This design comes from an exercise in tuning for small area, a short achievable clock period and few clock cycles per item on the open sky130 flow, not from production work.
The RTL was checked by simulation tests, not by an equivalence proof against the original design.
The series may have gaps, and a smaller design here may also do less where the tests do not look.

$ cat flow/design.v
module fft_ram_2ports (
  input clk,
  input [29:0] in,
  output [29:0] out
);
reg [30*64-1:0] dl;
assign out = dl[30*64-1 -: 30];
always @(posedge clk) dl <= {dl[30*63-1:0], in};
endmodule
module rom_w(input [5:0] t, output [31:0] w);
function [31:0] wtab; input [5:0] t; begin case (t)
  6'd0: wtab = 32'h7fff0000;
  6'd1: wtab = 32'h7fd8f9b8;
  6'd2: wtab = 32'h7f61f374;
  6'd3: wtab = 32'h7e9ced38;
  6'd4: wtab = 32'h7d89e707;
  6'd5: wtab = 32'h7c29e0e6;
  6'd6: wtab = 32'h7a7cdad8;
  6'd7: wtab = 32'h7884d4e1;
  6'd8: wtab = 32'h7641cf05;
  6'd9: wtab = 32'h73b5c946;
  6'd10: wtab = 32'h70e2c3aa;
  6'd11: wtab = 32'h6dc9be32;
  6'd12: wtab = 32'h6a6db8e4;
  6'd13: wtab = 32'h66cfb3c1;
  6'd14: wtab = 32'h62f1aecd;
  6'd15: wtab = 32'h5ed7aa0b;
  6'd16: wtab = 32'h5a82a57e;
  6'd17: wtab = 32'h55f5a129;
  6'd18: wtab = 32'h51339d0f;
  6'd19: wtab = 32'h4c3f9931;
  6'd20: wtab = 32'h471c9593;
  6'd21: wtab = 32'h41ce9237;
  6'd22: wtab = 32'h3c568f1e;
  6'd23: wtab = 32'h36ba8c4b;
  6'd24: wtab = 32'h30fb89bf;
  6'd25: wtab = 32'h2b1f877c;
  6'd26: wtab = 32'h25288584;
  6'd27: wtab = 32'h1f1a83d7;
  6'd28: wtab = 32'h18f98277;
  6'd29: wtab = 32'h12c88164;
  6'd30: wtab = 32'h0c8c809f;
  6'd31: wtab = 32'h06488028;
  6'd32: wtab = 32'h00008001;
  6'd33: wtab = 32'hf9b88028;
  6'd34: wtab = 32'hf374809f;
  6'd35: wtab = 32'hed388164;
  6'd36: wtab = 32'he7078277;
  6'd37: wtab = 32'he0e683d7;
  6'd38: wtab = 32'hdad88584;
  6'd39: wtab = 32'hd4e1877c;
  6'd40: wtab = 32'hcf0589bf;
  6'd41: wtab = 32'hc9468c4b;
  6'd42: wtab = 32'hc3aa8f1e;
  6'd43: wtab = 32'hbe329237;
  6'd44: wtab = 32'hb8e49593;
  6'd45: wtab = 32'hb3c19931;
  6'd46: wtab = 32'haecd9d0f;
  6'd47: wtab = 32'haa0ba129;
  6'd48: wtab = 32'ha57ea57e;
  6'd49: wtab = 32'ha129aa0b;
  6'd50: wtab = 32'h9d0faecd;
  6'd51: wtab = 32'h9931b3c1;
  6'd52: wtab = 32'h9593b8e4;
  6'd53: wtab = 32'h9237be32;
  6'd54: wtab = 32'h8f1ec3aa;
  6'd55: wtab = 32'h8c4bc946;
  6'd56: wtab = 32'h89bfcf05;
  6'd57: wtab = 32'h877cd4e1;
  6'd58: wtab = 32'h8584dad8;
  6'd59: wtab = 32'h83d7e0e6;
  6'd60: wtab = 32'h8277e707;
  6'd61: wtab = 32'h8164ed38;
  6'd62: wtab = 32'h809ff374;
  6'd63: wtab = 32'h8028f9b8;
  default: wtab = 32'h0; endcase end endfunction
assign w = wtab(t);
endmodule
module mult16x16_cpx #(parameter S = 2) (
  input clk,
  input [6:0] p,           
  input [31:0] in,
  output reg [31:0] out
);
function [15:0] f;
  input signed [15:0] v;
  begin
    f = v - {15'd0, (v > 0)} + {15'd0, (v == -16'sd32768)};
  end
endfunction
function [15:0] g;
  input signed [15:0] v;
  begin
    g = -v - {15'd0, v[15]};
  end
endfunction
function [15:0] sat;
  input signed [32:0] v;
  reg signed [17:0] q;
  begin
    q = v[32:15];
    if (q > 18'sd32767) sat = 16'h7fff;
    else if (q < -18'sd32768) sat = 16'h8000;
    else sat = q[15:0];
  end
endfunction
wire signed [15:0] br = in[31:16], bi = in[15:0];
generate if (S == 2) begin : s2
  always @(posedge clk)
    if (!p[5]) out <= in;
    else if (!p[6]) out <= {f(br), f(bi)};
    else out <= {f(bi), g(br)};
end else begin : s3
  reg [31:0] a1, a2, e1;
  reg [1:0] m1, m2;              
  reg signed [17:0] u1, v1;
  reg [32:0] us, uc, vs, vc;
  wire signed [17:0] sm = br + bi, df = bi - br;
  wire signed [17:0] nsm = -sm;
  wire [32:0] ue = {{15{u1[17]}}, u1};
  wire [32:0] ve = {{15{v1[17]}}, v1};
  wire [32:0] ua = ue << 14, ub = ue << 13, ucn = ~(ue << 11), ud = ue << 9, uf = ue << 7, ug = ue << 1;
  wire [32:0] va = ve << 14, vb = ve << 13, vcn = ~(ve << 11), vd = ve << 9, vf = ve << 7, vg = ve << 1;
  wire [32:0] one = 33'd1;
  wire [32:0] ux1 = ua ^ ub ^ ucn, uy1 = ((ua & ub) | (ua & ucn) | (ub & ucn)) << 1;
  wire [32:0] ux2 = ud ^ uf ^ ug, uy2 = ((ud & uf) | (ud & ug) | (uf & ug)) << 1;
  wire [32:0] ux3 = ux1 ^ uy1 ^ ux2, uy3 = ((ux1 & uy1) | (ux1 & ux2) | (uy1 & ux2)) << 1;
  wire [32:0] ux4 = ux3 ^ uy3 ^ uy2, uy4 = ((ux3 & uy3) | (ux3 & uy2) | (uy3 & uy2)) << 1;
  wire [32:0] ux5 = ux4 ^ uy4 ^ one, uy5 = ((ux4 & uy4) | (ux4 & one) | (uy4 & one)) << 1;
  wire [32:0] vx1 = va ^ vb ^ vcn, vy1 = ((va & vb) | (va & vcn) | (vb & vcn)) << 1;
  wire [32:0] vx2 = vd ^ vf ^ vg, vy2 = ((vd & vf) | (vd & vg) | (vf & vg)) << 1;
  wire [32:0] vx3 = vx1 ^ vy1 ^ vx2, vy3 = ((vx1 & vy1) | (vx1 & vx2) | (vy1 & vx2)) << 1;
  wire [32:0] vx4 = vx3 ^ vy3 ^ vy2, vy4 = ((vx3 & vy3) | (vx3 & vy2) | (vy3 & vy2)) << 1;
  wire [32:0] vx5 = vx4 ^ vy4 ^ one, vy5 = ((vx4 & vy4) | (vx4 & one) | (vy4 & one)) << 1;
  wire signed [32:0] ku = us + uc, kv = vs + vc;
  always @(posedge clk) begin
    a1 <= in;
    e1 <= p[5] ? {f(bi), g(br)} : {f(br), f(bi)};
    m1 <= !p[4] ? 2'd0 : !p[6] ? 2'd1 : p[5] ? 2'd3 : 2'd2;
    u1 <= p[5] ? df : sm;
    v1 <= p[5] ? nsm : df;
    a2 <= m1 == 2'd0 ? a1 : e1;
    m2 <= m1;
    us <= ux5; uc <= uy5; vs <= vx5; vc <= vy5;
    if (m2[1]) out <= {sat(ku), sat(kv)};
    else out <= a2;
  end
end endgenerate
endmodule
module macc2 (
  input clk,
  input [15:0] x1, input s1, input [14:0] m1,
  input [15:0] x2, input s2, input [14:0] m2,
  output [32:0] mac
);
wire [15:0] xa = x1;    
wire [15:0] xb = x2;
wire [32:0] tar1 = {1'b0, 1'b0, 1'b0, 1'b0, 1'b0, 1'b0, 1'b0, 1'b0, 1'b0, 1'b0, 1'b0, 1'b0, 1'b0, 1'b0, 1'b0, 1'b0, 1'b0, ~(m1[0] & xa[15]), (m1[0] & xa[14]), (m1[0] & xa[13]), (m1[0] & xa[12]), (m1[0] & xa[11]), (m1[0] & xa[10]), (m1[0] & xa[9]), (m1[0] & xa[8]), (m1[0] & xa[7]), (m1[0] & xa[6]), (m1[0] & xa[5]), (m1[0] & xa[4]), (m1[0] & xa[3]), (m1[0] & xa[2]), (m1[0] & xa[1]), (m1[0] & xa[0])};
wire [32:0] tar2 = {1'b0, 1'b0, 1'b0, 1'b0, 1'b0, 1'b0, 1'b0, 1'b0, 1'b0, 1'b0, 1'b0, 1'b0, 1'b0, 1'b0, 1'b0, 1'b0, ~(m1[1] & xa[15]), (m1[1] & xa[14]), (m1[1] & xa[13]), (m1[1] & xa[12]), (m1[1] & xa[11]), (m1[1] & xa[10]), (m1[1] & xa[9]), (m1[1] & xa[8]), (m1[1] & xa[7]), (m1[1] & xa[6]), (m1[1] & xa[5]), (m1[1] & xa[4]), (m1[1] & xa[3]), (m1[1] & xa[2]), (m1[1] & xa[1]), (m1[1] & xa[0]), 1'b0};
wire [32:0] tar3 = {1'b0, 1'b0, 1'b0, 1'b0, 1'b0, 1'b0, 1'b0, 1'b0, 1'b0, 1'b0, 1'b0, 1'b0, 1'b0, 1'b0, 1'b0, ~(m1[2] & xa[15]), (m1[2] & xa[14]), (m1[2] & xa[13]), (m1[2] & xa[12]), (m1[2] & xa[11]), (m1[2] & xa[10]), (m1[2] & xa[9]), (m1[2] & xa[8]), (m1[2] & xa[7]), (m1[2] & xa[6]), (m1[2] & xa[5]), (m1[2] & xa[4]), (m1[2] & xa[3]), (m1[2] & xa[2]), (m1[2] & xa[1]), (m1[2] & xa[0]), 1'b0, 1'b0};
wire [32:0] tar4 = {1'b0, 1'b0, 1'b0, 1'b0, 1'b0, 1'b0, 1'b0, 1'b0, 1'b0, 1'b0, 1'b0, 1'b0, 1'b0, 1'b0, ~(m1[3] & xa[15]), (m1[3] & xa[14]), (m1[3] & xa[13]), (m1[3] & xa[12]), (m1[3] & xa[11]), (m1[3] & xa[10]), (m1[3] & xa[9]), (m1[3] & xa[8]), (m1[3] & xa[7]), (m1[3] & xa[6]), (m1[3] & xa[5]), (m1[3] & xa[4]), (m1[3] & xa[3]), (m1[3] & xa[2]), (m1[3] & xa[1]), (m1[3] & xa[0]), 1'b0, 1'b0, 1'b0};
wire [32:0] tar5 = {1'b0, 1'b0, 1'b0, 1'b0, 1'b0, 1'b0, 1'b0, 1'b0, 1'b0, 1'b0, 1'b0, 1'b0, 1'b0, ~(m1[4] & xa[15]), (m1[4] & xa[14]), (m1[4] & xa[13]), (m1[4] & xa[12]), (m1[4] & xa[11]), (m1[4] & xa[10]), (m1[4] & xa[9]), (m1[4] & xa[8]), (m1[4] & xa[7]), (m1[4] & xa[6]), (m1[4] & xa[5]), (m1[4] & xa[4]), (m1[4] & xa[3]), (m1[4] & xa[2]), (m1[4] & xa[1]), (m1[4] & xa[0]), 1'b0, 1'b0, 1'b0, 1'b0};
wire [32:0] tar6 = {1'b0, 1'b0, 1'b0, 1'b0, 1'b0, 1'b0, 1'b0, 1'b0, 1'b0, 1'b0, 1'b0, 1'b0, ~(m1[5] & xa[15]), (m1[5] & xa[14]), (m1[5] & xa[13]), (m1[5] & xa[12]), (m1[5] & xa[11]), (m1[5] & xa[10]), (m1[5] & xa[9]), (m1[5] & xa[8]), (m1[5] & xa[7]), (m1[5] & xa[6]), (m1[5] & xa[5]), (m1[5] & xa[4]), (m1[5] & xa[3]), (m1[5] & xa[2]), (m1[5] & xa[1]), (m1[5] & xa[0]), 1'b0, 1'b0, 1'b0, 1'b0, 1'b0};
wire [32:0] tar7 = {1'b0, 1'b0, 1'b0, 1'b0, 1'b0, 1'b0, 1'b0, 1'b0, 1'b0, 1'b0, 1'b0, ~(m1[6] & xa[15]), (m1[6] & xa[14]), (m1[6] & xa[13]), (m1[6] & xa[12]), (m1[6] & xa[11]), (m1[6] & xa[10]), (m1[6] & xa[9]), (m1[6] & xa[8]), (m1[6] & xa[7]), (m1[6] & xa[6]), (m1[6] & xa[5]), (m1[6] & xa[4]), (m1[6] & xa[3]), (m1[6] & xa[2]), (m1[6] & xa[1]), (m1[6] & xa[0]), 1'b0, 1'b0, 1'b0, 1'b0, 1'b0, 1'b0};
wire [32:0] tar8 = {1'b0, 1'b0, 1'b0, 1'b0, 1'b0, 1'b0, 1'b0, 1'b0, 1'b0, 1'b0, ~(m1[7] & xa[15]), (m1[7] & xa[14]), (m1[7] & xa[13]), (m1[7] & xa[12]), (m1[7] & xa[11]), (m1[7] & xa[10]), (m1[7] & xa[9]), (m1[7] & xa[8]), (m1[7] & xa[7]), (m1[7] & xa[6]), (m1[7] & xa[5]), (m1[7] & xa[4]), (m1[7] & xa[3]), (m1[7] & xa[2]), (m1[7] & xa[1]), (m1[7] & xa[0]), 1'b0, 1'b0, 1'b0, 1'b0, 1'b0, 1'b0, 1'b0};
wire [32:0] tar9 = {1'b0, 1'b0, 1'b0, 1'b0, 1'b0, 1'b0, 1'b0, 1'b0, 1'b0, 1'b0, 1'b0, 1'b0, 1'b0, 1'b0, 1'b0, 1'b0, 1'b0, ~(m2[0] & xb[15]), (m2[0] & xb[14]), (m2[0] & xb[13]), (m2[0] & xb[12]), (m2[0] & xb[11]), (m2[0] & xb[10]), (m2[0] & xb[9]), (m2[0] & xb[8]), (m2[0] & xb[7]), (m2[0] & xb[6]), (m2[0] & xb[5]), (m2[0] & xb[4]), (m2[0] & xb[3]), (m2[0] & xb[2]), (m2[0] & xb[1]), (m2[0] & xb[0])};
wire [32:0] tar10 = {1'b0, 1'b0, 1'b0, 1'b0, 1'b0, 1'b0, 1'b0, 1'b0, 1'b0, 1'b0, 1'b0, 1'b0, 1'b0, 1'b0, 1'b0, 1'b0, ~(m2[1] & xb[15]), (m2[1] & xb[14]), (m2[1] & xb[13]), (m2[1] & xb[12]), (m2[1] & xb[11]), (m2[1] & xb[10]), (m2[1] & xb[9]), (m2[1] & xb[8]), (m2[1] & xb[7]), (m2[1] & xb[6]), (m2[1] & xb[5]), (m2[1] & xb[4]), (m2[1] & xb[3]), (m2[1] & xb[2]), (m2[1] & xb[1]), (m2[1] & xb[0]), 1'b0};
wire [32:0] tar11 = {1'b0, 1'b0, 1'b0, 1'b0, 1'b0, 1'b0, 1'b0, 1'b0, 1'b0, 1'b0, 1'b0, 1'b0, 1'b0, 1'b0, 1'b0, ~(m2[2] & xb[15]), (m2[2] & xb[14]), (m2[2] & xb[13]), (m2[2] & xb[12]), (m2[2] & xb[11]), (m2[2] & xb[10]), (m2[2] & xb[9]), (m2[2] & xb[8]), (m2[2] & xb[7]), (m2[2] & xb[6]), (m2[2] & xb[5]), (m2[2] & xb[4]), (m2[2] & xb[3]), (m2[2] & xb[2]), (m2[2] & xb[1]), (m2[2] & xb[0]), 1'b0, 1'b0};
wire [32:0] tar12 = {1'b0, 1'b0, 1'b0, 1'b0, 1'b0, 1'b0, 1'b0, 1'b0, 1'b0, 1'b0, 1'b0, 1'b0, 1'b0, 1'b0, ~(m2[3] & xb[15]), (m2[3] & xb[14]), (m2[3] & xb[13]), (m2[3] & xb[12]), (m2[3] & xb[11]), (m2[3] & xb[10]), (m2[3] & xb[9]), (m2[3] & xb[8]), (m2[3] & xb[7]), (m2[3] & xb[6]), (m2[3] & xb[5]), (m2[3] & xb[4]), (m2[3] & xb[3]), (m2[3] & xb[2]), (m2[3] & xb[1]), (m2[3] & xb[0]), 1'b0, 1'b0, 1'b0};
wire [32:0] tar13 = {1'b0, 1'b0, 1'b0, 1'b0, 1'b0, 1'b0, 1'b0, 1'b0, 1'b0, 1'b0, 1'b0, 1'b0, 1'b0, ~(m2[4] & xb[15]), (m2[4] & xb[14]), (m2[4] & xb[13]), (m2[4] & xb[12]), (m2[4] & xb[11]), (m2[4] & xb[10]), (m2[4] & xb[9]), (m2[4] & xb[8]), (m2[4] & xb[7]), (m2[4] & xb[6]), (m2[4] & xb[5]), (m2[4] & xb[4]), (m2[4] & xb[3]), (m2[4] & xb[2]), (m2[4] & xb[1]), (m2[4] & xb[0]), 1'b0, 1'b0, 1'b0, 1'b0};
wire [32:0] tar14 = {1'b0, 1'b0, 1'b0, 1'b0, 1'b0, 1'b0, 1'b0, 1'b0, 1'b0, 1'b0, 1'b0, 1'b0, ~(m2[5] & xb[15]), (m2[5] & xb[14]), (m2[5] & xb[13]), (m2[5] & xb[12]), (m2[5] & xb[11]), (m2[5] & xb[10]), (m2[5] & xb[9]), (m2[5] & xb[8]), (m2[5] & xb[7]), (m2[5] & xb[6]), (m2[5] & xb[5]), (m2[5] & xb[4]), (m2[5] & xb[3]), (m2[5] & xb[2]), (m2[5] & xb[1]), (m2[5] & xb[0]), 1'b0, 1'b0, 1'b0, 1'b0, 1'b0};
wire [32:0] tar15 = {1'b0, 1'b0, 1'b0, 1'b0, 1'b0, 1'b0, 1'b0, 1'b0, 1'b0, 1'b0, 1'b0, ~(m2[6] & xb[15]), (m2[6] & xb[14]), (m2[6] & xb[13]), (m2[6] & xb[12]), (m2[6] & xb[11]), (m2[6] & xb[10]), (m2[6] & xb[9]), (m2[6] & xb[8]), (m2[6] & xb[7]), (m2[6] & xb[6]), (m2[6] & xb[5]), (m2[6] & xb[4]), (m2[6] & xb[3]), (m2[6] & xb[2]), (m2[6] & xb[1]), (m2[6] & xb[0]), 1'b0, 1'b0, 1'b0, 1'b0, 1'b0, 1'b0};
wire [32:0] tar16 = {1'b0, 1'b0, 1'b0, 1'b0, 1'b0, 1'b0, 1'b0, 1'b0, 1'b0, 1'b0, ~(m2[7] & xb[15]), (m2[7] & xb[14]), (m2[7] & xb[13]), (m2[7] & xb[12]), (m2[7] & xb[11]), (m2[7] & xb[10]), (m2[7] & xb[9]), (m2[7] & xb[8]), (m2[7] & xb[7]), (m2[7] & xb[6]), (m2[7] & xb[5]), (m2[7] & xb[4]), (m2[7] & xb[3]), (m2[7] & xb[2]), (m2[7] & xb[1]), (m2[7] & xb[0]), 1'b0, 1'b0, 1'b0, 1'b0, 1'b0, 1'b0, 1'b0};
wire [32:0] tar17 = {18'd0, {15{s1}} & m1};
wire [32:0] tar18 = {18'd0, {15{s2}} & m2};
wire [32:0] tar19 = 33'h180010000;
wire [32:0] tas20 = tar1 ^ tar2 ^ tar3;
wire [32:0] tac21 = ((tar1 & tar2) | (tar1 & tar3) | (tar2 & tar3)) << 1;
wire [32:0] tas22 = tar4 ^ tar5 ^ tar6;
wire [32:0] tac23 = ((tar4 & tar5) | (tar4 & tar6) | (tar5 & tar6)) << 1;
wire [32:0] tas24 = tar7 ^ tar8 ^ tar9;
wire [32:0] tac25 = ((tar7 & tar8) | (tar7 & tar9) | (tar8 & tar9)) << 1;
wire [32:0] tas26 = tar10 ^ tar11 ^ tar12;
wire [32:0] tac27 = ((tar10 & tar11) | (tar10 & tar12) | (tar11 & tar12)) << 1;
wire [32:0] tas28 = tar13 ^ tar14 ^ tar15;
wire [32:0] tac29 = ((tar13 & tar14) | (tar13 & tar15) | (tar14 & tar15)) << 1;
wire [32:0] tas30 = tar16 ^ tar17 ^ tar18;
wire [32:0] tac31 = ((tar16 & tar17) | (tar16 & tar18) | (tar17 & tar18)) << 1;
wire [32:0] tas32 = tas20 ^ tac21 ^ tas22;
wire [32:0] tac33 = ((tas20 & tac21) | (tas20 & tas22) | (tac21 & tas22)) << 1;
wire [32:0] tas34 = tac23 ^ tas24 ^ tac25;
wire [32:0] tac35 = ((tac23 & tas24) | (tac23 & tac25) | (tas24 & tac25)) << 1;
wire [32:0] tas36 = tas26 ^ tac27 ^ tas28;
wire [32:0] tac37 = ((tas26 & tac27) | (tas26 & tas28) | (tac27 & tas28)) << 1;
wire [32:0] tas38 = tac29 ^ tas30 ^ tac31;
wire [32:0] tac39 = ((tac29 & tas30) | (tac29 & tac31) | (tas30 & tac31)) << 1;
wire [32:0] tas40 = tas32 ^ tac33 ^ tas34;
wire [32:0] tac41 = ((tas32 & tac33) | (tas32 & tas34) | (tac33 & tas34)) << 1;
wire [32:0] tas42 = tac35 ^ tas36 ^ tac37;
wire [32:0] tac43 = ((tac35 & tas36) | (tac35 & tac37) | (tas36 & tac37)) << 1;
wire [32:0] tas44 = tas38 ^ tac39 ^ tar19;
wire [32:0] tac45 = ((tas38 & tac39) | (tas38 & tar19) | (tac39 & tar19)) << 1;
wire [32:0] tas46 = tas40 ^ tac41 ^ tas42;
wire [32:0] tac47 = ((tas40 & tac41) | (tas40 & tas42) | (tac41 & tas42)) << 1;
wire [32:0] tas48 = tac43 ^ tas44 ^ tac45;
wire [32:0] tac49 = ((tac43 & tas44) | (tac43 & tac45) | (tas44 & tac45)) << 1;
wire [32:0] tas50 = tas46 ^ tac47 ^ tas48;
wire [32:0] tac51 = ((tas46 & tac47) | (tas46 & tas48) | (tac47 & tas48)) << 1;
wire [32:0] tas52 = tas50 ^ tac51 ^ tac49;
wire [32:0] tac53 = ((tas50 & tac51) | (tas50 & tac49) | (tac51 & tac49)) << 1;
wire [32:0] tbr54 = {1'b0, 1'b0, 1'b0, 1'b0, 1'b0, 1'b0, 1'b0, 1'b0, 1'b0, ~(m1[8] & xa[15]), (m1[8] & xa[14]), (m1[8] & xa[13]), (m1[8] & xa[12]), (m1[8] & xa[11]), (m1[8] & xa[10]), (m1[8] & xa[9]), (m1[8] & xa[8]), (m1[8] & xa[7]), (m1[8] & xa[6]), (m1[8] & xa[5]), (m1[8] & xa[4]), (m1[8] & xa[3]), (m1[8] & xa[2]), (m1[8] & xa[1]), (m1[8] & xa[0]), 1'b0, 1'b0, 1'b0, 1'b0, 1'b0, 1'b0, 1'b0, 1'b0};
wire [32:0] tbr55 = {1'b0, 1'b0, 1'b0, 1'b0, 1'b0, 1'b0, 1'b0, 1'b0, ~(m1[9] & xa[15]), (m1[9] & xa[14]), (m1[9] & xa[13]), (m1[9] & xa[12]), (m1[9] & xa[11]), (m1[9] & xa[10]), (m1[9] & xa[9]), (m1[9] & xa[8]), (m1[9] & xa[7]), (m1[9] & xa[6]), (m1[9] & xa[5]), (m1[9] & xa[4]), (m1[9] & xa[3]), (m1[9] & xa[2]), (m1[9] & xa[1]), (m1[9] & xa[0]), 1'b0, 1'b0, 1'b0, 1'b0, 1'b0, 1'b0, 1'b0, 1'b0, 1'b0};
wire [32:0] tbr56 = {1'b0, 1'b0, 1'b0, 1'b0, 1'b0, 1'b0, 1'b0, ~(m1[10] & xa[15]), (m1[10] & xa[14]), (m1[10] & xa[13]), (m1[10] & xa[12]), (m1[10] & xa[11]), (m1[10] & xa[10]), (m1[10] & xa[9]), (m1[10] & xa[8]), (m1[10] & xa[7]), (m1[10] & xa[6]), (m1[10] & xa[5]), (m1[10] & xa[4]), (m1[10] & xa[3]), (m1[10] & xa[2]), (m1[10] & xa[1]), (m1[10] & xa[0]), 1'b0, 1'b0, 1'b0, 1'b0, 1'b0, 1'b0, 1'b0, 1'b0, 1'b0, 1'b0};
wire [32:0] tbr57 = {1'b0, 1'b0, 1'b0, 1'b0, 1'b0, 1'b0, ~(m1[11] & xa[15]), (m1[11] & xa[14]), (m1[11] & xa[13]), (m1[11] & xa[12]), (m1[11] & xa[11]), (m1[11] & xa[10]), (m1[11] & xa[9]), (m1[11] & xa[8]), (m1[11] & xa[7]), (m1[11] & xa[6]), (m1[11] & xa[5]), (m1[11] & xa[4]), (m1[11] & xa[3]), (m1[11] & xa[2]), (m1[11] & xa[1]), (m1[11] & xa[0]), 1'b0, 1'b0, 1'b0, 1'b0, 1'b0, 1'b0, 1'b0, 1'b0, 1'b0, 1'b0, 1'b0};
wire [32:0] tbr58 = {1'b0, 1'b0, 1'b0, 1'b0, 1'b0, ~(m1[12] & xa[15]), (m1[12] & xa[14]), (m1[12] & xa[13]), (m1[12] & xa[12]), (m1[12] & xa[11]), (m1[12] & xa[10]), (m1[12] & xa[9]), (m1[12] & xa[8]), (m1[12] & xa[7]), (m1[12] & xa[6]), (m1[12] & xa[5]), (m1[12] & xa[4]), (m1[12] & xa[3]), (m1[12] & xa[2]), (m1[12] & xa[1]), (m1[12] & xa[0]), 1'b0, 1'b0, 1'b0, 1'b0, 1'b0, 1'b0, 1'b0, 1'b0, 1'b0, 1'b0, 1'b0, 1'b0};
wire [32:0] tbr59 = {1'b0, 1'b0, 1'b0, 1'b0, ~(m1[13] & xa[15]), (m1[13] & xa[14]), (m1[13] & xa[13]), (m1[13] & xa[12]), (m1[13] & xa[11]), (m1[13] & xa[10]), (m1[13] & xa[9]), (m1[13] & xa[8]), (m1[13] & xa[7]), (m1[13] & xa[6]), (m1[13] & xa[5]), (m1[13] & xa[4]), (m1[13] & xa[3]), (m1[13] & xa[2]), (m1[13] & xa[1]), (m1[13] & xa[0]), 1'b0, 1'b0, 1'b0, 1'b0, 1'b0, 1'b0, 1'b0, 1'b0, 1'b0, 1'b0, 1'b0, 1'b0, 1'b0};
wire [32:0] tbr60 = {1'b0, 1'b0, 1'b0, ~(m1[14] & xa[15]), (m1[14] & xa[14]), (m1[14] & xa[13]), (m1[14] & xa[12]), (m1[14] & xa[11]), (m1[14] & xa[10]), (m1[14] & xa[9]), (m1[14] & xa[8]), (m1[14] & xa[7]), (m1[14] & xa[6]), (m1[14] & xa[5]), (m1[14] & xa[4]), (m1[14] & xa[3]), (m1[14] & xa[2]), (m1[14] & xa[1]), (m1[14] & xa[0]), 1'b0, 1'b0, 1'b0, 1'b0, 1'b0, 1'b0, 1'b0, 1'b0, 1'b0, 1'b0, 1'b0, 1'b0, 1'b0, 1'b0};
wire [32:0] tbr61 = {1'b0, 1'b0, 1'b0, 1'b0, 1'b0, 1'b0, 1'b0, 1'b0, 1'b0, ~(m2[8] & xb[15]), (m2[8] & xb[14]), (m2[8] & xb[13]), (m2[8] & xb[12]), (m2[8] & xb[11]), (m2[8] & xb[10]), (m2[8] & xb[9]), (m2[8] & xb[8]), (m2[8] & xb[7]), (m2[8] & xb[6]), (m2[8] & xb[5]), (m2[8] & xb[4]), (m2[8] & xb[3]), (m2[8] & xb[2]), (m2[8] & xb[1]), (m2[8] & xb[0]), 1'b0, 1'b0, 1'b0, 1'b0, 1'b0, 1'b0, 1'b0, 1'b0};
wire [32:0] tbr62 = {1'b0, 1'b0, 1'b0, 1'b0, 1'b0, 1'b0, 1'b0, 1'b0, ~(m2[9] & xb[15]), (m2[9] & xb[14]), (m2[9] & xb[13]), (m2[9] & xb[12]), (m2[9] & xb[11]), (m2[9] & xb[10]), (m2[9] & xb[9]), (m2[9] & xb[8]), (m2[9] & xb[7]), (m2[9] & xb[6]), (m2[9] & xb[5]), (m2[9] & xb[4]), (m2[9] & xb[3]), (m2[9] & xb[2]), (m2[9] & xb[1]), (m2[9] & xb[0]), 1'b0, 1'b0, 1'b0, 1'b0, 1'b0, 1'b0, 1'b0, 1'b0, 1'b0};
wire [32:0] tbr63 = {1'b0, 1'b0, 1'b0, 1'b0, 1'b0, 1'b0, 1'b0, ~(m2[10] & xb[15]), (m2[10] & xb[14]), (m2[10] & xb[13]), (m2[10] & xb[12]), (m2[10] & xb[11]), (m2[10] & xb[10]), (m2[10] & xb[9]), (m2[10] & xb[8]), (m2[10] & xb[7]), (m2[10] & xb[6]), (m2[10] & xb[5]), (m2[10] & xb[4]), (m2[10] & xb[3]), (m2[10] & xb[2]), (m2[10] & xb[1]), (m2[10] & xb[0]), 1'b0, 1'b0, 1'b0, 1'b0, 1'b0, 1'b0, 1'b0, 1'b0, 1'b0, 1'b0};
wire [32:0] tbr64 = {1'b0, 1'b0, 1'b0, 1'b0, 1'b0, 1'b0, ~(m2[11] & xb[15]), (m2[11] & xb[14]), (m2[11] & xb[13]), (m2[11] & xb[12]), (m2[11] & xb[11]), (m2[11] & xb[10]), (m2[11] & xb[9]), (m2[11] & xb[8]), (m2[11] & xb[7]), (m2[11] & xb[6]), (m2[11] & xb[5]), (m2[11] & xb[4]), (m2[11] & xb[3]), (m2[11] & xb[2]), (m2[11] & xb[1]), (m2[11] & xb[0]), 1'b0, 1'b0, 1'b0, 1'b0, 1'b0, 1'b0, 1'b0, 1'b0, 1'b0, 1'b0, 1'b0};
wire [32:0] tbr65 = {1'b0, 1'b0, 1'b0, 1'b0, 1'b0, ~(m2[12] & xb[15]), (m2[12] & xb[14]), (m2[12] & xb[13]), (m2[12] & xb[12]), (m2[12] & xb[11]), (m2[12] & xb[10]), (m2[12] & xb[9]), (m2[12] & xb[8]), (m2[12] & xb[7]), (m2[12] & xb[6]), (m2[12] & xb[5]), (m2[12] & xb[4]), (m2[12] & xb[3]), (m2[12] & xb[2]), (m2[12] & xb[1]), (m2[12] & xb[0]), 1'b0, 1'b0, 1'b0, 1'b0, 1'b0, 1'b0, 1'b0, 1'b0, 1'b0, 1'b0, 1'b0, 1'b0};
wire [32:0] tbr66 = {1'b0, 1'b0, 1'b0, 1'b0, ~(m2[13] & xb[15]), (m2[13] & xb[14]), (m2[13] & xb[13]), (m2[13] & xb[12]), (m2[13] & xb[11]), (m2[13] & xb[10]), (m2[13] & xb[9]), (m2[13] & xb[8]), (m2[13] & xb[7]), (m2[13] & xb[6]), (m2[13] & xb[5]), (m2[13] & xb[4]), (m2[13] & xb[3]), (m2[13] & xb[2]), (m2[13] & xb[1]), (m2[13] & xb[0]), 1'b0, 1'b0, 1'b0, 1'b0, 1'b0, 1'b0, 1'b0, 1'b0, 1'b0, 1'b0, 1'b0, 1'b0, 1'b0};
wire [32:0] tbr67 = {1'b0, 1'b0, 1'b0, ~(m2[14] & xb[15]), (m2[14] & xb[14]), (m2[14] & xb[13]), (m2[14] & xb[12]), (m2[14] & xb[11]), (m2[14] & xb[10]), (m2[14] & xb[9]), (m2[14] & xb[8]), (m2[14] & xb[7]), (m2[14] & xb[6]), (m2[14] & xb[5]), (m2[14] & xb[4]), (m2[14] & xb[3]), (m2[14] & xb[2]), (m2[14] & xb[1]), (m2[14] & xb[0]), 1'b0, 1'b0, 1'b0, 1'b0, 1'b0, 1'b0, 1'b0, 1'b0, 1'b0, 1'b0, 1'b0, 1'b0, 1'b0, 1'b0};
wire [32:0] tbs68 = tbr54 ^ tbr55 ^ tbr56;
wire [32:0] tbc69 = ((tbr54 & tbr55) | (tbr54 & tbr56) | (tbr55 & tbr56)) << 1;
wire [32:0] tbs70 = tbr57 ^ tbr58 ^ tbr59;
wire [32:0] tbc71 = ((tbr57 & tbr58) | (tbr57 & tbr59) | (tbr58 & tbr59)) << 1;
wire [32:0] tbs72 = tbr60 ^ tbr61 ^ tbr62;
wire [32:0] tbc73 = ((tbr60 & tbr61) | (tbr60 & tbr62) | (tbr61 & tbr62)) << 1;
wire [32:0] tbs74 = tbr63 ^ tbr64 ^ tbr65;
wire [32:0] tbc75 = ((tbr63 & tbr64) | (tbr63 & tbr65) | (tbr64 & tbr65)) << 1;
wire [32:0] tbs76 = tbs68 ^ tbc69 ^ tbs70;
wire [32:0] tbc77 = ((tbs68 & tbc69) | (tbs68 & tbs70) | (tbc69 & tbs70)) << 1;
wire [32:0] tbs78 = tbc71 ^ tbs72 ^ tbc73;
wire [32:0] tbc79 = ((tbc71 & tbs72) | (tbc71 & tbc73) | (tbs72 & tbc73)) << 1;
wire [32:0] tbs80 = tbs74 ^ tbc75 ^ tbr66;
wire [32:0] tbc81 = ((tbs74 & tbc75) | (tbs74 & tbr66) | (tbc75 & tbr66)) << 1;
wire [32:0] tbs82 = tbs76 ^ tbc77 ^ tbs78;
wire [32:0] tbc83 = ((tbs76 & tbc77) | (tbs76 & tbs78) | (tbc77 & tbs78)) << 1;
wire [32:0] tbs84 = tbc79 ^ tbs80 ^ tbc81;
wire [32:0] tbc85 = ((tbc79 & tbs80) | (tbc79 & tbc81) | (tbs80 & tbc81)) << 1;
wire [32:0] tbs86 = tbs82 ^ tbc83 ^ tbs84;
wire [32:0] tbc87 = ((tbs82 & tbc83) | (tbs82 & tbs84) | (tbc83 & tbs84)) << 1;
wire [32:0] tbs88 = tbs86 ^ tbc87 ^ tbc85;
wire [32:0] tbc89 = ((tbs86 & tbc87) | (tbs86 & tbc85) | (tbc87 & tbc85)) << 1;
wire [32:0] tbs90 = tbs88 ^ tbc89 ^ tbr67;
wire [32:0] tbc91 = ((tbs88 & tbc89) | (tbs88 & tbr67) | (tbc89 & tbr67)) << 1;
reg [32:0] va, vb, vc, vd;
always @(posedge clk) begin
  va <= tas52; vb <= tac53; vc <= tbs90; vd <= tbc91;
end
wire [32:0] u1 = va ^ vb ^ vc;
wire [32:0] u2 = ((va & vb) | (va & vc) | (vb & vc)) << 1;
wire [32:0] v1 = u1 ^ u2 ^ vd;
wire [32:0] v2 = ((u1 & u2) | (u1 & vd) | (u2 & vd)) << 1;
assign mac = v1 + v2;
endmodule
module fft_ram_ad #(parameter I = 0, parameter J = 6) (
  input clk,
  input [6:0] p,           
  input [31:0] in,
  output reg [31:0] out
);
localparam L = (1 << J) - (1 << I);
reg [32*L-1:0] bf;
wire [31:0] bo = bf[32*L-1 -: 32];
wire sel = p[J] & ~p[I];
always @(posedge clk) begin
  bf <= {bf[32*L-33:0], sel ? bo : in};
  out <= sel ? in : bo;
end
endmodule
module radix_2 (
  input clk,
  input [6:0] p,           
  input [31:0] in,
  output reg [31:0] out
);
wire [5:0] t = {p[1], p[2], p[3], p[4], p[5], p[6]};
wire [31:0] w;
rom_w rom(.t(t), .w(w));
wire signed [15:0] wre = w[31:16], wim = w[15:0];
function [15:0] sat;
  input signed [32:0] v;
  reg signed [17:0] q;
  begin
    q = v[32:15];
    if (q > 18'sd32767) sat = 16'h7fff;
    else if (q < -18'sd32768) sat = 16'h8000;
    else sat = q[15:0];
  end
endfunction
reg [31:0] a_hold, a_r, a_r2, b_r, bh;
reg [15:0] xa, xb;      
reg y1s, y2s, wsr, wsi;
reg [14:0] y1m, y2m, wmr, wmi;
reg signed [32:0] pa, pb;
wire ph = p[0];    
wire signed [15:0] br = b_r[31:16], bi = b_r[15:0];
wire signed [32:0] mac;
macc2 mc(.clk(clk), .x1(xa), .s1(y1s), .m1(y1m),
         .x2(xb), .s2(y2s), .m2(y2m), .mac(mac));
wire [15:0] nre = -wre, nim = -wim;
wire [14:0] amr = wre[15] ? nre[14:0] : wre[14:0];
wire [14:0] ami = wim[15] ? nim[14:0] : wim[14:0];
wire signed [15:0] tr = sat(pa), ti = sat(pb);
wire signed [15:0] ar = a_r2[31:16], ai = a_r2[15:0];
wire signed [16:0] sr = ar + tr, si = ai + ti, dr = ar - tr, di = ai - ti;
always @(posedge clk) begin
  if (!ph) a_hold <= in;
  if (ph) begin
    xa <= in[31:16] ^ {16{wre[15]}}; xb <= in[15:0] ^ {16{~wim[15]}};
  end else begin
    xa <= b_r[31:16] ^ {16{wsi}}; xb <= b_r[15:0] ^ {16{wsr}};
  end
  if (ph) begin
    b_r <= in; a_r <= a_hold;
    wsr <= wre[15]; wmr <= amr; wsi <= wim[15]; wmi <= ami;
    y1s <= wre[15]; y1m <= amr; y2s <= ~wim[15]; y2m <= ami;
  end else begin
    y1s <= wsi; y1m <= wmi; y2s <= wsr; y2m <= wmr;
  end
  if (ph) begin
    pa <= mac;
    a_r2 <= a_r;
  end else
    pb <= mac;
  if (ph) begin
    out <= {sr[16:1], si[16:1]};
    bh <= {dr[16:1], di[16:1]};
  end else
    out <= bh;
end
endmodule
module tw_mult2 #(parameter S = 4) (
  input clk,
  input [6:0] p,           
  input [31:0] in,
  output [31:0] out
);
localparam DB = 7 - S;
localparam D = 1 << DB;
localparam L = D + 4;
wire [5:0] pr6 = {p[1], p[2], p[3], p[4], p[5], p[6]};    
wire [5:0] t = (pr6 & ((6'd1 << (S - 1)) - 6'd1)) << (7 - S);
wire [31:0] w;
rom_w rom(.t(t), .w(w));
wire signed [15:0] wre = w[31:16], wim = w[15:0];
function [15:0] sat;
  input signed [32:0] v;
  reg signed [17:0] q;
  begin
    q = v[32:15];
    if (q > 18'sd32767) sat = 16'h7fff;
    else if (q < -18'sd32768) sat = 16'h8000;
    else sat = q[15:0];
  end
endfunction
wire [DB:0] r = {~p[DB], p[DB-1:0]};
wire [DB-1:0] k = r[DB:1];                  
wire [DB-1:0] kw = r[DB:1] - 2'd2;          
reg [32*L-1:0] line;
assign out = line[32*L-1 -: 32];
wire [31:0] bsrc = (k == 0) ? in : line[32*(k-1) +: 32];
reg [31:0] b_r;
reg [15:0] xa, xb;      
reg y1s, y2s, wsr, wsi;
reg [14:0] y1m, y2m, wmr, wmi;
reg signed [32:0] pa, pb;
wire signed [15:0] br = b_r[31:16], bi = b_r[15:0];
wire signed [32:0] mac;
macc2 mc(.clk(clk), .x1(xa), .s1(y1s), .m1(y1m),
         .x2(xb), .s2(y2s), .m2(y2m), .mac(mac));
wire [15:0] nre = -wre, nim = -wim;
wire [14:0] amr = wre[15] ? nre[14:0] : wre[14:0];
wire [14:0] ami = wim[15] ? nim[14:0] : wim[14:0];
wire [31:0] res = {sat(pa), sat(pb)};
integer m;
always @(posedge clk) begin
  if (!r[0]) b_r <= bsrc;
  if (r == 0) begin
    xa <= bsrc[31:16] ^ {16{wre[15]}}; xb <= bsrc[15:0] ^ {16{~wim[15]}};
  end else if (r[0]) begin
    xa <= b_r[31:16] ^ {16{wsi}}; xb <= b_r[15:0] ^ {16{wsr}};
  end else begin
    xa <= bsrc[31:16] ^ {16{wsr}}; xb <= bsrc[15:0] ^ {16{~wsi}};
  end
  if (r == 0) begin
    wsr <= wre[15]; wmr <= amr; wsi <= wim[15]; wmi <= ami;
    y1s <= wre[15]; y1m <= amr; y2s <= ~wim[15]; y2m <= ami;
  end else if (r[0]) begin
    y1s <= wsi; y1m <= wmi; y2s <= wsr; y2m <= wmr;
  end else begin
    y1s <= wsr; y1m <= wmr; y2s <= ~wsi; y2m <= wmi;
  end
  if (r[0]) pb <= mac;
  else pa <= mac;
  line[31:0] <= in;
  for (m = 1; m < L; m = m + 1)
    line[32*m +: 32] <= (!r[0] && m == kw + 4) ? res : line[32*(m-1) +: 32];
end
endmodule
module butterfly2 #(parameter D = 8) (
  input clk,
  input bsel,
  input [31:0] in,
  output reg [31:0] out
);
reg [32*D-1:0] dl;
wire [31:0] a = dl[32*D-1 -: 32];
wire signed [15:0] ar = a[31:16], ai = a[15:0];
wire signed [15:0] tr = in[31:16], ti = in[15:0];
wire signed [16:0] sr = ar + tr;
wire signed [16:0] si = ai + ti;
wire signed [16:0] dr = ar - tr;
wire signed [16:0] di = ai - ti;
wire [31:0] dl_in = bsel ? {dr[16:1], di[16:1]} : in;
always @(posedge clk) begin
  if (D == 1) dl <= dl_in;
  else dl <= {dl[32*D-33:0], dl_in};
  out <= bsel ? {sr[16:1], si[16:1]} : a;
end
endmodule
module fft_128_ctr #(parameter LAST = 321, parameter OUT0 = 194) (
  input clk,
  input rst,
  input ce,
  output reg [9:0] cnt,
  output reg oe_next
);
reg running;
always @(posedge clk or negedge rst)
  if (!rst) begin
    running <= 1'b0;
    cnt <= 10'd0;
  end else if (ce && !running) begin
    running <= 1'b1;
    cnt <= 10'd1;
  end else if (running) begin
    cnt <= cnt + 10'd1;
    if (cnt == LAST) begin
      running <= 1'b0;
      cnt <= 10'd0;
    end
  end
always @(*) oe_next = running && cnt >= OUT0 && cnt <= LAST;
endmodule
`timescale 1ns / 1ps
module fft_insert128(
  input clk,
  input rst,
  input ce,
  input [31:0] din,
  output reg oe,
  output reg [31:0] dout
);
localparam T2 = 1;              
localparam C2 = T2 + 1;         
localparam T3 = C2 + 33;
localparam C3 = T3 + 3;
localparam T4 = C3 + 17;
localparam C4 = T4 + 12;
localparam T5 = C4 + 9;
localparam C5 = T5 + 8;
localparam T6 = C5 + 5;
localparam C6 = T6 + 6;
localparam T7 = C6 + 3;
localparam R1 = T7 + 6;
localparam R2 = R1 + 64;
localparam R3 = R2 + 31;
localparam RO = R3 + 13;        
localparam LAST = RO + 127;
wire [9:0] cnt;
wire oe_next;
fft_128_ctr #(.LAST(LAST), .OUT0(RO)) ctr (
  .clk(clk), .rst(rst), .ce(ce), .cnt(cnt), .oe_next(oe_next));
function [6:0] pos;
  input [9:0] c;
  input integer t;
  reg [9:0] d;
  begin
    d = c - t;
    pos = d[6:0];
  end
endfunction
reg [31:0] xin;
always @(posedge clk) xin <= din;
wire [29:0] xh = {xin[31:17], xin[15:1]};
wire [29:0] xrep;
fft_ram_2ports replay(.clk(clk), .in(xh), .out(xrep));
reg [6:0] p2;
wire [29:0] s1 = p2[6] ? xrep : xh;
wire [31:0] s1w = {s1[29], s1[29:15], s1[14], s1[14:0]};
wire [31:0] t2o, c2o, t3o, c3o, t4o, c4o, t5o, c5o, t6o, c6o, s7o, r1o, r2o, r3o;
reg [6:0] pc2, pt3, pc3, pt4, pc4, pt5, pc5, pt6, pc6, pt7, pr1, pr2, pr3;
always @(posedge clk) begin
  p2 <= pos(cnt, T2 - 1);
  pc2 <= pos(cnt, C2 - 1); pt3 <= pos(cnt, T3 - 1); pc3 <= pos(cnt, C3 - 1);
  pt4 <= pos(cnt, T4 - 1); pc4 <= pos(cnt, C4 - 1); pt5 <= pos(cnt, T5 - 1);
  pc5 <= pos(cnt, C5 - 1); pt6 <= pos(cnt, T6 - 1); pc6 <= pos(cnt, C6 - 1);
  pt7 <= pos(cnt, T7 - 1); pr1 <= pos(cnt, R1 - 1); pr2 <= pos(cnt, R2 - 1);
  pr3 <= pos(cnt, R3 - 1);
end
mult16x16_cpx #(.S(2)) tw2 (.clk(clk), .p(p2), .in(s1w), .out(t2o));
butterfly2 #(.D(32)) bf2 (.clk(clk), .bsel(pc2[5]), .in(t2o), .out(c2o));
mult16x16_cpx #(.S(3)) tw3 (.clk(clk), .p(pt3), .in(c2o), .out(t3o));
butterfly2 #(.D(16)) bf3 (.clk(clk), .bsel(pc3[4]), .in(t3o), .out(c3o));
tw_mult2 #(.S(4)) tw4 (.clk(clk), .p(pt4), .in(c3o), .out(t4o));
butterfly2 #(.D(8)) bf4 (.clk(clk), .bsel(pc4[3]), .in(t4o), .out(c4o));
tw_mult2 #(.S(5)) tw5 (.clk(clk), .p(pt5), .in(c4o), .out(t5o));
butterfly2 #(.D(4)) bf5 (.clk(clk), .bsel(pc5[2]), .in(t5o), .out(c5o));
tw_mult2 #(.S(6)) tw6 (.clk(clk), .p(pt6), .in(c5o), .out(t6o));
butterfly2 #(.D(2)) bf6 (.clk(clk), .bsel(pc6[1]), .in(t6o), .out(c6o));
radix_2 st7 (.clk(clk), .p(pt7), .in(c6o), .out(s7o));
fft_ram_ad #(.I(0), .J(6)) sw1 (.clk(clk), .p(pr1), .in(s7o), .out(r1o));
fft_ram_ad #(.I(1), .J(5)) sw2 (.clk(clk), .p(pr2), .in(r1o), .out(r2o));
fft_ram_ad #(.I(2), .J(4)) sw3 (.clk(clk), .p(pr3), .in(r2o), .out(r3o));
always @(posedge clk or negedge rst)
  if (!rst) oe <= 1'b0;
  else oe <= oe_next;
always @(posedge clk) dout <= r3o;
endmodule
$ cat flow/config.mk
export PLATFORM = sky130hd
export DESIGN_NAME = fft_insert128
export DESIGN_NICKNAME = fft_insert128
export VERILOG_FILES = /design/flow/design.v
export SDC_FILE = /design/flow/constraint.sdc
export NUM_CORES = 4
export LEC_CHECK = 0
export CAP_MARGIN = 20
export CORE_MARGIN = 2
export CORE_UTILIZATION = 55
export PLACE_DENSITY = 0.65
export SETUP_SLACK_MARGIN = 5
export SLEW_MARGIN = 20
export SYNTH_MEMORY_MAX_BITS = 32768
$ cat flow/constraint.sdc
create_clock -name core_clock -period 10.0 [get_ports {clk}]
set_input_delay 2.0000 -clock core_clock [delete_from_list [all_inputs] [get_ports {clk}]]
set_output_delay 2.0000 -clock core_clock [all_outputs]
set_load 0.01 [all_outputs]
$ cat flow/run.sh
#!/bin/bash
# synth_recipe.tcl (not shown) runs the flow's synth.tcl, then flattens the netlist and writes it again
# the make line also repeats each setting of config.mk as NAME=value (left out here)
make -C /OpenROAD-flow-scripts/flow DESIGN_CONFIG=/design/flow/config.mk WORK_HOME=/design/flow/orfs CLKGATE_MAP_FILE= SYNTH_SCRIPT=/design/flow/synth_recipe.tcl finish
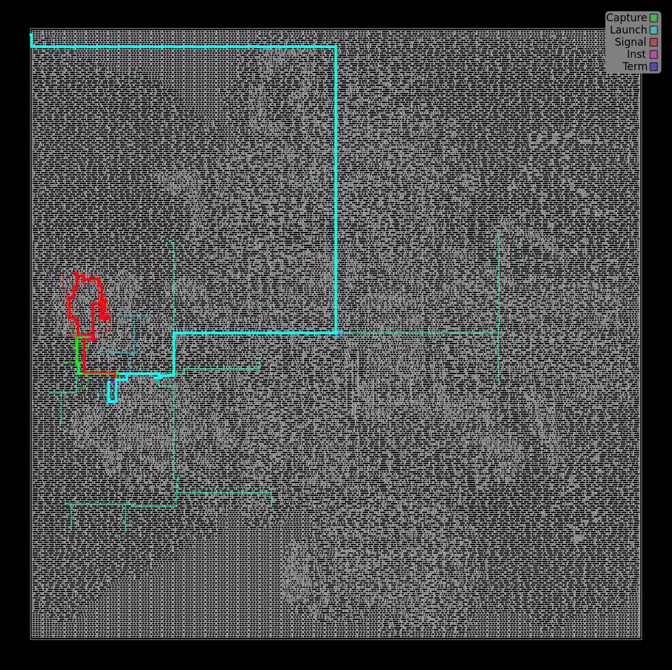
Fig. 1. The worst timing path (run 1).
final std cells w/o fill: 35200
Final WS setup: 5.14 ns
Tmin final: 4.86 ns

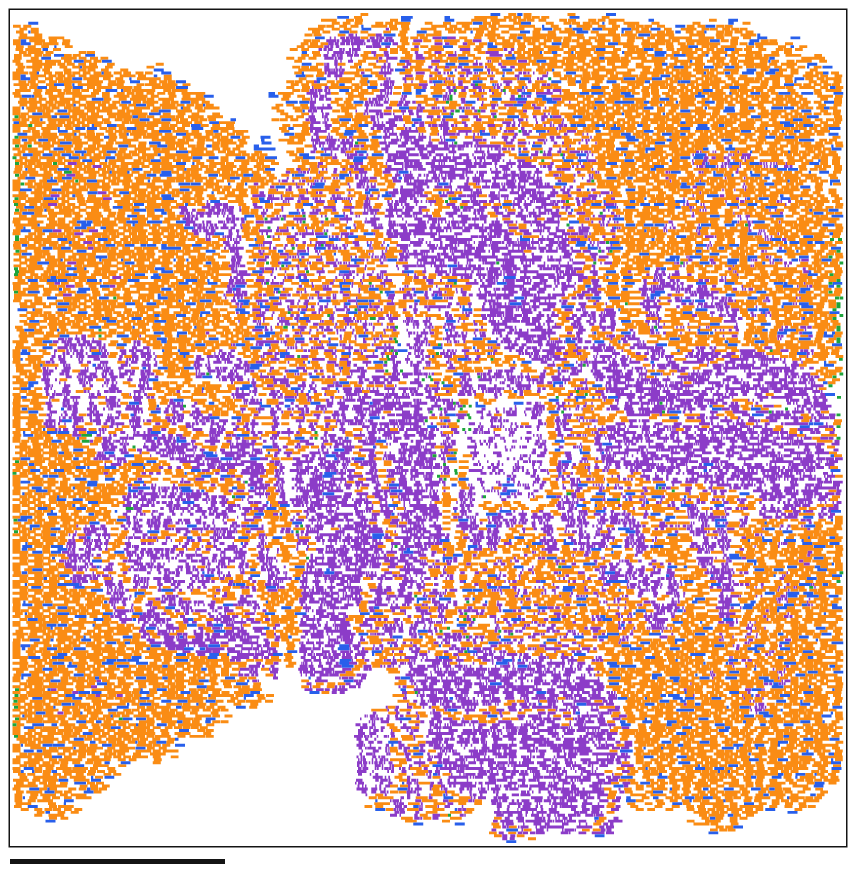
Fig. 2. Cells colored by class (run 1).
Scale bar: 200 um.
purple -> combinational and other logic  # cells 15154
blue -> clock drivers and dummy loads  # cells 1691
orange -> flops  # cells 10049
green -> other buffers and delay cells  # cells 207
Seq/total area: 55.7%
cell area after layout: 371000 sq um
fin util: 62.1%

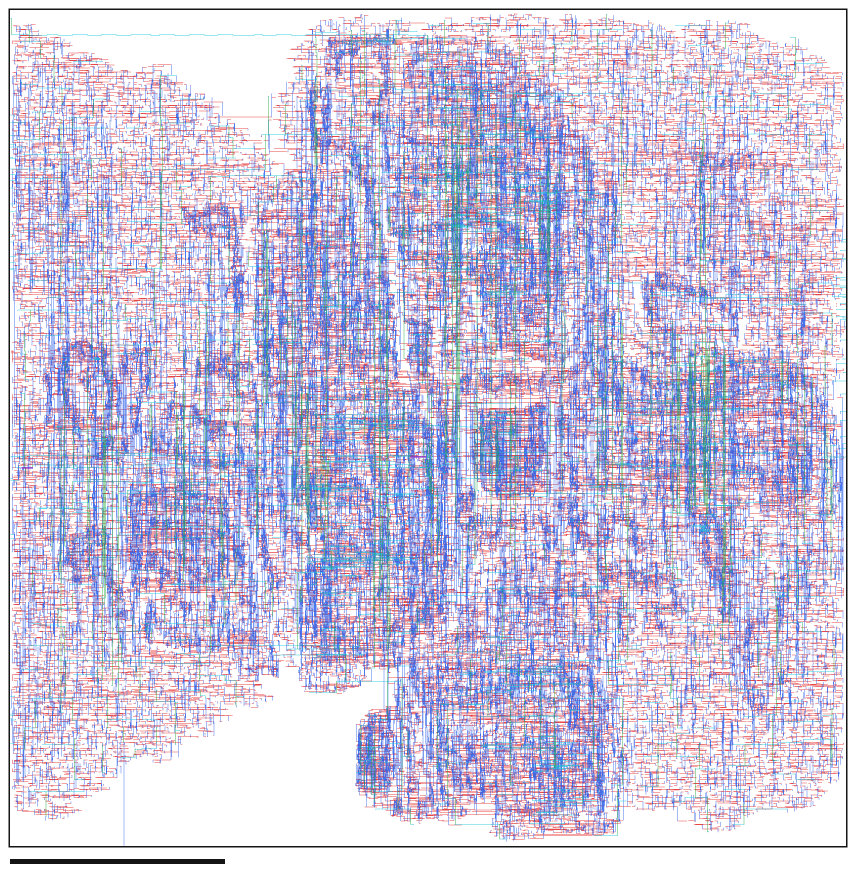
Fig. 3. Metal layers overlaid (run 1).
Scale bar: 200 um.
red -> metal 1  # wire length 274 mm
blue -> metal 2  # wire length 303 mm
cyan -> metal 3  # wire length 27.2 mm
purple -> metal 5  # wire length 23.0 um
green -> metal 4  # wire length 28.5 mm
post-DR wirelength/cell: 18.0 um
vias: 172000
GRT Resource Usage Total: 20.9%

==> metrics.md, run 1 <==
| Metric | Value |
|---|---|
| Root buffer cell | `clkbuf_16` |
| Setup crit start kind | `flop` |
| Max-slew headroom | `10.8%` |
| Routability Congestion | `0.874` |
| Pin count of the biggest net entering global routing | `116` |
| Core Region | `597000 sq um` |
| Max incr delay on CP | `between 0.4 and 0.5 ns` |
| Fmax | `a little over 0.2 GHz` |
| Worst path cell trace | `buf_16, mux2_2, inv_1, ha_1, nand2_1, nor4_1, nand2b_1, inv_1, ha_1, inv_1, fa_1, nand2b_1, a21oi_1, o21ai_1, a21oi_1, o21ai_0, a21oi_1, o21ai_1, a21oi_2, o221ai_2, o21ai_1, xor2_1, mux4_2` |
| Setup TNS | `0 ns` |
| Asr flop ratio synth | `less than 1%` |
| WL met1 | `274000 um` |
| Tcrit/Tclk final | `48.6%` |
| Worst-Skew Late Latency | `1.16 ns` |
| Run status | `timing/DRC/antenna clean` |
| R2R depth | `23` |
| Clock-pin slew on the worst setup and hold paths | `0.07 ns` |
| Worst Hold Path Cells | `0` |
| Maximum level of the CTS H-tree | `6` |
| Hold worst-path end | `sw1.bf[1154]` |
| Initial core utilization | `a little under three fifths` |
| Crit Path Max Fanout | `40` |
| RSZ-0062 raised after global routing | `true` |
Testbench counts for the RTL of run 1, summed over its fixed seeds: cycles 16,408, frames 48.
## run 1: cell families after synthesis
family / count (synthesis) / share of synthesized area, %
AO/OA/AOI/OAI: 2753 / 4.94
XOR/XNOR: 911 / 2.42
adder cells (fa/ha/maj): 3324 / 17.1
buffers and inverters: 3306 / 3.78
flip-flops: 10000 / 62.7
multiplexers: 469 / 1.86
AND/OR/NAND/NOR: 5282 / 7.24
## run 1: worst max path at each step
stage | slack (ns) | to | cells after the start | from
2_1_floorplan | 5.15 | tw2.out[30] | 22 | p2[6]
3_3_place_gp | 4.13 | tw2.out[30] | 22 | p2[6]
3_5_place_dp | 4.04 | tw2.out[30] | 22 | p2[6]
4_1_cts | 4.98 | tw2.out[30] | 23 | p2[6]
5_1_grt | 4.77 | tw2.out[30] | 23 | p2[6]
6_report | 5.14 | tw2.out[30] | 23 | p2[6]
## run 1: critical path: cells and delay by family, from the launching register on
kind / cells / cell delay, ns
AO/OA/AOI/OAI: 9 / 1.52
XOR/XNOR: 1 / 0.16
adder cells (fa/ha/maj): 3 / 0.59
buffers and inverters: 4 / 0.58
flip-flops: 1 / 0.43
multiplexers: 2 / 0.89
AND/OR/NAND/NOR: 4 / 0.56
## run 1: synth_stat cells (27+ instances only)
master,n,area (sq um)
nor3_1,105,526
nor2_1,891,3340
inv_1,2407,9030
clkbuf_1,794,2980
dfxtp_1,9510,190000
o21a_1,43,323
mux2_2,168,1890
mux4_2,98,2210
nand3_1,106,531
nor2b_1,65,407
a221o_1,32,320
buf_1,84,315
xor2_1,218,1910
mux2i_1,203,2030
or3_1,44,275
a211oi_1,82,616
and3_1,37,231
nand3b_1,33,248
and2_1,1087,6800
o21bai_1,126,946
edfxtp_1,527,15800
o211ai_1,38,285
xnor2_1,693,6070
o21ai_1,27,135
ha_1,1362,17000
a31oi_1,62,388
nand2_1,2729,10200
o21ai_0,1088,5450
o41ai_1,31,272
a21oi_1,808,4040
nand2b_1,79,494
o31ai_1,62,465
fa_1,1962,39300
a21o_1,92,691
## run 1: area by class of cell
| class | instances | area share, % |
|---|---|---|
| diodes | 97 | 0.0654 |
| inverters | 2415 | 2.45 |
| clock buffers | 1237 | 7.00 |
| multi-input cells | 12700 | 29.9 |
| well taps | 8008 | 2.70 |
| clock inverters | 454 | 1.69 |
| flip-flops and latches | 10000 | 55.7 |
| repair buffers | 207 | 0.483 |
## run 1: what timing repair did
action | in CTS | in global routing
hold buffers | 0 | 0
pin swaps | 0 | 3
resized for setup | 34 | 33
setup endpoints to repair | 11 | 43
endpoints found under the hold margin | 0 | 0
buffers inserted | 6 | 1
## run 1: sequential cells by signal, summed over array words and instances (netlist names), 64 cells and up
name / cells
bf2.dl: 1024
bf3.dl: 512
bf4.dl: 256
bf5.dl: 128
bf6.dl: 64
replay.dl: 1920
sw1.bf: 2016
sw2.bf: 960
sw3.bf: 384
tw4.line: 384
tw5.line: 256
tw6.line: 192
## run 1: metal layers
metal,GRT usage [%],vias up
li1,-,83100
met5,0,-
met4,8.86,4
met3,2.83,1104
met1,27.1,84300
met2,35.5,3415
## run 1: metrics by stage
step | cell area [sq um] | worst slack [ns]
final | 371000 | 5.14
after global routing | 371000 | 4.77
after CTS | 371000 | 4.98
after detailed placement | 338000 | 4.04
after global placement | 338000 | 4.13
after floorplan | 330000 | 5.15
==> run 2: too many edits to list; what changed since run 1 <==
flow/design.v: 523 -> 562 lines; modules unchanged: 1
  rom_w: edited, 69 -> 69 lines
  mult16x16_cpx: edited, 71 -> 87 lines
  macc2: edited, 109 -> 94 lines
  booth_enc: new, 11 lines
  fft_ram_ad: edited, 15 -> 15 lines
  radix_2: edited, 62 -> 67 lines
  tw_mult2: edited, 68 -> 84 lines
  butterfly2: edited, 21 -> 27 lines
  fft_128_ctr: edited, 24 -> 26 lines
  fft_insert128: edited, 74 -> 72 lines
==> module mult16x16_cpx as of run 2 <==
module mult16x16_cpx #(parameter S = 2) (
  input clk,
  input [6:0] p,           
  input [31:0] in,
  input [31:0] ine,        
  input [31:0] ino,        
  output reg [31:0] out
);
function [15:0] f;
  input [15:0] v;
  integer i;
  begin
    if (!v[15] && v[14:0] != 15'd0)
      for (i = 0; i < 16; i = i + 1) f[i] = v[i] ^ ((v & ((16'd1 << i) - 16'd1)) == 16'd0);
    else if (v == 16'h8000) f = 16'h8001;
    else f = v;
  end
endfunction
function [15:0] g;
  input [15:0] v;
  integer i;
  begin
    if (v[15]) g = ~v;
    else for (i = 0; i < 16; i = i + 1) g[i] = ~v[i] ^ ((v & ((16'd1 << i) - 16'd1)) == 16'd0);
  end
endfunction
function [15:0] sat;
  input [32:0] v;
  begin
    if (v[32:30] == 3'b000 || v[32:30] == 3'b111) sat = v[30:15];
    else sat = v[32] ? 16'h8000 : 16'h7fff;
  end
endfunction
wire [15:0] br = in[31:16], bi = in[15:0];
generate if (S == 2) begin : s2
  wire [31:0] te = {f(ine[31:16]), f(ine[15:0])};
  wire [31:0] to = {f(ino[15:0]), g(ino[31:16])};
  always @(posedge clk)
    if (!p[5]) out <= in;
    else if (!p[6]) out <= te;
    else out <= to;
end else begin : s3
  reg [31:0] a1, a2, a3;
  reg m3;
  reg [32:0] ku3, kv3;
  reg [1:0] m1, m2;              
  reg w32;
  reg signed [17:0] u1, v1;
  reg [32:0] us, uc, vs, vc;
  wire signed [15:0] sbr = br, sbi = bi;
  wire signed [17:0] sm = sbr + sbi, df = sbi - sbr;
  wire signed [17:0] nsm = -sm;
  wire [32:0] ue = {{15{u1[17]}}, u1};
  wire [32:0] ve = {{15{v1[17]}}, v1};
  wire [32:0] ua = ue << 14, ub = ue << 13, ucn = ~(ue << 11), ud = ue << 9, uf = ue << 7, ug = ue << 1;
  wire [32:0] va = ve << 14, vb = ve << 13, vcn = ~(ve << 11), vd = ve << 9, vf = ve << 7, vg = ve << 1;
  wire [32:0] one = 33'd1;
  wire [32:0] ux1 = ua ^ ub ^ ucn, uy1 = ((ua & ub) | (ua & ucn) | (ub & ucn)) << 1;
  wire [32:0] ux2 = ud ^ uf ^ ug, uy2 = ((ud & uf) | (ud & ug) | (uf & ug)) << 1;
  wire [32:0] ux3 = ux1 ^ uy1 ^ ux2, uy3 = ((ux1 & uy1) | (ux1 & ux2) | (uy1 & ux2)) << 1;
  wire [32:0] ux4 = ux3 ^ uy3 ^ uy2, uy4 = ((ux3 & uy3) | (ux3 & uy2) | (uy3 & uy2)) << 1;
  wire [32:0] ux5 = ux4 ^ uy4 ^ one, uy5 = ((ux4 & uy4) | (ux4 & one) | (uy4 & one)) << 1;
  wire [32:0] vx1 = va ^ vb ^ vcn, vy1 = ((va & vb) | (va & vcn) | (vb & vcn)) << 1;
  wire [32:0] vx2 = vd ^ vf ^ vg, vy2 = ((vd & vf) | (vd & vg) | (vf & vg)) << 1;
  wire [32:0] vx3 = vx1 ^ vy1 ^ vx2, vy3 = ((vx1 & vy1) | (vx1 & vx2) | (vy1 & vx2)) << 1;
  wire [32:0] vx4 = vx3 ^ vy3 ^ vy2, vy4 = ((vx3 & vy3) | (vx3 & vy2) | (vy3 & vy2)) << 1;
  wire [32:0] vx5 = vx4 ^ vy4 ^ one, vy5 = ((vx4 & vy4) | (vx4 & one) | (vy4 & one)) << 1;
  wire [32:0] ku = us + uc, kv = vs + vc;
  wire [15:0] ar1 = a1[31:16], ai1 = a1[15:0];
  always @(posedge clk) begin
    a1 <= in;
    m1 <= !p[4] ? 2'd0 : !p[6] ? 2'd1 : p[5] ? 2'd3 : 2'd2;
    w32 <= p[5];
    u1 <= p[5] ? df : sm;
    v1 <= p[5] ? nsm : df;
    if (m1 == 2'd0) a2 <= a1;
    else if (!w32) a2 <= {f(ar1), f(ai1)};
    else a2 <= {f(ai1), g(ar1)};
    m2 <= m1;
    us <= ux5; uc <= uy5; vs <= vx5; vc <= vy5;
    a3 <= a2; m3 <= m2[1];
    ku3 <= ku; kv3 <= kv;
    if (m3) out <= {sat(ku3), sat(kv3)};
    else out <= a3;
  end
end endgenerate
endmodule
==> module fft_ram_ad as of run 2 <==
module fft_ram_ad #(parameter I = 0, parameter J = 6) (
  input clk,
  input [6:0] p,           
  input [31:0] in,
  output [31:0] out
);
localparam L = (1 << J) - (1 << I);
reg [32*L-1:0] bf;
wire [31:0] bo = bf[32*L-1 -: 32];
wire sel = p[J] & ~p[I];
assign out = sel ? in : bo;
always @(posedge clk) begin
  bf <= {bf[32*L-33:0], sel ? bo : in};
end
endmodule
==> module tw_mult2 as of run 2 <==
module tw_mult2 #(parameter S = 4) (
  input clk,
  input [6:0] p,           
  input [31:0] in,
  output [31:0] out
);
localparam DB = 7 - S;
localparam D = 1 << DB;
localparam L = D + 5;
function [15:0] sat;
  input [32:0] v;
  begin
    if (v[32:30] == 3'b000 || v[32:30] == 3'b111) sat = v[30:15];
    else sat = v[32] ? 16'h8000 : 16'h7fff;
  end
endfunction
wire [6:0] pn = p + 7'd1;
wire [DB:0] rn = {~pn[DB], pn[DB-1:0]};
wire [DB-1:0] kn = rn[DB:1];                
wire [DB-1:0] kwn = rn[DB:1] - 2'd2;        
wire [5:0] pr6 = {pn[1], pn[2], pn[3], pn[4], pn[5], pn[6]};
wire [5:0] t = (pr6 & ((6'd1 << (S - 1)) - 6'd1)) << (7 - S);
wire [31:0] wn;
rom_w rom(.t(t), .w(wn));
reg r0, rodd;                  
reg [D-1:0] rsel;              
reg [L-1:0] wsel;              
reg [31:0] w;                  
integer m;
always @(posedge clk) begin
  r0 <= rn == 0;
  rodd <= rn[0];
  for (m = 0; m < D; m = m + 1) rsel[m] <= !rn[0] && kn == m;
  for (m = 0; m < L; m = m + 1) wsel[m] <= rn[0] && m == kwn + 5;
  w <= wn;
end
reg [32*L-1:0] line;
assign out = line[32*L-1 -: 32];
reg [31:0] bsrc;
always @(*) begin
  bsrc = in;
  for (m = 1; m < D; m = m + 1)
    if (rsel[m]) bsrc = line[32*(m-1) +: 32];
end
reg [31:0] b_r;
reg [15:0] xa, xb;       
reg wsr, wsi;
reg [14:0] wmr, wmi;
reg [23:0] y1d, y2d;     
reg n1s, n2s;
reg [14:0] n1m, n2m;     
wire [23:0] n1d, n2d;
booth_enc be1(.s(n1s), .m(n1m), .d(n1d));
booth_enc be2(.s(n2s), .m(n2m), .d(n2d));
reg [32:0] pa, pb;
wire [32:0] mac;
macc2 mc(.clk(clk), .x1(xa), .d1(y1d), .x2(xb), .d2(y2d), .mac(mac));
wire [31:0] res = {sat(pb), sat(pa)};    
always @(*)
  if (r0) begin
    n1s = w[31]; n1m = w[30:16]; n2s = ~w[15]; n2m = w[14:0];
  end else if (rodd) begin
    n1s = wsi; n1m = wmi; n2s = wsr; n2m = wmr;
  end else begin
    n1s = wsr; n1m = wmr; n2s = ~wsi; n2m = wmi;
  end
always @(posedge clk) begin
  if (!rodd) b_r <= bsrc;
  if (r0) begin
    xa <= bsrc[31:16]; xb <= bsrc[15:0];
    wsr <= w[31]; wmr <= w[30:16]; wsi <= w[15]; wmi <= w[14:0];
  end else if (rodd) begin
    xa <= b_r[31:16]; xb <= b_r[15:0];
  end else begin
    xa <= bsrc[31:16]; xb <= bsrc[15:0];
  end
  y1d <= n1d; y2d <= n2d;
  pa <= mac;
  pb <= pa;
  line[31:0] <= in;
  for (m = 1; m < L; m = m + 1)
    line[32*m +: 32] <= wsel[m] ? res : line[32*(m-1) +: 32];
end
endmodule
==> module fft_insert128 as of run 2 <==
module fft_insert128(
  input clk,
  input rst,
  input ce,
  input [31:0] din,
  output oe,
  output reg [31:0] dout
);
localparam T2 = 1;              
localparam C2 = T2 + 1;         
localparam T3 = C2 + 33;
localparam C3 = T3 + 4;
localparam T4 = C3 + 16;
localparam C4 = T4 + 13;
localparam T5 = C4 + 8;
localparam C5 = T5 + 9;
localparam T6 = C5 + 4;
localparam C6 = T6 + 7;
localparam T7 = C6 + 2;
localparam R1 = T7 + 7;
localparam R2 = R1 + 63;
localparam R3 = R2 + 30;
localparam RO = R3 + 12;        
localparam LAST = RO + 127;
wire [9:0] cnt;
fft_128_ctr #(.LAST(LAST), .OUT0(RO)) ctr (
  .clk(clk), .rst(rst), .ce(ce), .cnt(cnt), .oe(oe));
function [6:0] pos;
  input [9:0] c;
  input integer t;
  reg [9:0] d;
  begin
    d = c - t;
    pos = d[6:0];
  end
endfunction
reg [31:0] xin;
always @(posedge clk) xin <= din;
wire [29:0] xh = {xin[31:17], xin[15:1]};
wire [29:0] xrep;
fft_ram_2ports replay(.clk(clk), .in(xh), .out(xrep));
reg [6:0] p2;
wire [29:0] s1 = p2[6] ? xrep : xh;
wire [31:0] s1w = {s1[29], s1[29:15], s1[14], s1[14:0]};
wire [31:0] xhw = {xh[29], xh[29:15], xh[14], xh[14:0]};
wire [31:0] xrw = {xrep[29], xrep[29:15], xrep[14], xrep[14:0]};
wire [31:0] t2o, c2o, t3o, c3o, t4o, c4o, t5o, c5o, t6o, c6o, s7o, r1o, r2o, r3o;
reg [6:0] pc2, pt3, pc3, pt4, pc4, pt5, pc5, pt6, pc6, pt7, pr1, pr2, pr3;
always @(posedge clk) begin
  p2 <= pos(cnt, T2 - 1);
  pc2 <= pos(cnt, C2 - 1); pt3 <= pos(cnt, T3 - 1); pc3 <= pos(cnt, C3 - 1);
  pt4 <= pos(cnt, T4 - 1); pc4 <= pos(cnt, C4 - 1); pt5 <= pos(cnt, T5 - 1);
  pc5 <= pos(cnt, C5 - 1); pt6 <= pos(cnt, T6 - 1); pc6 <= pos(cnt, C6 - 1);
  pt7 <= pos(cnt, T7 - 1); pr1 <= pos(cnt, R1 - 1); pr2 <= pos(cnt, R2 - 1);
  pr3 <= pos(cnt, R3 - 1);
end
mult16x16_cpx #(.S(2)) tw2 (.clk(clk), .p(p2), .in(s1w), .ine(xhw), .ino(xrw), .out(t2o));
butterfly2 #(.D(32), .NB(15)) bf2 (.clk(clk), .bsel(pc2[5]), .in(t2o), .out(c2o));
mult16x16_cpx #(.S(3)) tw3 (.clk(clk), .p(pt3), .in(c2o), .ine(32'd0), .ino(32'd0), .out(t3o));
butterfly2 #(.D(16), .R(0)) bf3 (.clk(clk), .bsel(pc3[4]), .in(t3o), .out(c3o));
tw_mult2 #(.S(4)) tw4 (.clk(clk), .p(pt4), .in(c3o), .out(t4o));
butterfly2 #(.D(8), .R(0)) bf4 (.clk(clk), .bsel(pc4[3]), .in(t4o), .out(c4o));
tw_mult2 #(.S(5)) tw5 (.clk(clk), .p(pt5), .in(c4o), .out(t5o));
butterfly2 #(.D(4), .R(0)) bf5 (.clk(clk), .bsel(pc5[2]), .in(t5o), .out(c5o));
tw_mult2 #(.S(6)) tw6 (.clk(clk), .p(pt6), .in(c5o), .out(t6o));
butterfly2 #(.D(2), .R(0)) bf6 (.clk(clk), .bsel(pc6[1]), .in(t6o), .out(c6o));
radix_2 st7 (.clk(clk), .p(pt7), .in(c6o), .out(s7o));
fft_ram_ad #(.I(0), .J(6)) sw1 (.clk(clk), .p(pr1), .in(s7o), .out(r1o));
fft_ram_ad #(.I(1), .J(5)) sw2 (.clk(clk), .p(pr2), .in(r1o), .out(r2o));
fft_ram_ad #(.I(2), .J(4)) sw3 (.clk(clk), .p(pr3), .in(r2o), .out(r3o));
always @(posedge clk) dout <= r3o;
endmodule
==> module radix_2 as of run 2 <==
module radix_2 (
  input clk,
  input [6:0] p,           
  input [31:0] in,
  output [31:0] out
);
function [15:0] sat;
  input [32:0] v;
  begin
    if (v[32:30] == 3'b000 || v[32:30] == 3'b111) sat = v[30:15];
    else sat = v[32] ? 16'h8000 : 16'h7fff;
  end
endfunction
wire [6:0] pn = p + 7'd1;
wire [5:0] t = {pn[1], pn[2], pn[3], pn[4], pn[5], pn[6]};
wire [31:0] wn;
rom_w rom(.t(t), .w(wn));
reg [31:0] w;            
reg ph;                  
always @(posedge clk) begin
  w <= wn;
  ph <= pn[0];
end
reg [31:0] a_hold, a_r, a_r2, a_r3, b_r, bh;
reg [15:0] xa, xb;       
reg wsr, wsi;
reg [14:0] wmr, wmi;
reg [23:0] y1d, y2d;     
reg n1s, n2s;
reg [14:0] n1m, n2m;     
wire [23:0] n1d, n2d;
booth_enc be1(.s(n1s), .m(n1m), .d(n1d));
booth_enc be2(.s(n2s), .m(n2m), .d(n2d));
reg [32:0] pa, pb;
wire [32:0] mac;
macc2 mc(.clk(clk), .x1(xa), .d1(y1d), .x2(xb), .d2(y2d), .mac(mac));
reg signed [15:0] tr, ti;
wire signed [15:0] ar = a_r3[31:16], ai = a_r3[15:0];
wire signed [16:0] sr = ar + tr, si = ai + ti, dr = ar - tr, di = ai - ti;
assign out = ph ? {sr[16:1], si[16:1]} : bh;
always @(*)
  if (ph) begin
    n1s = w[31]; n1m = w[30:16]; n2s = ~w[15]; n2m = w[14:0];
  end else begin
    n1s = wsi; n1m = wmi; n2s = wsr; n2m = wmr;
  end
always @(posedge clk) begin
  if (!ph) a_hold <= in;
  if (ph) begin
    xa <= in[31:16]; xb <= in[15:0];
    wsr <= w[31]; wmr <= w[30:16]; wsi <= w[15]; wmi <= w[14:0];
  end else begin
    xa <= b_r[31:16]; xb <= b_r[15:0];
  end
  y1d <= n1d; y2d <= n2d;
  if (ph) begin
    b_r <= in; a_r <= a_hold;
    a_r2 <= a_r; a_r3 <= a_r2;
    pb <= mac;
    tr <= sat(pa);
  end else begin
    pa <= mac;
    ti <= sat(pb);
  end
  if (ph) bh <= {dr[16:1], di[16:1]};
end
endmodule
==> module fft_128_ctr as of run 2 <==
module fft_128_ctr #(parameter LAST = 321, parameter OUT0 = 194) (
  input clk,
  input rst,
  input ce,
  output reg [9:0] cnt,
  output reg oe
);
reg running;
always @(posedge clk or negedge rst)
  if (!rst) begin
    running <= 1'b0;
    cnt <= 10'd0;
  end else if (ce && !running) begin
    running <= 1'b1;
    cnt <= 10'd1;
  end else if (running) begin
    cnt <= cnt + 10'd1;
    if (cnt == LAST) begin
      running <= 1'b0;
      cnt <= 10'd0;
    end
  end
always @(posedge clk)
  if (!running) oe <= 1'b0;
  else if (cnt == OUT0) oe <= 1'b1;
endmodule
==> module booth_enc as of run 2 <==
module booth_enc (input s, input [14:0] m, output [23:0] d);
wire [17:0] e = {2'b00, m, 1'b0};
genvar j;
generate for (j = 0; j < 8; j = j + 1) begin : g
  wire b0 = e[2*j], b1 = e[2*j+1], b2 = e[2*j+2];
  wire one = b1 ^ b0;
  wire two = (b2 & ~b1 & ~b0) | (~b2 & b1 & b0);
  wire ng = b2 & ~(b1 & b0);
  assign d[3*j+2 -: 3] = {(one | two) & (ng ^ s), one, two};
end endgenerate
endmodule
==> module butterfly2 as of run 2 <==
module butterfly2 #(parameter D = 8, parameter R = 1, parameter NB = 16) (
  input clk,
  input bsel,
  input [31:0] in,
  output [31:0] out
);
localparam WB = 2 * NB;
reg [WB*D-1:0] dl;
wire [WB-1:0] at = dl[WB*D-1 -: WB];
wire [31:0] a = {{(16-NB){at[WB-1]}}, at[WB-1:NB], {(16-NB){at[NB-1]}}, at[NB-1:0]};
wire signed [15:0] ar = a[31:16], ai = a[15:0];
wire signed [15:0] tr = in[31:16], ti = in[15:0];
wire signed [16:0] sr = ar + tr;
wire signed [16:0] si = ai + ti;
wire signed [16:0] dr = ar - tr;
wire signed [16:0] di = ai - ti;
wire [31:0] dl_w = bsel ? {dr[16:1], di[16:1]} : in;
wire [WB-1:0] dl_in = {dl_w[16+NB-1:16], dl_w[NB-1:0]};
wire [31:0] o = bsel ? {sr[16:1], si[16:1]} : a;
reg [31:0] o_r;
assign out = R ? o_r : o;
always @(posedge clk) begin
  if (D == 1) dl <= dl_in;
  else dl <= {dl[WB*D-WB-1:0], dl_in};
  o_r <= o;
end
endmodule
==> flow/flow/run.sh (new file) <==
#!/bin/bash
# The standard layout (standard.sh, all steps, standard synthesis),
# with two changes to how the layout is optimised:
#  - repair_timing aims at 6.7 ns of setup slack (SETUP_SLACK_MARGIN), so
#    paths are sized for a shorter period than the 10 ns constraint;
#  - the port buffers that buffer_ports inserts on every input and output
#    are sky130_fd_sc_hd__buf_4 (BUFFER_PORTS_ARGS).
# The full output of the flow goes to standard.log in this folder (ORFS
# also keeps each step's log under orfs/logs/).
set -euo pipefail
export SETUP_SLACK_MARGIN=6.7
export BUFFER_PORTS_ARGS="-buffer_cell sky130_fd_sc_hd__buf_4"
bash standard.sh > standard.log 2>&1
==> flow/standard.sh (new file) <==
#!/bin/bash
# synth_recipe.tcl (not shown) runs the flow's synth.tcl, then flattens the netlist and writes it again
# the make line also repeats each setting of config.mk as NAME=value (left out here)
make -C /OpenROAD-flow-scripts/flow DESIGN_CONFIG=/design/flow/config.mk WORK_HOME=/design/flow/orfs CLKGATE_MAP_FILE= SYNTH_SCRIPT=/design/flow/synth_recipe.tcl "${@:-finish}"
--- a/flow/config.mk
+++ b/flow/config.mk
@@ -9,6 +9,7 @@
 export CORE_MARGIN = 2
 export CORE_UTILIZATION = 55
+export CTS_CLUSTER_DIAMETER = 120
+export CTS_CLUSTER_SIZE = 24
 export PLACE_DENSITY = 0.65
-export SETUP_SLACK_MARGIN = 5
 export SLEW_MARGIN = 20
 export SYNTH_MEMORY_MAX_BITS = 32768
removed: flow/run.sh
==> metrics.md, run 2 <==
| Metric | Value |
|---|---|
| Initial core utilization | `55.3% (+0.092 points)` |
| Yosys top cell by area | `dfxtp_1` |
| Routability Congestion | `0.870 (-0.47%)` |
| Largest register FFs | `2016 (unchanged)` |
| Asr flop ratio synth | `0.106% (-0.013 points)` |
| Hold worst-path end | `bf2.dl[682]` |
| Largest reg by FF count | `sw1.bf` |
| Worst path required time | `8.00 ns` |
| R2R depth | `15 (-35%)` |
| Max-slew headroom | `15.8% (+5.0 points)` |
| Synth area leaders | `dfxtp_1 (62%), fa_1 (6.2%), ha_1 (5.5%), edfxtp_1 (4.4%), xnor2_1 (2.9%)` |
| Crit path max-delay family | `flip-flops` |
| CP Launch Point | `ctr.oe` |
| Ys flop type | `dfxtp_1` |
| Top cell type's share of synthesized area | `61.5% (+3.8 points)` |
| Core Region | `582000 sq um (-2.5%)` |
| Max incr delay on CP | `0.35 ns (-0.10 ns)` |
| DRT antenna net count | `1` |
| Maximum level of the CTS H-tree | `5 (-1)` |
| Crit Path Max Fanout | `2 (-95%)` |
| Top cells by count, synth | `dfxtp_1 (9890), inv_1 (1631), ha_1 (1409), nor2_1 (1243), xnor2_1 (1079)` |
| Worst path cell trace | `buf_6` |
| RSZ-0062 raised after global routing | `true` |
| Largest registers | `sw1.bf (2016), replay.dl (1920)` |
| Tcrit/Tclk final | `35.6% (-13 points)` |
| Clock-pin slew on the worst setup and hold paths | `0.10 ns (+0.03 ns)` |
| Most numerous cell in the Yosys netlist | `dfxtp_1` |
| Violated Checks | `antenna violations` |
| Run status | `complete, but fails checks` |
| Sequential-to-total area share from yosys stat | `66.0%` |
| Setup crit start kind | `flop` |
| Hold-fix buffers at CTS | `0 (unchanged)` |
| Worst Hold Path Cells | `0 (unchanged)` |
Testbench counts for the RTL of run 2, summed over its fixed seeds: cycles 16,312, frames 48.
## run 2: changes by cell type after synthesis, sizes merged, moves of 354 or more
cell,change
inv,-773
xnor2,+386
nand2,-1756
a22oi,+945
mux2,+621
and2,-1057
nor2,+354
o21ai,-426
fa,-966
dfxtp,+380
## run 2: logic make-up after synthesis
group / after synthesis / synth area share (%)
buffers and inverters: 2758 / 3.22
other: 1 / 0.00117
and+or+nand+nor: 3097 / 4.22
AOI/OAI and AO/OA: 3410 / 6.89
muxes: 1051 / 3.58
adders and majority gates: 2405 / 11.7
DFF: 10400 / 66.0
xor gates and xnor gates: 1618 / 4.40
## run 2: how the worst max path moves through the flow
stage | end | slack [ns] | cells past startpoint
final | oe | 6.44 | 1
after global routing | oe | 6.34 | 1
after CTS | oe | 6.31 | 1
after detailed placement | tw4.xa[13] | 5.99 | 12
after global placement | tw4.xa[13] | 5.97 | 12
after floorplan | tw5.y2d[5] | 6.35 | 11
## run 2: worst register-to-register path, cell delays in order, from the launching register on
cell and delay (ns):
dfxtp_2 0.34, inv_1 0.08, ha_4 0.13, or3b_4 0.38, or3_4 0.36, nor3_4 0.16
nand2_2 0.11, or3_4 0.35, or3_4 0.35, nor2_4 0.10, inv_2 0.05, ha_4 0.18
nor2b_4 0.17, nor3b_4 0.20, a21oi_2 0.12, o21ai_0 0.08
## run 2: layout make-up
class / instances / area (sq um) / area share, %
Sequential cell: 10400 / 213000 / 61.7
Timing Repair Buffer: 267 / 2350 / 0.680
Inverter: 1649 / 6200 / 1.80
Clock inverter: 35 / 757 / 0.219
Tap cell: 7755 / 9700 / 2.81
Antenna cell: 67 / 168 / 0.0485
Clock buffer: 554 / 12200 / 3.52
Multi-Input combinational cell: 11600 / 101000 / 29.3
## run 2: stage by stage
step / hold slack (ns) / instances / utilization [%] / instance area, sq um
final: 0.265 / 32300 / 59.3 / 345000
after floorplan: 0.310 / 24700 / - / 322000
after global placement: 0.309 / 31600 / 56.5 / 329000
after detailed placement: 0.312 / 31600 / 56.5 / 329000
after CTS: 0.249 / 32200 / 59.1 / 344000
after global routing: 0.272 / 32300 / 59.3 / 345000
## run 2: what timing repair did
item                                    CTS  global route
cloned                                    1             1
endpoints found under the setup margin  465           441
pin swaps                                42            71
gates resized for setup                 499           345
buffers inserted                         33            26
## run 2: layer usage
layer / vias up / GRT usage (%)
met5: - / 0
met4: 2 / 6.93
met3: 939 / 2.12
met2: 2981 / 33.9
met1: 78900 / 27.0
li1: 80000 / -
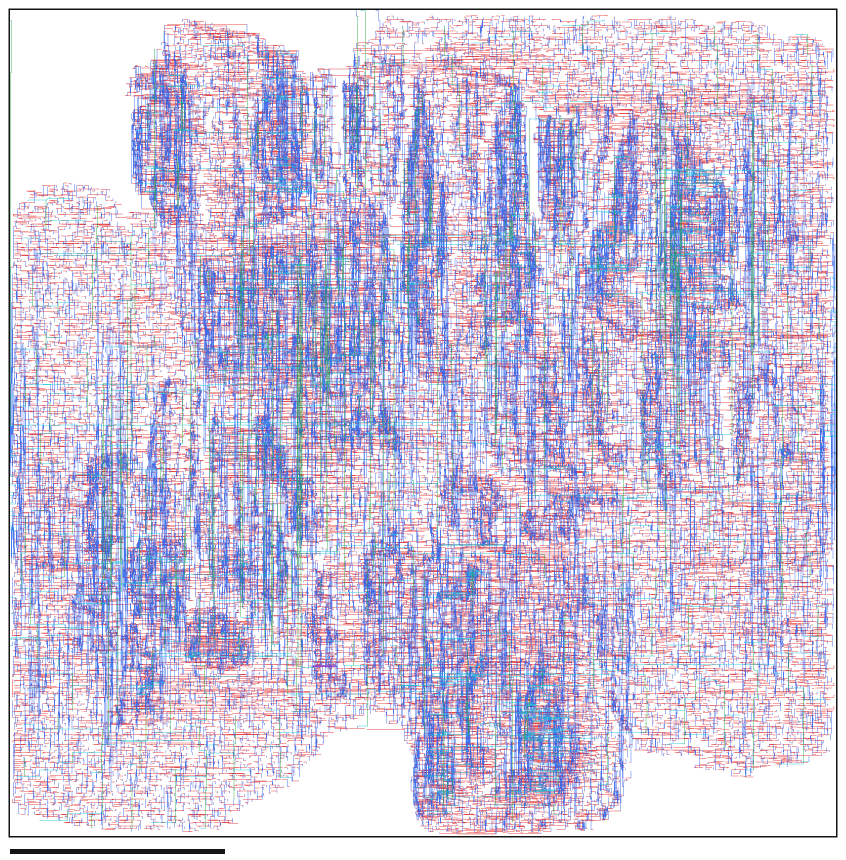
Fig. 4. Metal layers overlaid (run 2).
Scale bar: 200 um.
purple -> metal 5  # wire length 20.2 um
green -> metal 4  # wire length 23.2 mm
red -> metal 1  # wire length 274 mm
blue -> metal 2  # wire length 285 mm
cyan -> metal 3  # wire length 22.9 mm
total wire length: 605000 um
post-DR wirelength/cell: 18.7 um
GRT Resource Usage Total: 20.1%
vias: 163000

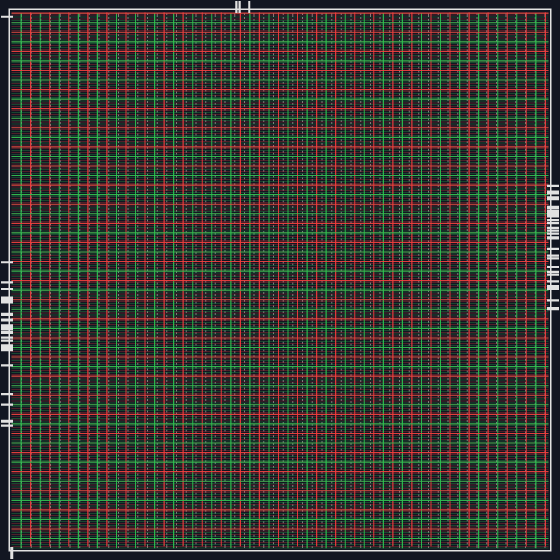
Fig. 5. Supply network (run 2).
Pins as bars on the die edge. Tap cells in gray.
green -> VSS
red -> VDD
met5 straps = 56
met4 straps = 56
met1 rails = 281
die extent in x: 769 um
Die H: 769 um

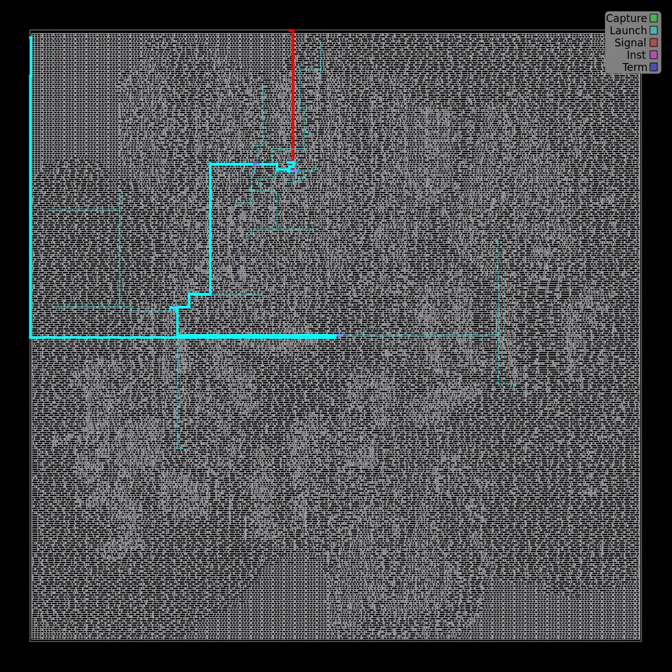
Fig. 6. The worst timing path (run 2).
Setup TNS: 0 ns
fin util: 59.3%
Final WS setup: 6.44 ns
Tmin final: 3.56 ns
final std cells w/o fill: 32300

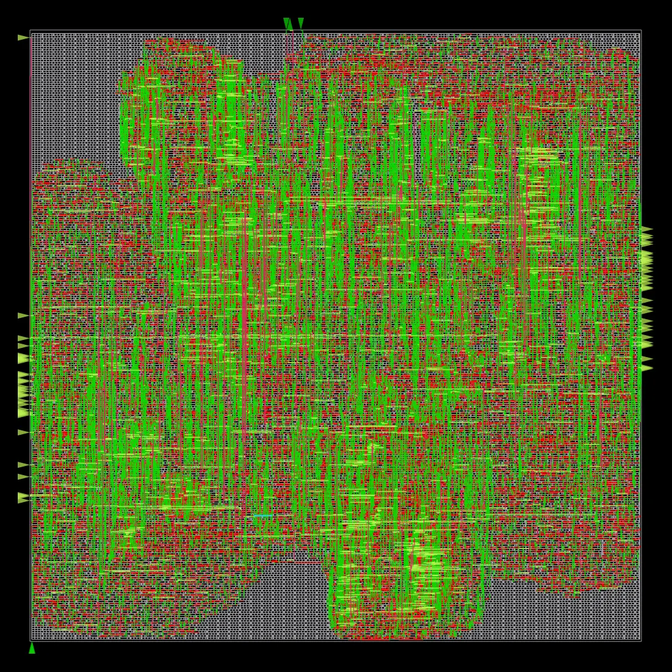
Fig. 7. Routing view (run 2).
DR top layer: met5
WL met1: 274000 um
wire length on met3: 22900 um
Met2 Wirelength: 285000 um

==> run 3, diff against run 2 <==
--- a/flow/design.v
+++ b/flow/design.v
@@ -118,9 +118,7 @@
     else if (!p[6]) out <= te;
     else out <= to;
 end else begin : s3
-  reg [31:0] a1, a2, a3;
-  reg m3;
-  reg [32:0] ku3, kv3;
+  reg [31:0] a1, a2;
   reg [1:0] m1, m2;              
   reg w32;
   reg signed [17:0] u1, v1;
@@ -156,10 +154,8 @@
     else a2 <= {f(ai1), g(ar1)};
     m2 <= m1;
     us <= ux5; uc <= uy5; vs <= vx5; vc <= vy5;
-    a3 <= a2; m3 <= m2[1];
-    ku3 <= ku; kv3 <= kv;
-    if (m3) out <= {sat(ku3), sat(kv3)};
-    else out <= a3;
+    if (m2[1]) out <= {sat(ku), sat(kv)};
+    else out <= a2;
   end
 end endgenerate
 endmodule
@@ -319,10 +315,10 @@
 reg [32:0] pa, pb;
 wire [32:0] mac;
 macc2 mc(.clk(clk), .x1(xa), .d1(y1d), .x2(xb), .d2(y2d), .mac(mac));
-reg signed [15:0] tr, ti;
+wire signed [15:0] tr = sat(pa), ti = sat(pb);
 wire signed [15:0] ar = a_r3[31:16], ai = a_r3[15:0];
 wire signed [16:0] sr = ar + tr, si = ai + ti, dr = ar - tr, di = ai - ti;
-assign out = ph ? {sr[16:1], si[16:1]} : bh;
+assign out = ph ? bh : {sr[16:1], si[16:1]};
 always @(*)
   if (ph) begin
     n1s = w[31]; n1m = w[30:16]; n2s = ~w[15]; n2m = w[14:0];
@@ -342,12 +338,9 @@
     b_r <= in; a_r <= a_hold;
     a_r2 <= a_r; a_r3 <= a_r2;
     pb <= mac;
-    tr <= sat(pa);
-  end else begin
+  end else
     pa <= mac;
-    ti <= sat(pb);
-  end
-  if (ph) bh <= {dr[16:1], di[16:1]};
+  if (!ph) bh <= {dr[16:1], di[16:1]};
 end
 endmodule
 module tw_mult2 #(parameter S = 4) (
@@ -499,7 +492,7 @@
 localparam T2 = 1;              
 localparam C2 = T2 + 1;         
 localparam T3 = C2 + 33;
-localparam C3 = T3 + 4;
+localparam C3 = T3 + 3;
 localparam T4 = C3 + 16;
 localparam C4 = T4 + 13;
 localparam T5 = C4 + 8;
@@ -507,7 +500,7 @@
 localparam T6 = C5 + 4;
 localparam C6 = T6 + 7;
 localparam T7 = C6 + 2;
-localparam R1 = T7 + 7;
+localparam R1 = T7 + 6;
 localparam R2 = R1 + 63;
 localparam R3 = R2 + 30;
 localparam RO = R3 + 12;        
==> metrics.md, run 3 <==
| Metric | Value |
|---|---|
| Ys flop type | `dfxtp_1` |
| Boundary Pins | `between 60 and 70` |
| Routability Congestion | `0.878 (+0.99%)` |
| Synth area leaders | `dfxtp_1 (62%), fa_1 (6.3%), ha_1 (5.5%), edfxtp_1 (4.1%), xnor2_1 (2.9%)` |
| Largest registers | `sw1.bf (2016), replay.dl (1920)` |
| Die Footprint | `586000 sq um` |
| CP bufs+invs | `2` |
| Tmin final | `3.89 ns (+0.330 ns)` |
| Initial antenna violation count | `15` |
| Maximum level of the CTS H-tree | `5 (unchanged)` |
| Wire length on met3 | `24700 um (+7.8%)` |
| Run status | `timing/DRC/antenna clean` |
| Yosys top cell by area | `dfxtp_1` |
| Top cells by count, synth | `dfxtp_1 (9820), inv_1 (1633), ha_1 (1405), nor2_1 (1329), xnor2_1 (1070)` |
| Clock-pin slew on the worst setup and hold paths | `0.09 ns (about the same)` |
| Fin. max-slew vios | `0` |
| Worst path required time | `10.90 ns (+2.90 ns)` |
| GRT overflow | `0` |
| Worst path cell trace | `ha_4, inv_2, fa_2, o21bai_4, a21oi_4, o21ai_2, a21oi_2, o41ai_2, buf_4, xnor2_4, nand2b_4, or4b_4, or3_4, or4_4, a31o_1` |
| Area of the multi-input gates | `102000 sq um (+1.2%)` |
| Met2 Wirelength | `272000 um (-4.4%)` |
| R2R depth | `15 (unchanged)` |
| WL met1 | `270000 um (-1.5%)` |
| Largest reg by FF count | `sw1.bf` |
| Tcrit/Tclk final | `38.9% (+3.3 points)` |
| Synth Instances | `between 20000 and 25000` |
| Post-DR wirelength/cell | `18.2 um (-2.6%)` |
| Hold Slack | `0.258 ns (-0.00785 ns)` |
| Max-slew headroom | `16.0% (+0.22 points)` |
| Top cell type's share of synthesized area | `61.7% (+0.13 points)` |
| Final hold viol count | `0` |
| DR DRC count | `0` |
| Setup TNS | `0 ns (unchanged)` |
| Crit path max-delay family | `simple AND/OR/NAND/NOR gates` |
| Clk sinks | `roughly 10000` |
| WP depth | `15 (+14)` |
| Vias | `163000 (-0.14%)` |
| Crit Reg-Reg Startpoint | `bf2.o_r[0]` |
| Drt first pass iters | `9` |
| Dpl cells | `31400 (-0.42%)` |
| Sequential cell area | `211000 sq um (-1.1%)` |
| Setup crit start kind | `flop` |
| CP Launch Point | `bf2.o_r[0]` |
| Largest register FFs | `2016 (unchanged)` |
| Asr flop ratio synth | `0.107% (+0.0011 points)` |
| CP Capture Point | `tw3.s3.v1[16]` |
| DRT antenna net count | `0 (-1)` |
| Crit path kind | `flop to flop` |
| HPWL after DPL | `404000 um` |
| Most numerous cell in the Yosys netlist | `dfxtp_1` |
| RSZ-0062 raised after global routing | `true` |
| Sequential-to-total area share from yosys stat | `65.9% (-0.13 points)` |
| Crit Path Max Fanout | `3 (+1)` |
| Initial core utilization | `55.2% (about the same)` |
| Max incr delay on CP | `0.54 ns (+0.19 ns)` |
Testbench counts for the RTL of run 3, summed over its fixed seeds: cycles 16,216, frames 48.
## run 3: stage by stage
step                worst slack (ns)  instance area, sq um  util (%)
CTS                             6.07                343000      59.3
global placement                5.09                326000      56.5
global route                    6.04                345000      59.8
detailed placement              5.15                326000      56.5
finish                          6.11                345000      59.8
floorplan                       6.42                319000         -
## run 3: worst min-delay path by stage
stage	end	cells after the start
after global routing	bf4.dl[130]	0
after global placement	bf3.dl[370]	0
after CTS	sw2.bf[40]	0
after detailed placement	bf2.dl[35]	0
after floorplan	bf2.dl[100]	0
final	bf4.dl[33]	0
## run 3: what timing repair did
action                                  4_1_cts  5_1_grt
setup buffers                               124       79
hold buffers                                  0        0
endpoints found under the setup margin      606      540
cloned                                        3        2
pin swaps                                   125      231
resized for setup                           687      553
## run 3: logic make-up (layout without fill, tap and decap cells)
group / Yosys count / in the layout / share of synthesized area (%)
adders and majority gates: 2401 / 2401 / 11.8
buffers and inverters: 2732 / 2629 / 3.22
xor gates and xnor gates: 1594 / 1594 / 4.38
other: 1 / 31 / 0.00118
AOI/OAI and AO/OA: 3381 / 3382 / 6.86
and+or+nand+nor: 3176 / 3178 / 4.32
DFF: 10300 / 10300 / 65.9
muxes: 1039 / 1039 / 3.57
## run 3: layer usage
| layer | vias to the layer above | track usage (%) |
|---|---|---|
| li1 | 79800 | - |
| met1 | 78600 | 26.9 |
| met2 | 3245 | 32.6 |
| met3 | 1001 | 2.19 |
| met4 | 0 | 6.83 |
| met5 | - | 0 |
## run 3: cell type report
type / instances / area share [%]
inverters: 1647 / 1.80
clock inverters: 38 / 0.259
clock buffers: 541 / 3.52
repair buffers: 402 / 1.03
repair inverters: 1 / 0.00217
multi-input cells: 11600 / 29.6
diodes: 26 / 0.0188
well taps: 7727 / 2.80
flip-flops and latches: 10300 / 61.0
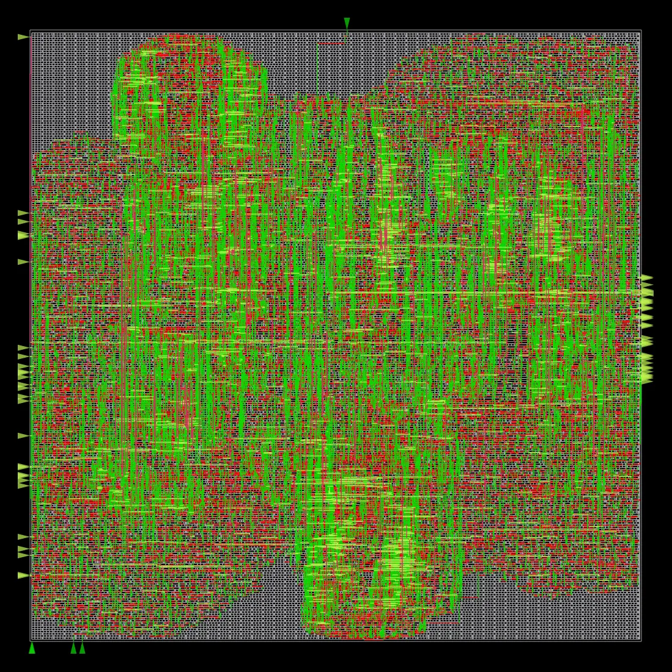
Fig. 8. Routing view (run 3).
total wire length: 589000 um
GRT Resource Usage Total: 19.6%
DR top layer: met4

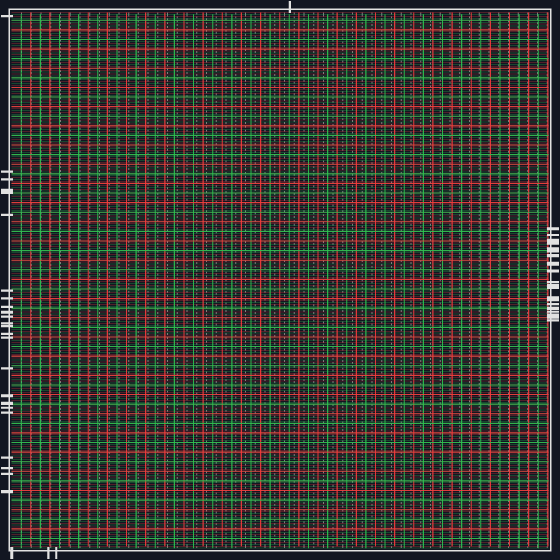
Fig. 9. Supply network (run 3).
Pins as bars on the die edge. Tap cells in gray.
red -> VDD
green -> VSS
rows = 279
met4 straps = 56
tap cells = 7727
met1 rails = 280
met5 straps = 55
die extent in x: 765 um
Core Region: 577000 sq um
Die H: 765 um

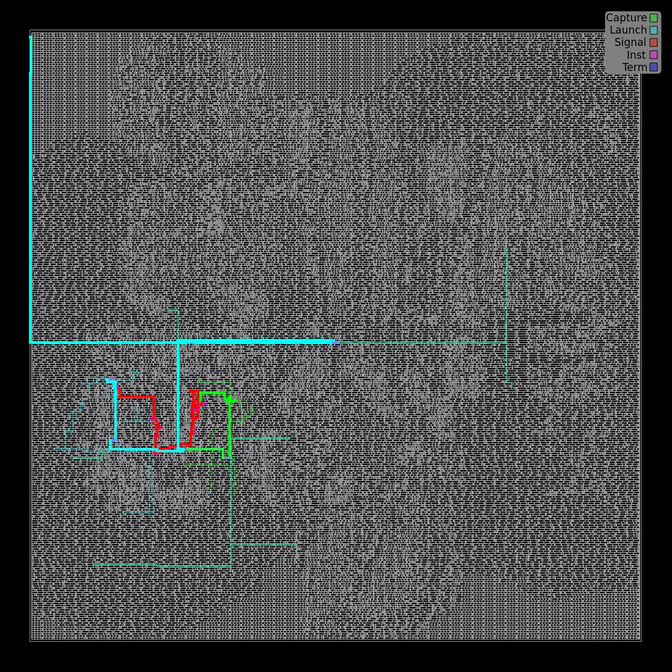
Fig. 10. The worst timing path (run 3).
Final WS setup: 6.11 ns
final std cells w/o fill: 32200
fin util: 59.8%

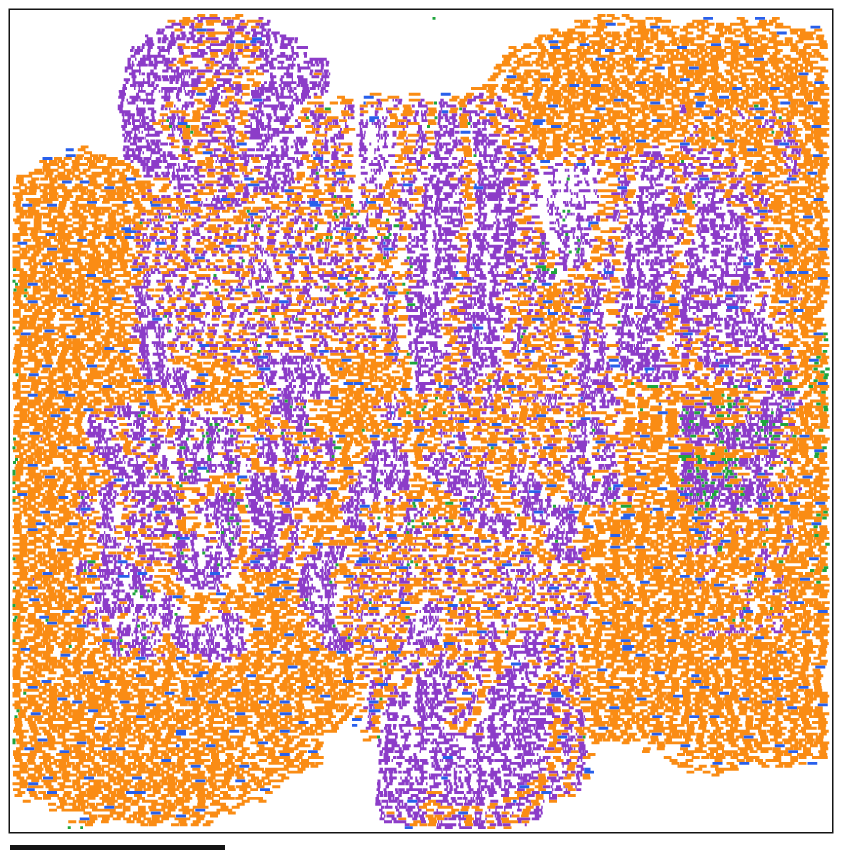
Fig. 11. Cells colored by class (run 3).
Scale bar: 200 um.
cell area after layout: 345000 sq um
Rows: 279

==> run 4, diff against run 3 <==
--- a/flow/design.v
+++ b/flow/design.v
@@ -122,14 +122,16 @@
   reg [1:0] m1, m2;              
   reg w32;
   reg signed [17:0] u1, v1;
+  reg vn;                        
   reg [32:0] us, uc, vs, vc;
   wire signed [15:0] sbr = br, sbi = bi;
   wire signed [17:0] sm = sbr + sbi, df = sbi - sbr;
-  wire signed [17:0] nsm = -sm;
   wire [32:0] ue = {{15{u1[17]}}, u1};
   wire [32:0] ve = {{15{v1[17]}}, v1};
   wire [32:0] ua = ue << 14, ub = ue << 13, ucn = ~(ue << 11), ud = ue << 9, uf = ue << 7, ug = ue << 1;
-  wire [32:0] va = ve << 14, vb = ve << 13, vcn = ~(ve << 11), vd = ve << 9, vf = ve << 7, vg = ve << 1;
+  wire [32:0] vx = {33{vn}};
+  wire [32:0] va = (ve << 14) ^ vx, vb = (ve << 13) ^ vx, vcn = ~(ve << 11) ^ vx, vd = (ve << 9) ^ vx, vf = (ve << 7) ^ vx, vg = (ve << 1) ^ vx;
+  wire [32:0] vone = vn ? 33'd5 : 33'd1;
   wire [32:0] one = 33'd1;
   wire [32:0] ux1 = ua ^ ub ^ ucn, uy1 = ((ua & ub) | (ua & ucn) | (ub & ucn)) << 1;
   wire [32:0] ux2 = ud ^ uf ^ ug, uy2 = ((ud & uf) | (ud & ug) | (uf & ug)) << 1;
@@ -140,7 +142,7 @@
   wire [32:0] vx2 = vd ^ vf ^ vg, vy2 = ((vd & vf) | (vd & vg) | (vf & vg)) << 1;
   wire [32:0] vx3 = vx1 ^ vy1 ^ vx2, vy3 = ((vx1 & vy1) | (vx1 & vx2) | (vy1 & vx2)) << 1;
   wire [32:0] vx4 = vx3 ^ vy3 ^ vy2, vy4 = ((vx3 & vy3) | (vx3 & vy2) | (vy3 & vy2)) << 1;
-  wire [32:0] vx5 = vx4 ^ vy4 ^ one, vy5 = ((vx4 & vy4) | (vx4 & one) | (vy4 & one)) << 1;
+  wire [32:0] vx5 = vx4 ^ vy4 ^ vone, vy5 = ((vx4 & vy4) | (vx4 & vone) | (vy4 & vone)) << 1;
   wire [32:0] ku = us + uc, kv = vs + vc;
   wire [15:0] ar1 = a1[31:16], ai1 = a1[15:0];
   always @(posedge clk) begin
@@ -148,7 +150,8 @@
     m1 <= !p[4] ? 2'd0 : !p[6] ? 2'd1 : p[5] ? 2'd3 : 2'd2;
     w32 <= p[5];
     u1 <= p[5] ? df : sm;
-    v1 <= p[5] ? nsm : df;
+    v1 <= p[5] ? sm : df;
+    vn <= p[5];
     if (m1 == 2'd0) a2 <= a1;
     else if (!w32) a2 <= {f(ar1), f(ai1)};
     else a2 <= {f(ai1), g(ar1)};
@@ -191,7 +194,7 @@
 wire [32:0] tar6 = {1'b0, 1'b0, 1'b0, 1'b0, 1'b0, 1'b0, ~pp1_5[16], pp1_5[15], pp1_5[14], pp1_5[13], pp1_5[12], pp1_5[11], pp1_5[10], pp1_5[9], pp1_5[8], pp1_5[7], pp1_5[6], pp1_5[5], pp1_5[4], pp1_5[3], pp1_5[2], pp1_5[1], pp1_5[0], 1'b0, d1[14], 1'b0, 1'b0, 1'b0, 1'b0, 1'b0, 1'b0, 1'b0, 1'b0};
 wire [32:0] tar7 = {1'b0, 1'b0, 1'b0, 1'b0, ~pp1_6[16], pp1_6[15], pp1_6[14], pp1_6[13], pp1_6[12], pp1_6[11], pp1_6[10], pp1_6[9], pp1_6[8], pp1_6[7], pp1_6[6], pp1_6[5], pp1_6[4], pp1_6[3], pp1_6[2], pp1_6[1], pp1_6[0], 1'b0, d1[17], 1'b0, 1'b0, 1'b0, 1'b0, 1'b0, 1'b0, 1'b0, 1'b0, 1'b0, 1'b0};
 wire [32:0] tar8 = {1'b0, 1'b0, ~pp1_7[16], pp1_7[15], pp1_7[14], pp1_7[13], pp1_7[12], pp1_7[11], pp1_7[10], pp1_7[9], pp1_7[8], pp1_7[7], pp1_7[6], pp1_7[5], pp1_7[4], pp1_7[3], pp1_7[2], pp1_7[1], pp1_7[0], 1'b0, d1[20], 1'b0, 1'b0, 1'b0, 1'b0, 1'b0, 1'b0, 1'b0, 1'b0, 1'b0, 1'b0, 1'b0, 1'b0};
-wire [32:0] tar9 = {1'b0, 1'b0, 1'b0, 1'b0, 1'b0, 1'b0, 1'b0, 1'b0, 1'b0, 1'b0, 1'b0, 1'b0, 1'b0, 1'b0, 1'b0, 1'b0, 1'b0, 1'b0, d1[23], 1'b0, 1'b0, 1'b0, 1'b0, 1'b0, 1'b0, 1'b0, 1'b0, 1'b0, 1'b0, 1'b0, 1'b0, 1'b0, 1'b0};
+wire [32:0] tar9 = {1'b1, 1'b0, 1'b1, 1'b0, 1'b1, 1'b0, 1'b1, 1'b0, 1'b1, 1'b0, 1'b1, 1'b0, 1'b1, 1'b0, 1'b1, 1'b1, 1'b0, 1'b0, d1[23], 1'b0, 1'b0, 1'b0, 1'b0, 1'b0, 1'b0, 1'b0, 1'b0, 1'b0, 1'b0, 1'b0, 1'b0, 1'b0, 1'b0};
 wire [32:0] tas10 = tar1 ^ tar2 ^ tar3;
 wire [32:0] tac11 = ((tar1 & tar2) | (tar1 & tar3) | (tar2 & tar3)) << 1;
 wire [32:0] tas12 = tar4 ^ tar5 ^ tar6;
@@ -240,16 +243,13 @@
 wire [32:0] mr48 = q1;
 wire [32:0] mr49 = q2;
 wire [32:0] mr50 = q3;
-wire [32:0] mr51 = 33'h155560000;
-wire [32:0] ms52 = mr47 ^ mr48 ^ mr49;
-wire [32:0] mc53 = ((mr47 & mr48) | (mr47 & mr49) | (mr48 & mr49)) << 1;
-wire [32:0] ms54 = ms52 ^ mc53 ^ mr50;
-wire [32:0] mc55 = ((ms52 & mc53) | (ms52 & mr50) | (mc53 & mr50)) << 1;
-wire [32:0] ms56 = ms54 ^ mc55 ^ mr51;
-wire [32:0] mc57 = ((ms54 & mc55) | (ms54 & mr51) | (mc55 & mr51)) << 1;
+wire [32:0] ms51 = mr47 ^ mr48 ^ mr49;
+wire [32:0] mc52 = ((mr47 & mr48) | (mr47 & mr49) | (mr48 & mr49)) << 1;
+wire [32:0] ms53 = ms51 ^ mc52 ^ mr50;
+wire [32:0] mc54 = ((ms51 & mc52) | (ms51 & mr50) | (mc52 & mr50)) << 1;
 reg [32:0] z1, z2;
 always @(posedge clk) begin
-  z1 <= ms56; z2 <= mc57;
+  z1 <= ms53; z2 <= mc54;
 end
 assign mac = z1 + z2;
 endmodule
@@ -315,7 +315,7 @@
 reg [32:0] pa, pb;
 wire [32:0] mac;
 macc2 mc(.clk(clk), .x1(xa), .d1(y1d), .x2(xb), .d2(y2d), .mac(mac));
-wire signed [15:0] tr = sat(pa), ti = sat(pb);
+wire signed [15:0] tr = sat(pb), ti = sat(pa);    
 wire signed [15:0] ar = a_r3[31:16], ai = a_r3[15:0];
 wire signed [16:0] sr = ar + tr, si = ai + ti, dr = ar - tr, di = ai - ti;
 assign out = ph ? bh : {sr[16:1], si[16:1]};
@@ -337,9 +337,9 @@
   if (ph) begin
     b_r <= in; a_r <= a_hold;
     a_r2 <= a_r; a_r3 <= a_r2;
-    pb <= mac;
-  end else
-    pa <= mac;
+  end
+  pa <= mac;
+  pb <= pa;
   if (!ph) bh <= {dr[16:1], di[16:1]};
 end
 endmodule
==> metrics.md, run 4 <==
| Metric | Value |
|---|---|
| Setup crit start kind | `flop` |
| Clk sinks | `10300 (+0.13%)` |
| HPWL after DPL | `413000 um (+2.3%)` |
| Crit path max-delay family | `flip-flops` |
| Final hold viol count | `0 (unchanged)` |
| Tcrit/Tclk final | `36.1% (-2.7 points)` |
| Core Region | `576000 sq um (-0.18%)` |
| Max incr delay on CP | `0.43 ns (-0.11 ns)` |
| CP Launch Point | `dout[15]` |
| Sequential-to-total area share from yosys stat | `66.1% (+0.21 points)` |
| DR DRC count | `0 (unchanged)` |
| Die extent in x | `764 um (-0.18%)` |
| Initial antenna violation count | `29 (+14)` |
| Top cells by count, synth | `dfxtp_1 (9869), inv_1 (1453), ha_1 (1299), nor2_1 (1265), xnor2_1 (1055)` |
| Run status | `timing/DRC/antenna clean` |
| Largest reg by FF count | `sw1.bf` |
| CP bufs+invs | `1 (-1)` |
| Synth area leaders | `dfxtp_1 (62%), fa_1 (6.3%), ha_1 (5.1%), edfxtp_1 (3.8%), xnor2_1 (2.9%)` |
| Drt first pass iters | `6 (-3)` |
| Worst path cell trace | `buf_6` |
Testbench counts for the RTL of run 4, summed over its fixed seeds: cycles 16,216, frames 48.
==> run 4: per-stage QoR <==
| stage | setup WS (ns) | instances |
|---|---|---|
| after global routing | 6.29 | 31900 |
| after CTS | 6.24 | 31800 |
| after global placement | 4.89 | 31200 |
| after floorplan | 6.70 | 24400 |
| after detailed placement | 5.25 | 31200 |
| final | 6.39 | 31900 |
==> run 4: final timing paths <==
kind	endpoint	slack [ns]	depth (start not counted)
worst max-delay path	dout[15]	6.39	1
worst min-delay path	replay.dl[891]	0.25	0
worst max register to register	tw3.out[10]	6.62	13
worst min register to register	replay.dl[891]	0.25	0
max in group asynchronous	ctr.running	9.07	1
min in group asynchronous	ctr.cnt[8]	0.77	1
==> run 4: cells by family after synthesis <==
family	Yosys count	synth area share (%)
compound gates	3406	7.03
xor+xnor	1644	4.53
flops	10300	66.1
mux	1055	3.64
fa+ha+maj	2294	11.4
buf+inv	2587	3.07
simple gates	3108	4.25
other cells	1	0.00118
==> run 4: per-layer routing <==
layer / GRT usage [%] / vias to the layer above / part of all wire, %
met5: 0 / - / 0.0039
met4: 7.06 / 4 / 3.6
met3: 2.40 / 947 / 4.3
met2: 32.8 / 3082 / 46
met1: 27.8 / 78500 / 46
li1: - / 79100 / -
==> run 4: what timing repair did <==
item	in CTS	in global routing
cloned	2	1
endpoints found under the hold margin	0	0
setup buffers	61	49
hold buffers	0	0
gates resized for setup	596	428
pin swaps	69	101
endpoints found under the setup margin	645	481
==> run 4: layout make-up <==
| type | instances | share of cell area, % |
|---|---|---|
| antenna | 46 | 0.0336 |
| timing repair buffer | 314 | 0.807 |
| clock inverter | 41 | 0.256 |
| inverter | 1471 | 1.62 |
| tap | 7727 | 2.82 |
| clock buffer | 538 | 3.52 |
| multi-input combinational | 11500 | 29.4 |
| sequential | 10300 | 61.5 |
| timing repair inverter | 1 | 0.00146 |
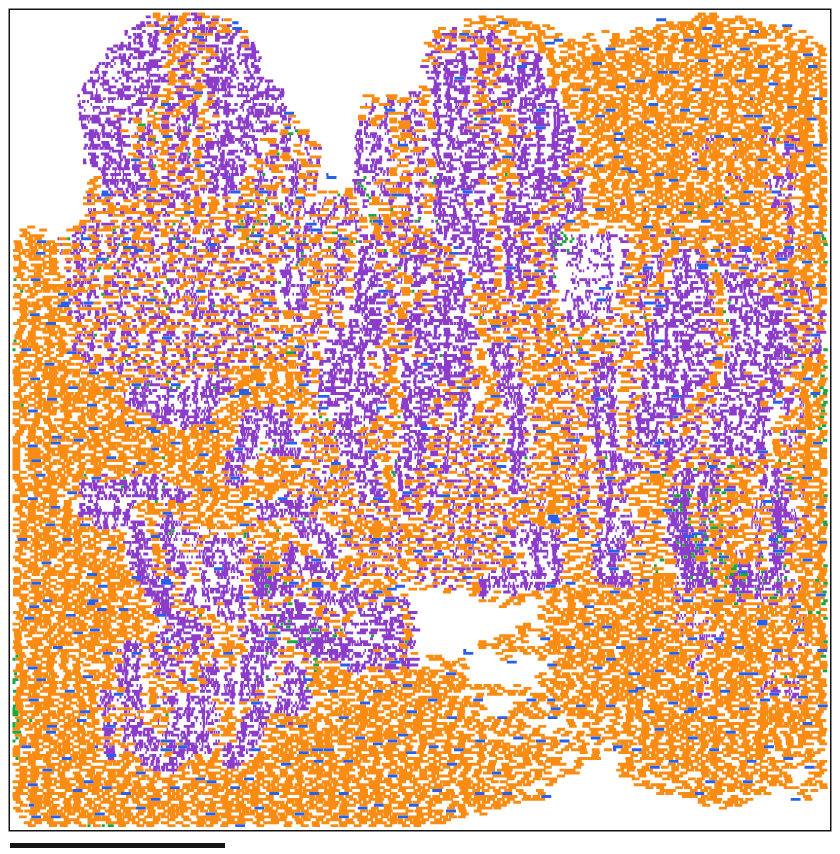
Fig. 12. Cells colored by class (run 4).
Scale bar: 200 um.
purple -> combinational and other logic  # cells 12986
blue -> clock drivers and dummy loads  # cells 579
green -> other buffers and delay cells  # cells 314
orange -> flops  # cells 10281
fin util: 59.4%
Seq/total area: 61.5%

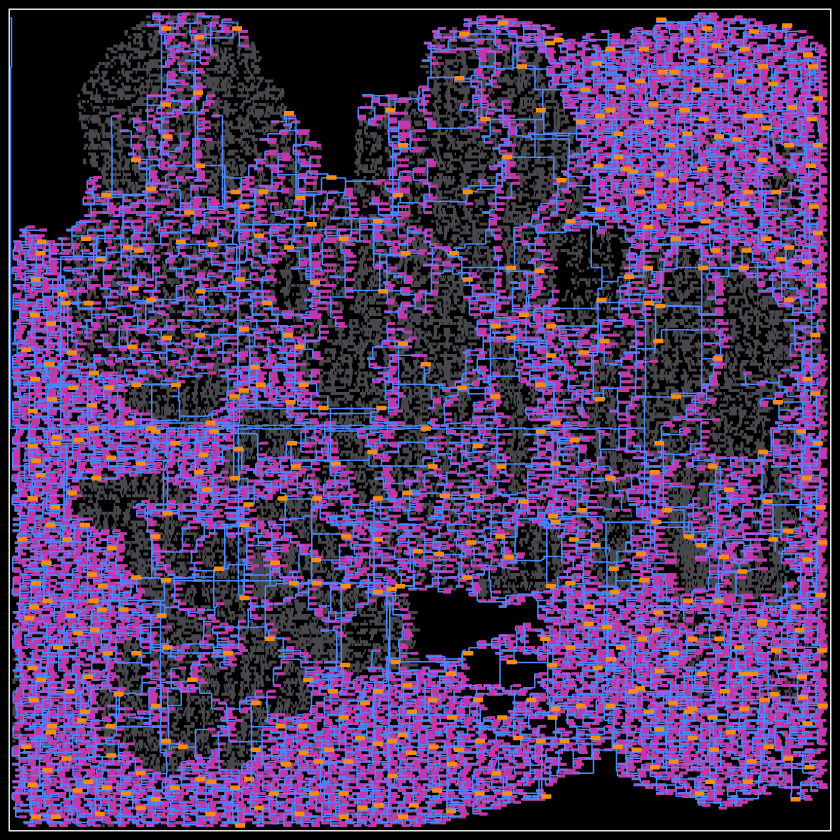
Fig. 13. Clock distribution (run 4).
orange -> clock drivers  # count 470
blue -> clock wires  # length 90.6 mm
magenta -> flip-flops  # count 10281
flops lie = widely spread
skew final: 0.128 ns
Worst-Skew Late Latency: 1.09 ns

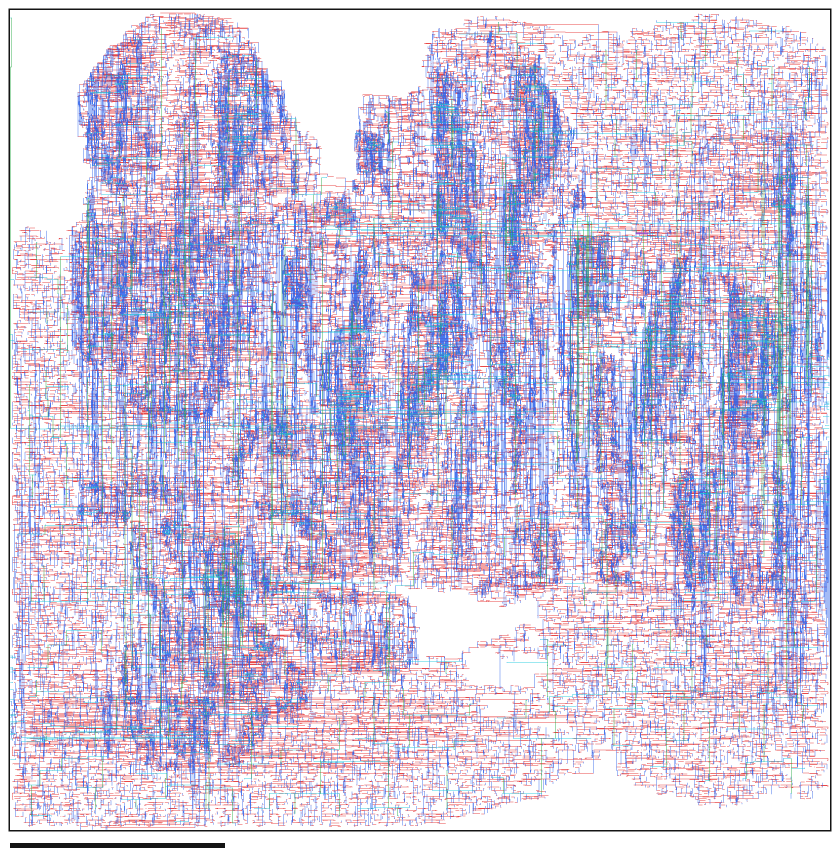
Fig. 14. Metal layers overlaid (run 4).
Scale bar: 200 um.
red -> metal 1  # wire length 275 mm
cyan -> metal 3  # wire length 25.7 mm
blue -> metal 2  # wire length 275 mm
green -> metal 4  # wire length 21.8 mm
purple -> metal 5  # wire length 23.9 um
vias: 162000
post-DR wirelength/cell: 18.7 um

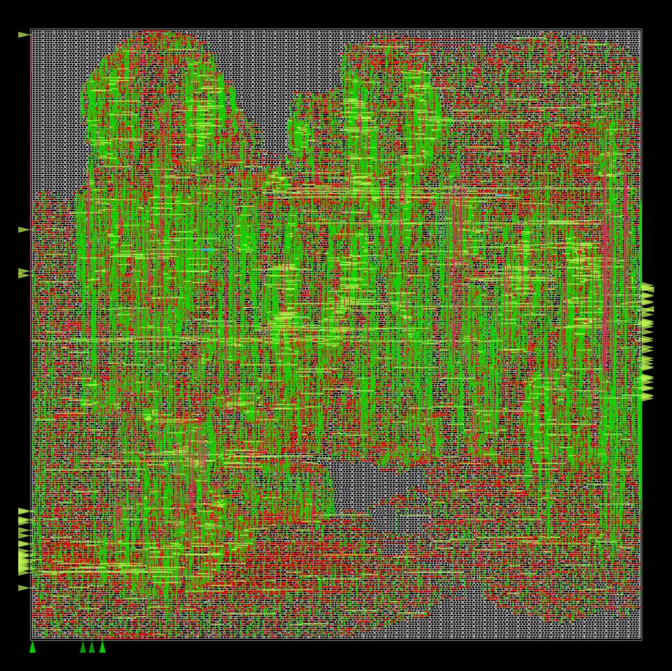
Fig. 15. Routing view (run 4).
total wire length: 597000 um
wire length on met3: 25700 um
WL met1: 275000 um
DR top layer: met5


## Gallery

Clock distribution.
(a)
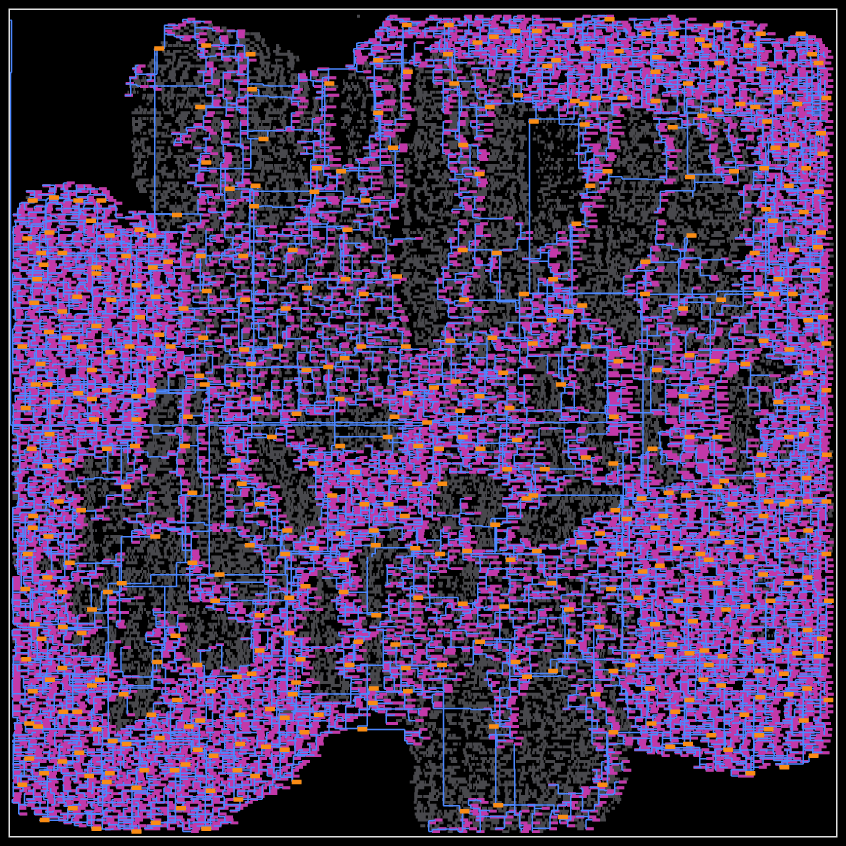
(b)
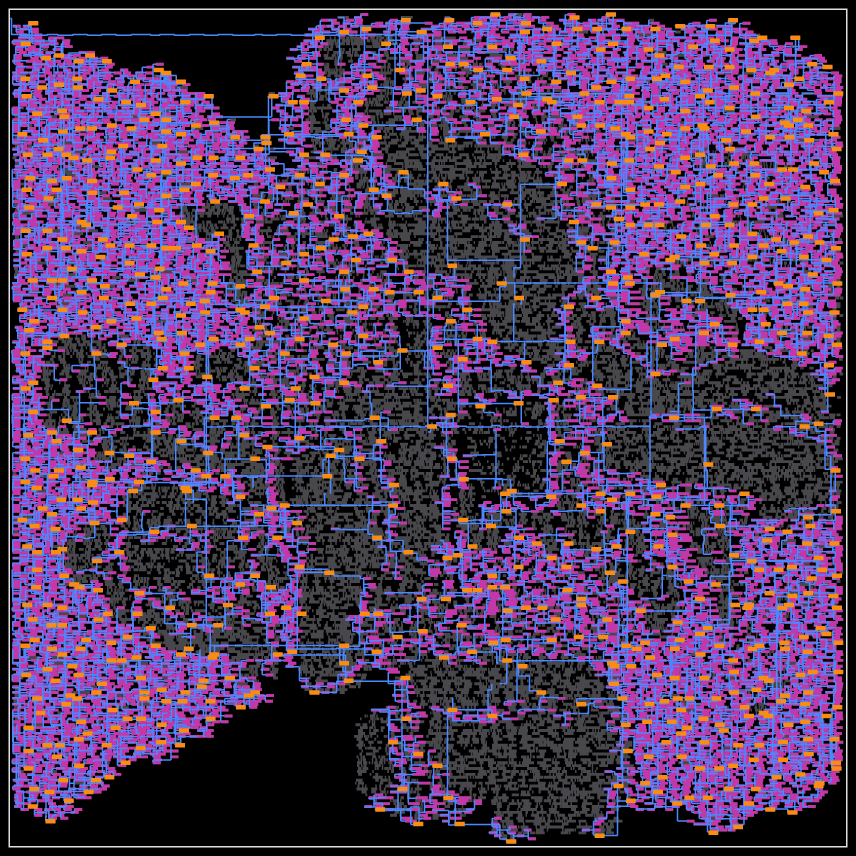
| picture | from |
|---|---|
| (b) | run 1 |
| (a) | run 2 |

## static timing again, ports no longer ideal
In the flow no input, the clock included, has a driving cell. The finished layouts below were timed again as built, in two steps. Step 1 (the two cells are an assumption about what drives the block):
set clk [get_ports {clk}]
set_driving_cell -lib_cell sky130_fd_sc_hd__clkbuf_16 $clk
set_driving_cell -lib_cell sky130_fd_sc_hd__buf_2 [delete_from_list [all_inputs] $clk]
Step 2, shift: input delay + t, output delay - t, t = (earliest + latest rising clock arrival at the registers) / 2. This alone moves slack from input paths to output paths. a / b / c = ideal ports / drivers / drivers and shift; a / b = the first two.
run | shift t [ns] | slack for setup (ns) | hold WS [ns] | worst data-port slew with drivers (ns) | pins driven straight from the clock port
run 1 | 1.244 | 5.144 / 5.144 / 5.144 | 0.225 / 0.225 / 0.225 | 0.33 | 1
run 2 | 1.163 | 6.444 / 6.316 / 6.644 | 0.265 / 0.265 / 0.265 | 0.13 | 1
run 3 | 1.155 | 6.114 / 6.114 / 6.114 | 0.258 / 0.258 / 0.258 | 0.44 | 1
run 4 | 1.153 | 6.385 / 6.261 / 6.624 | 0.248 / 0.248 / 0.248 | 0.47 | 1
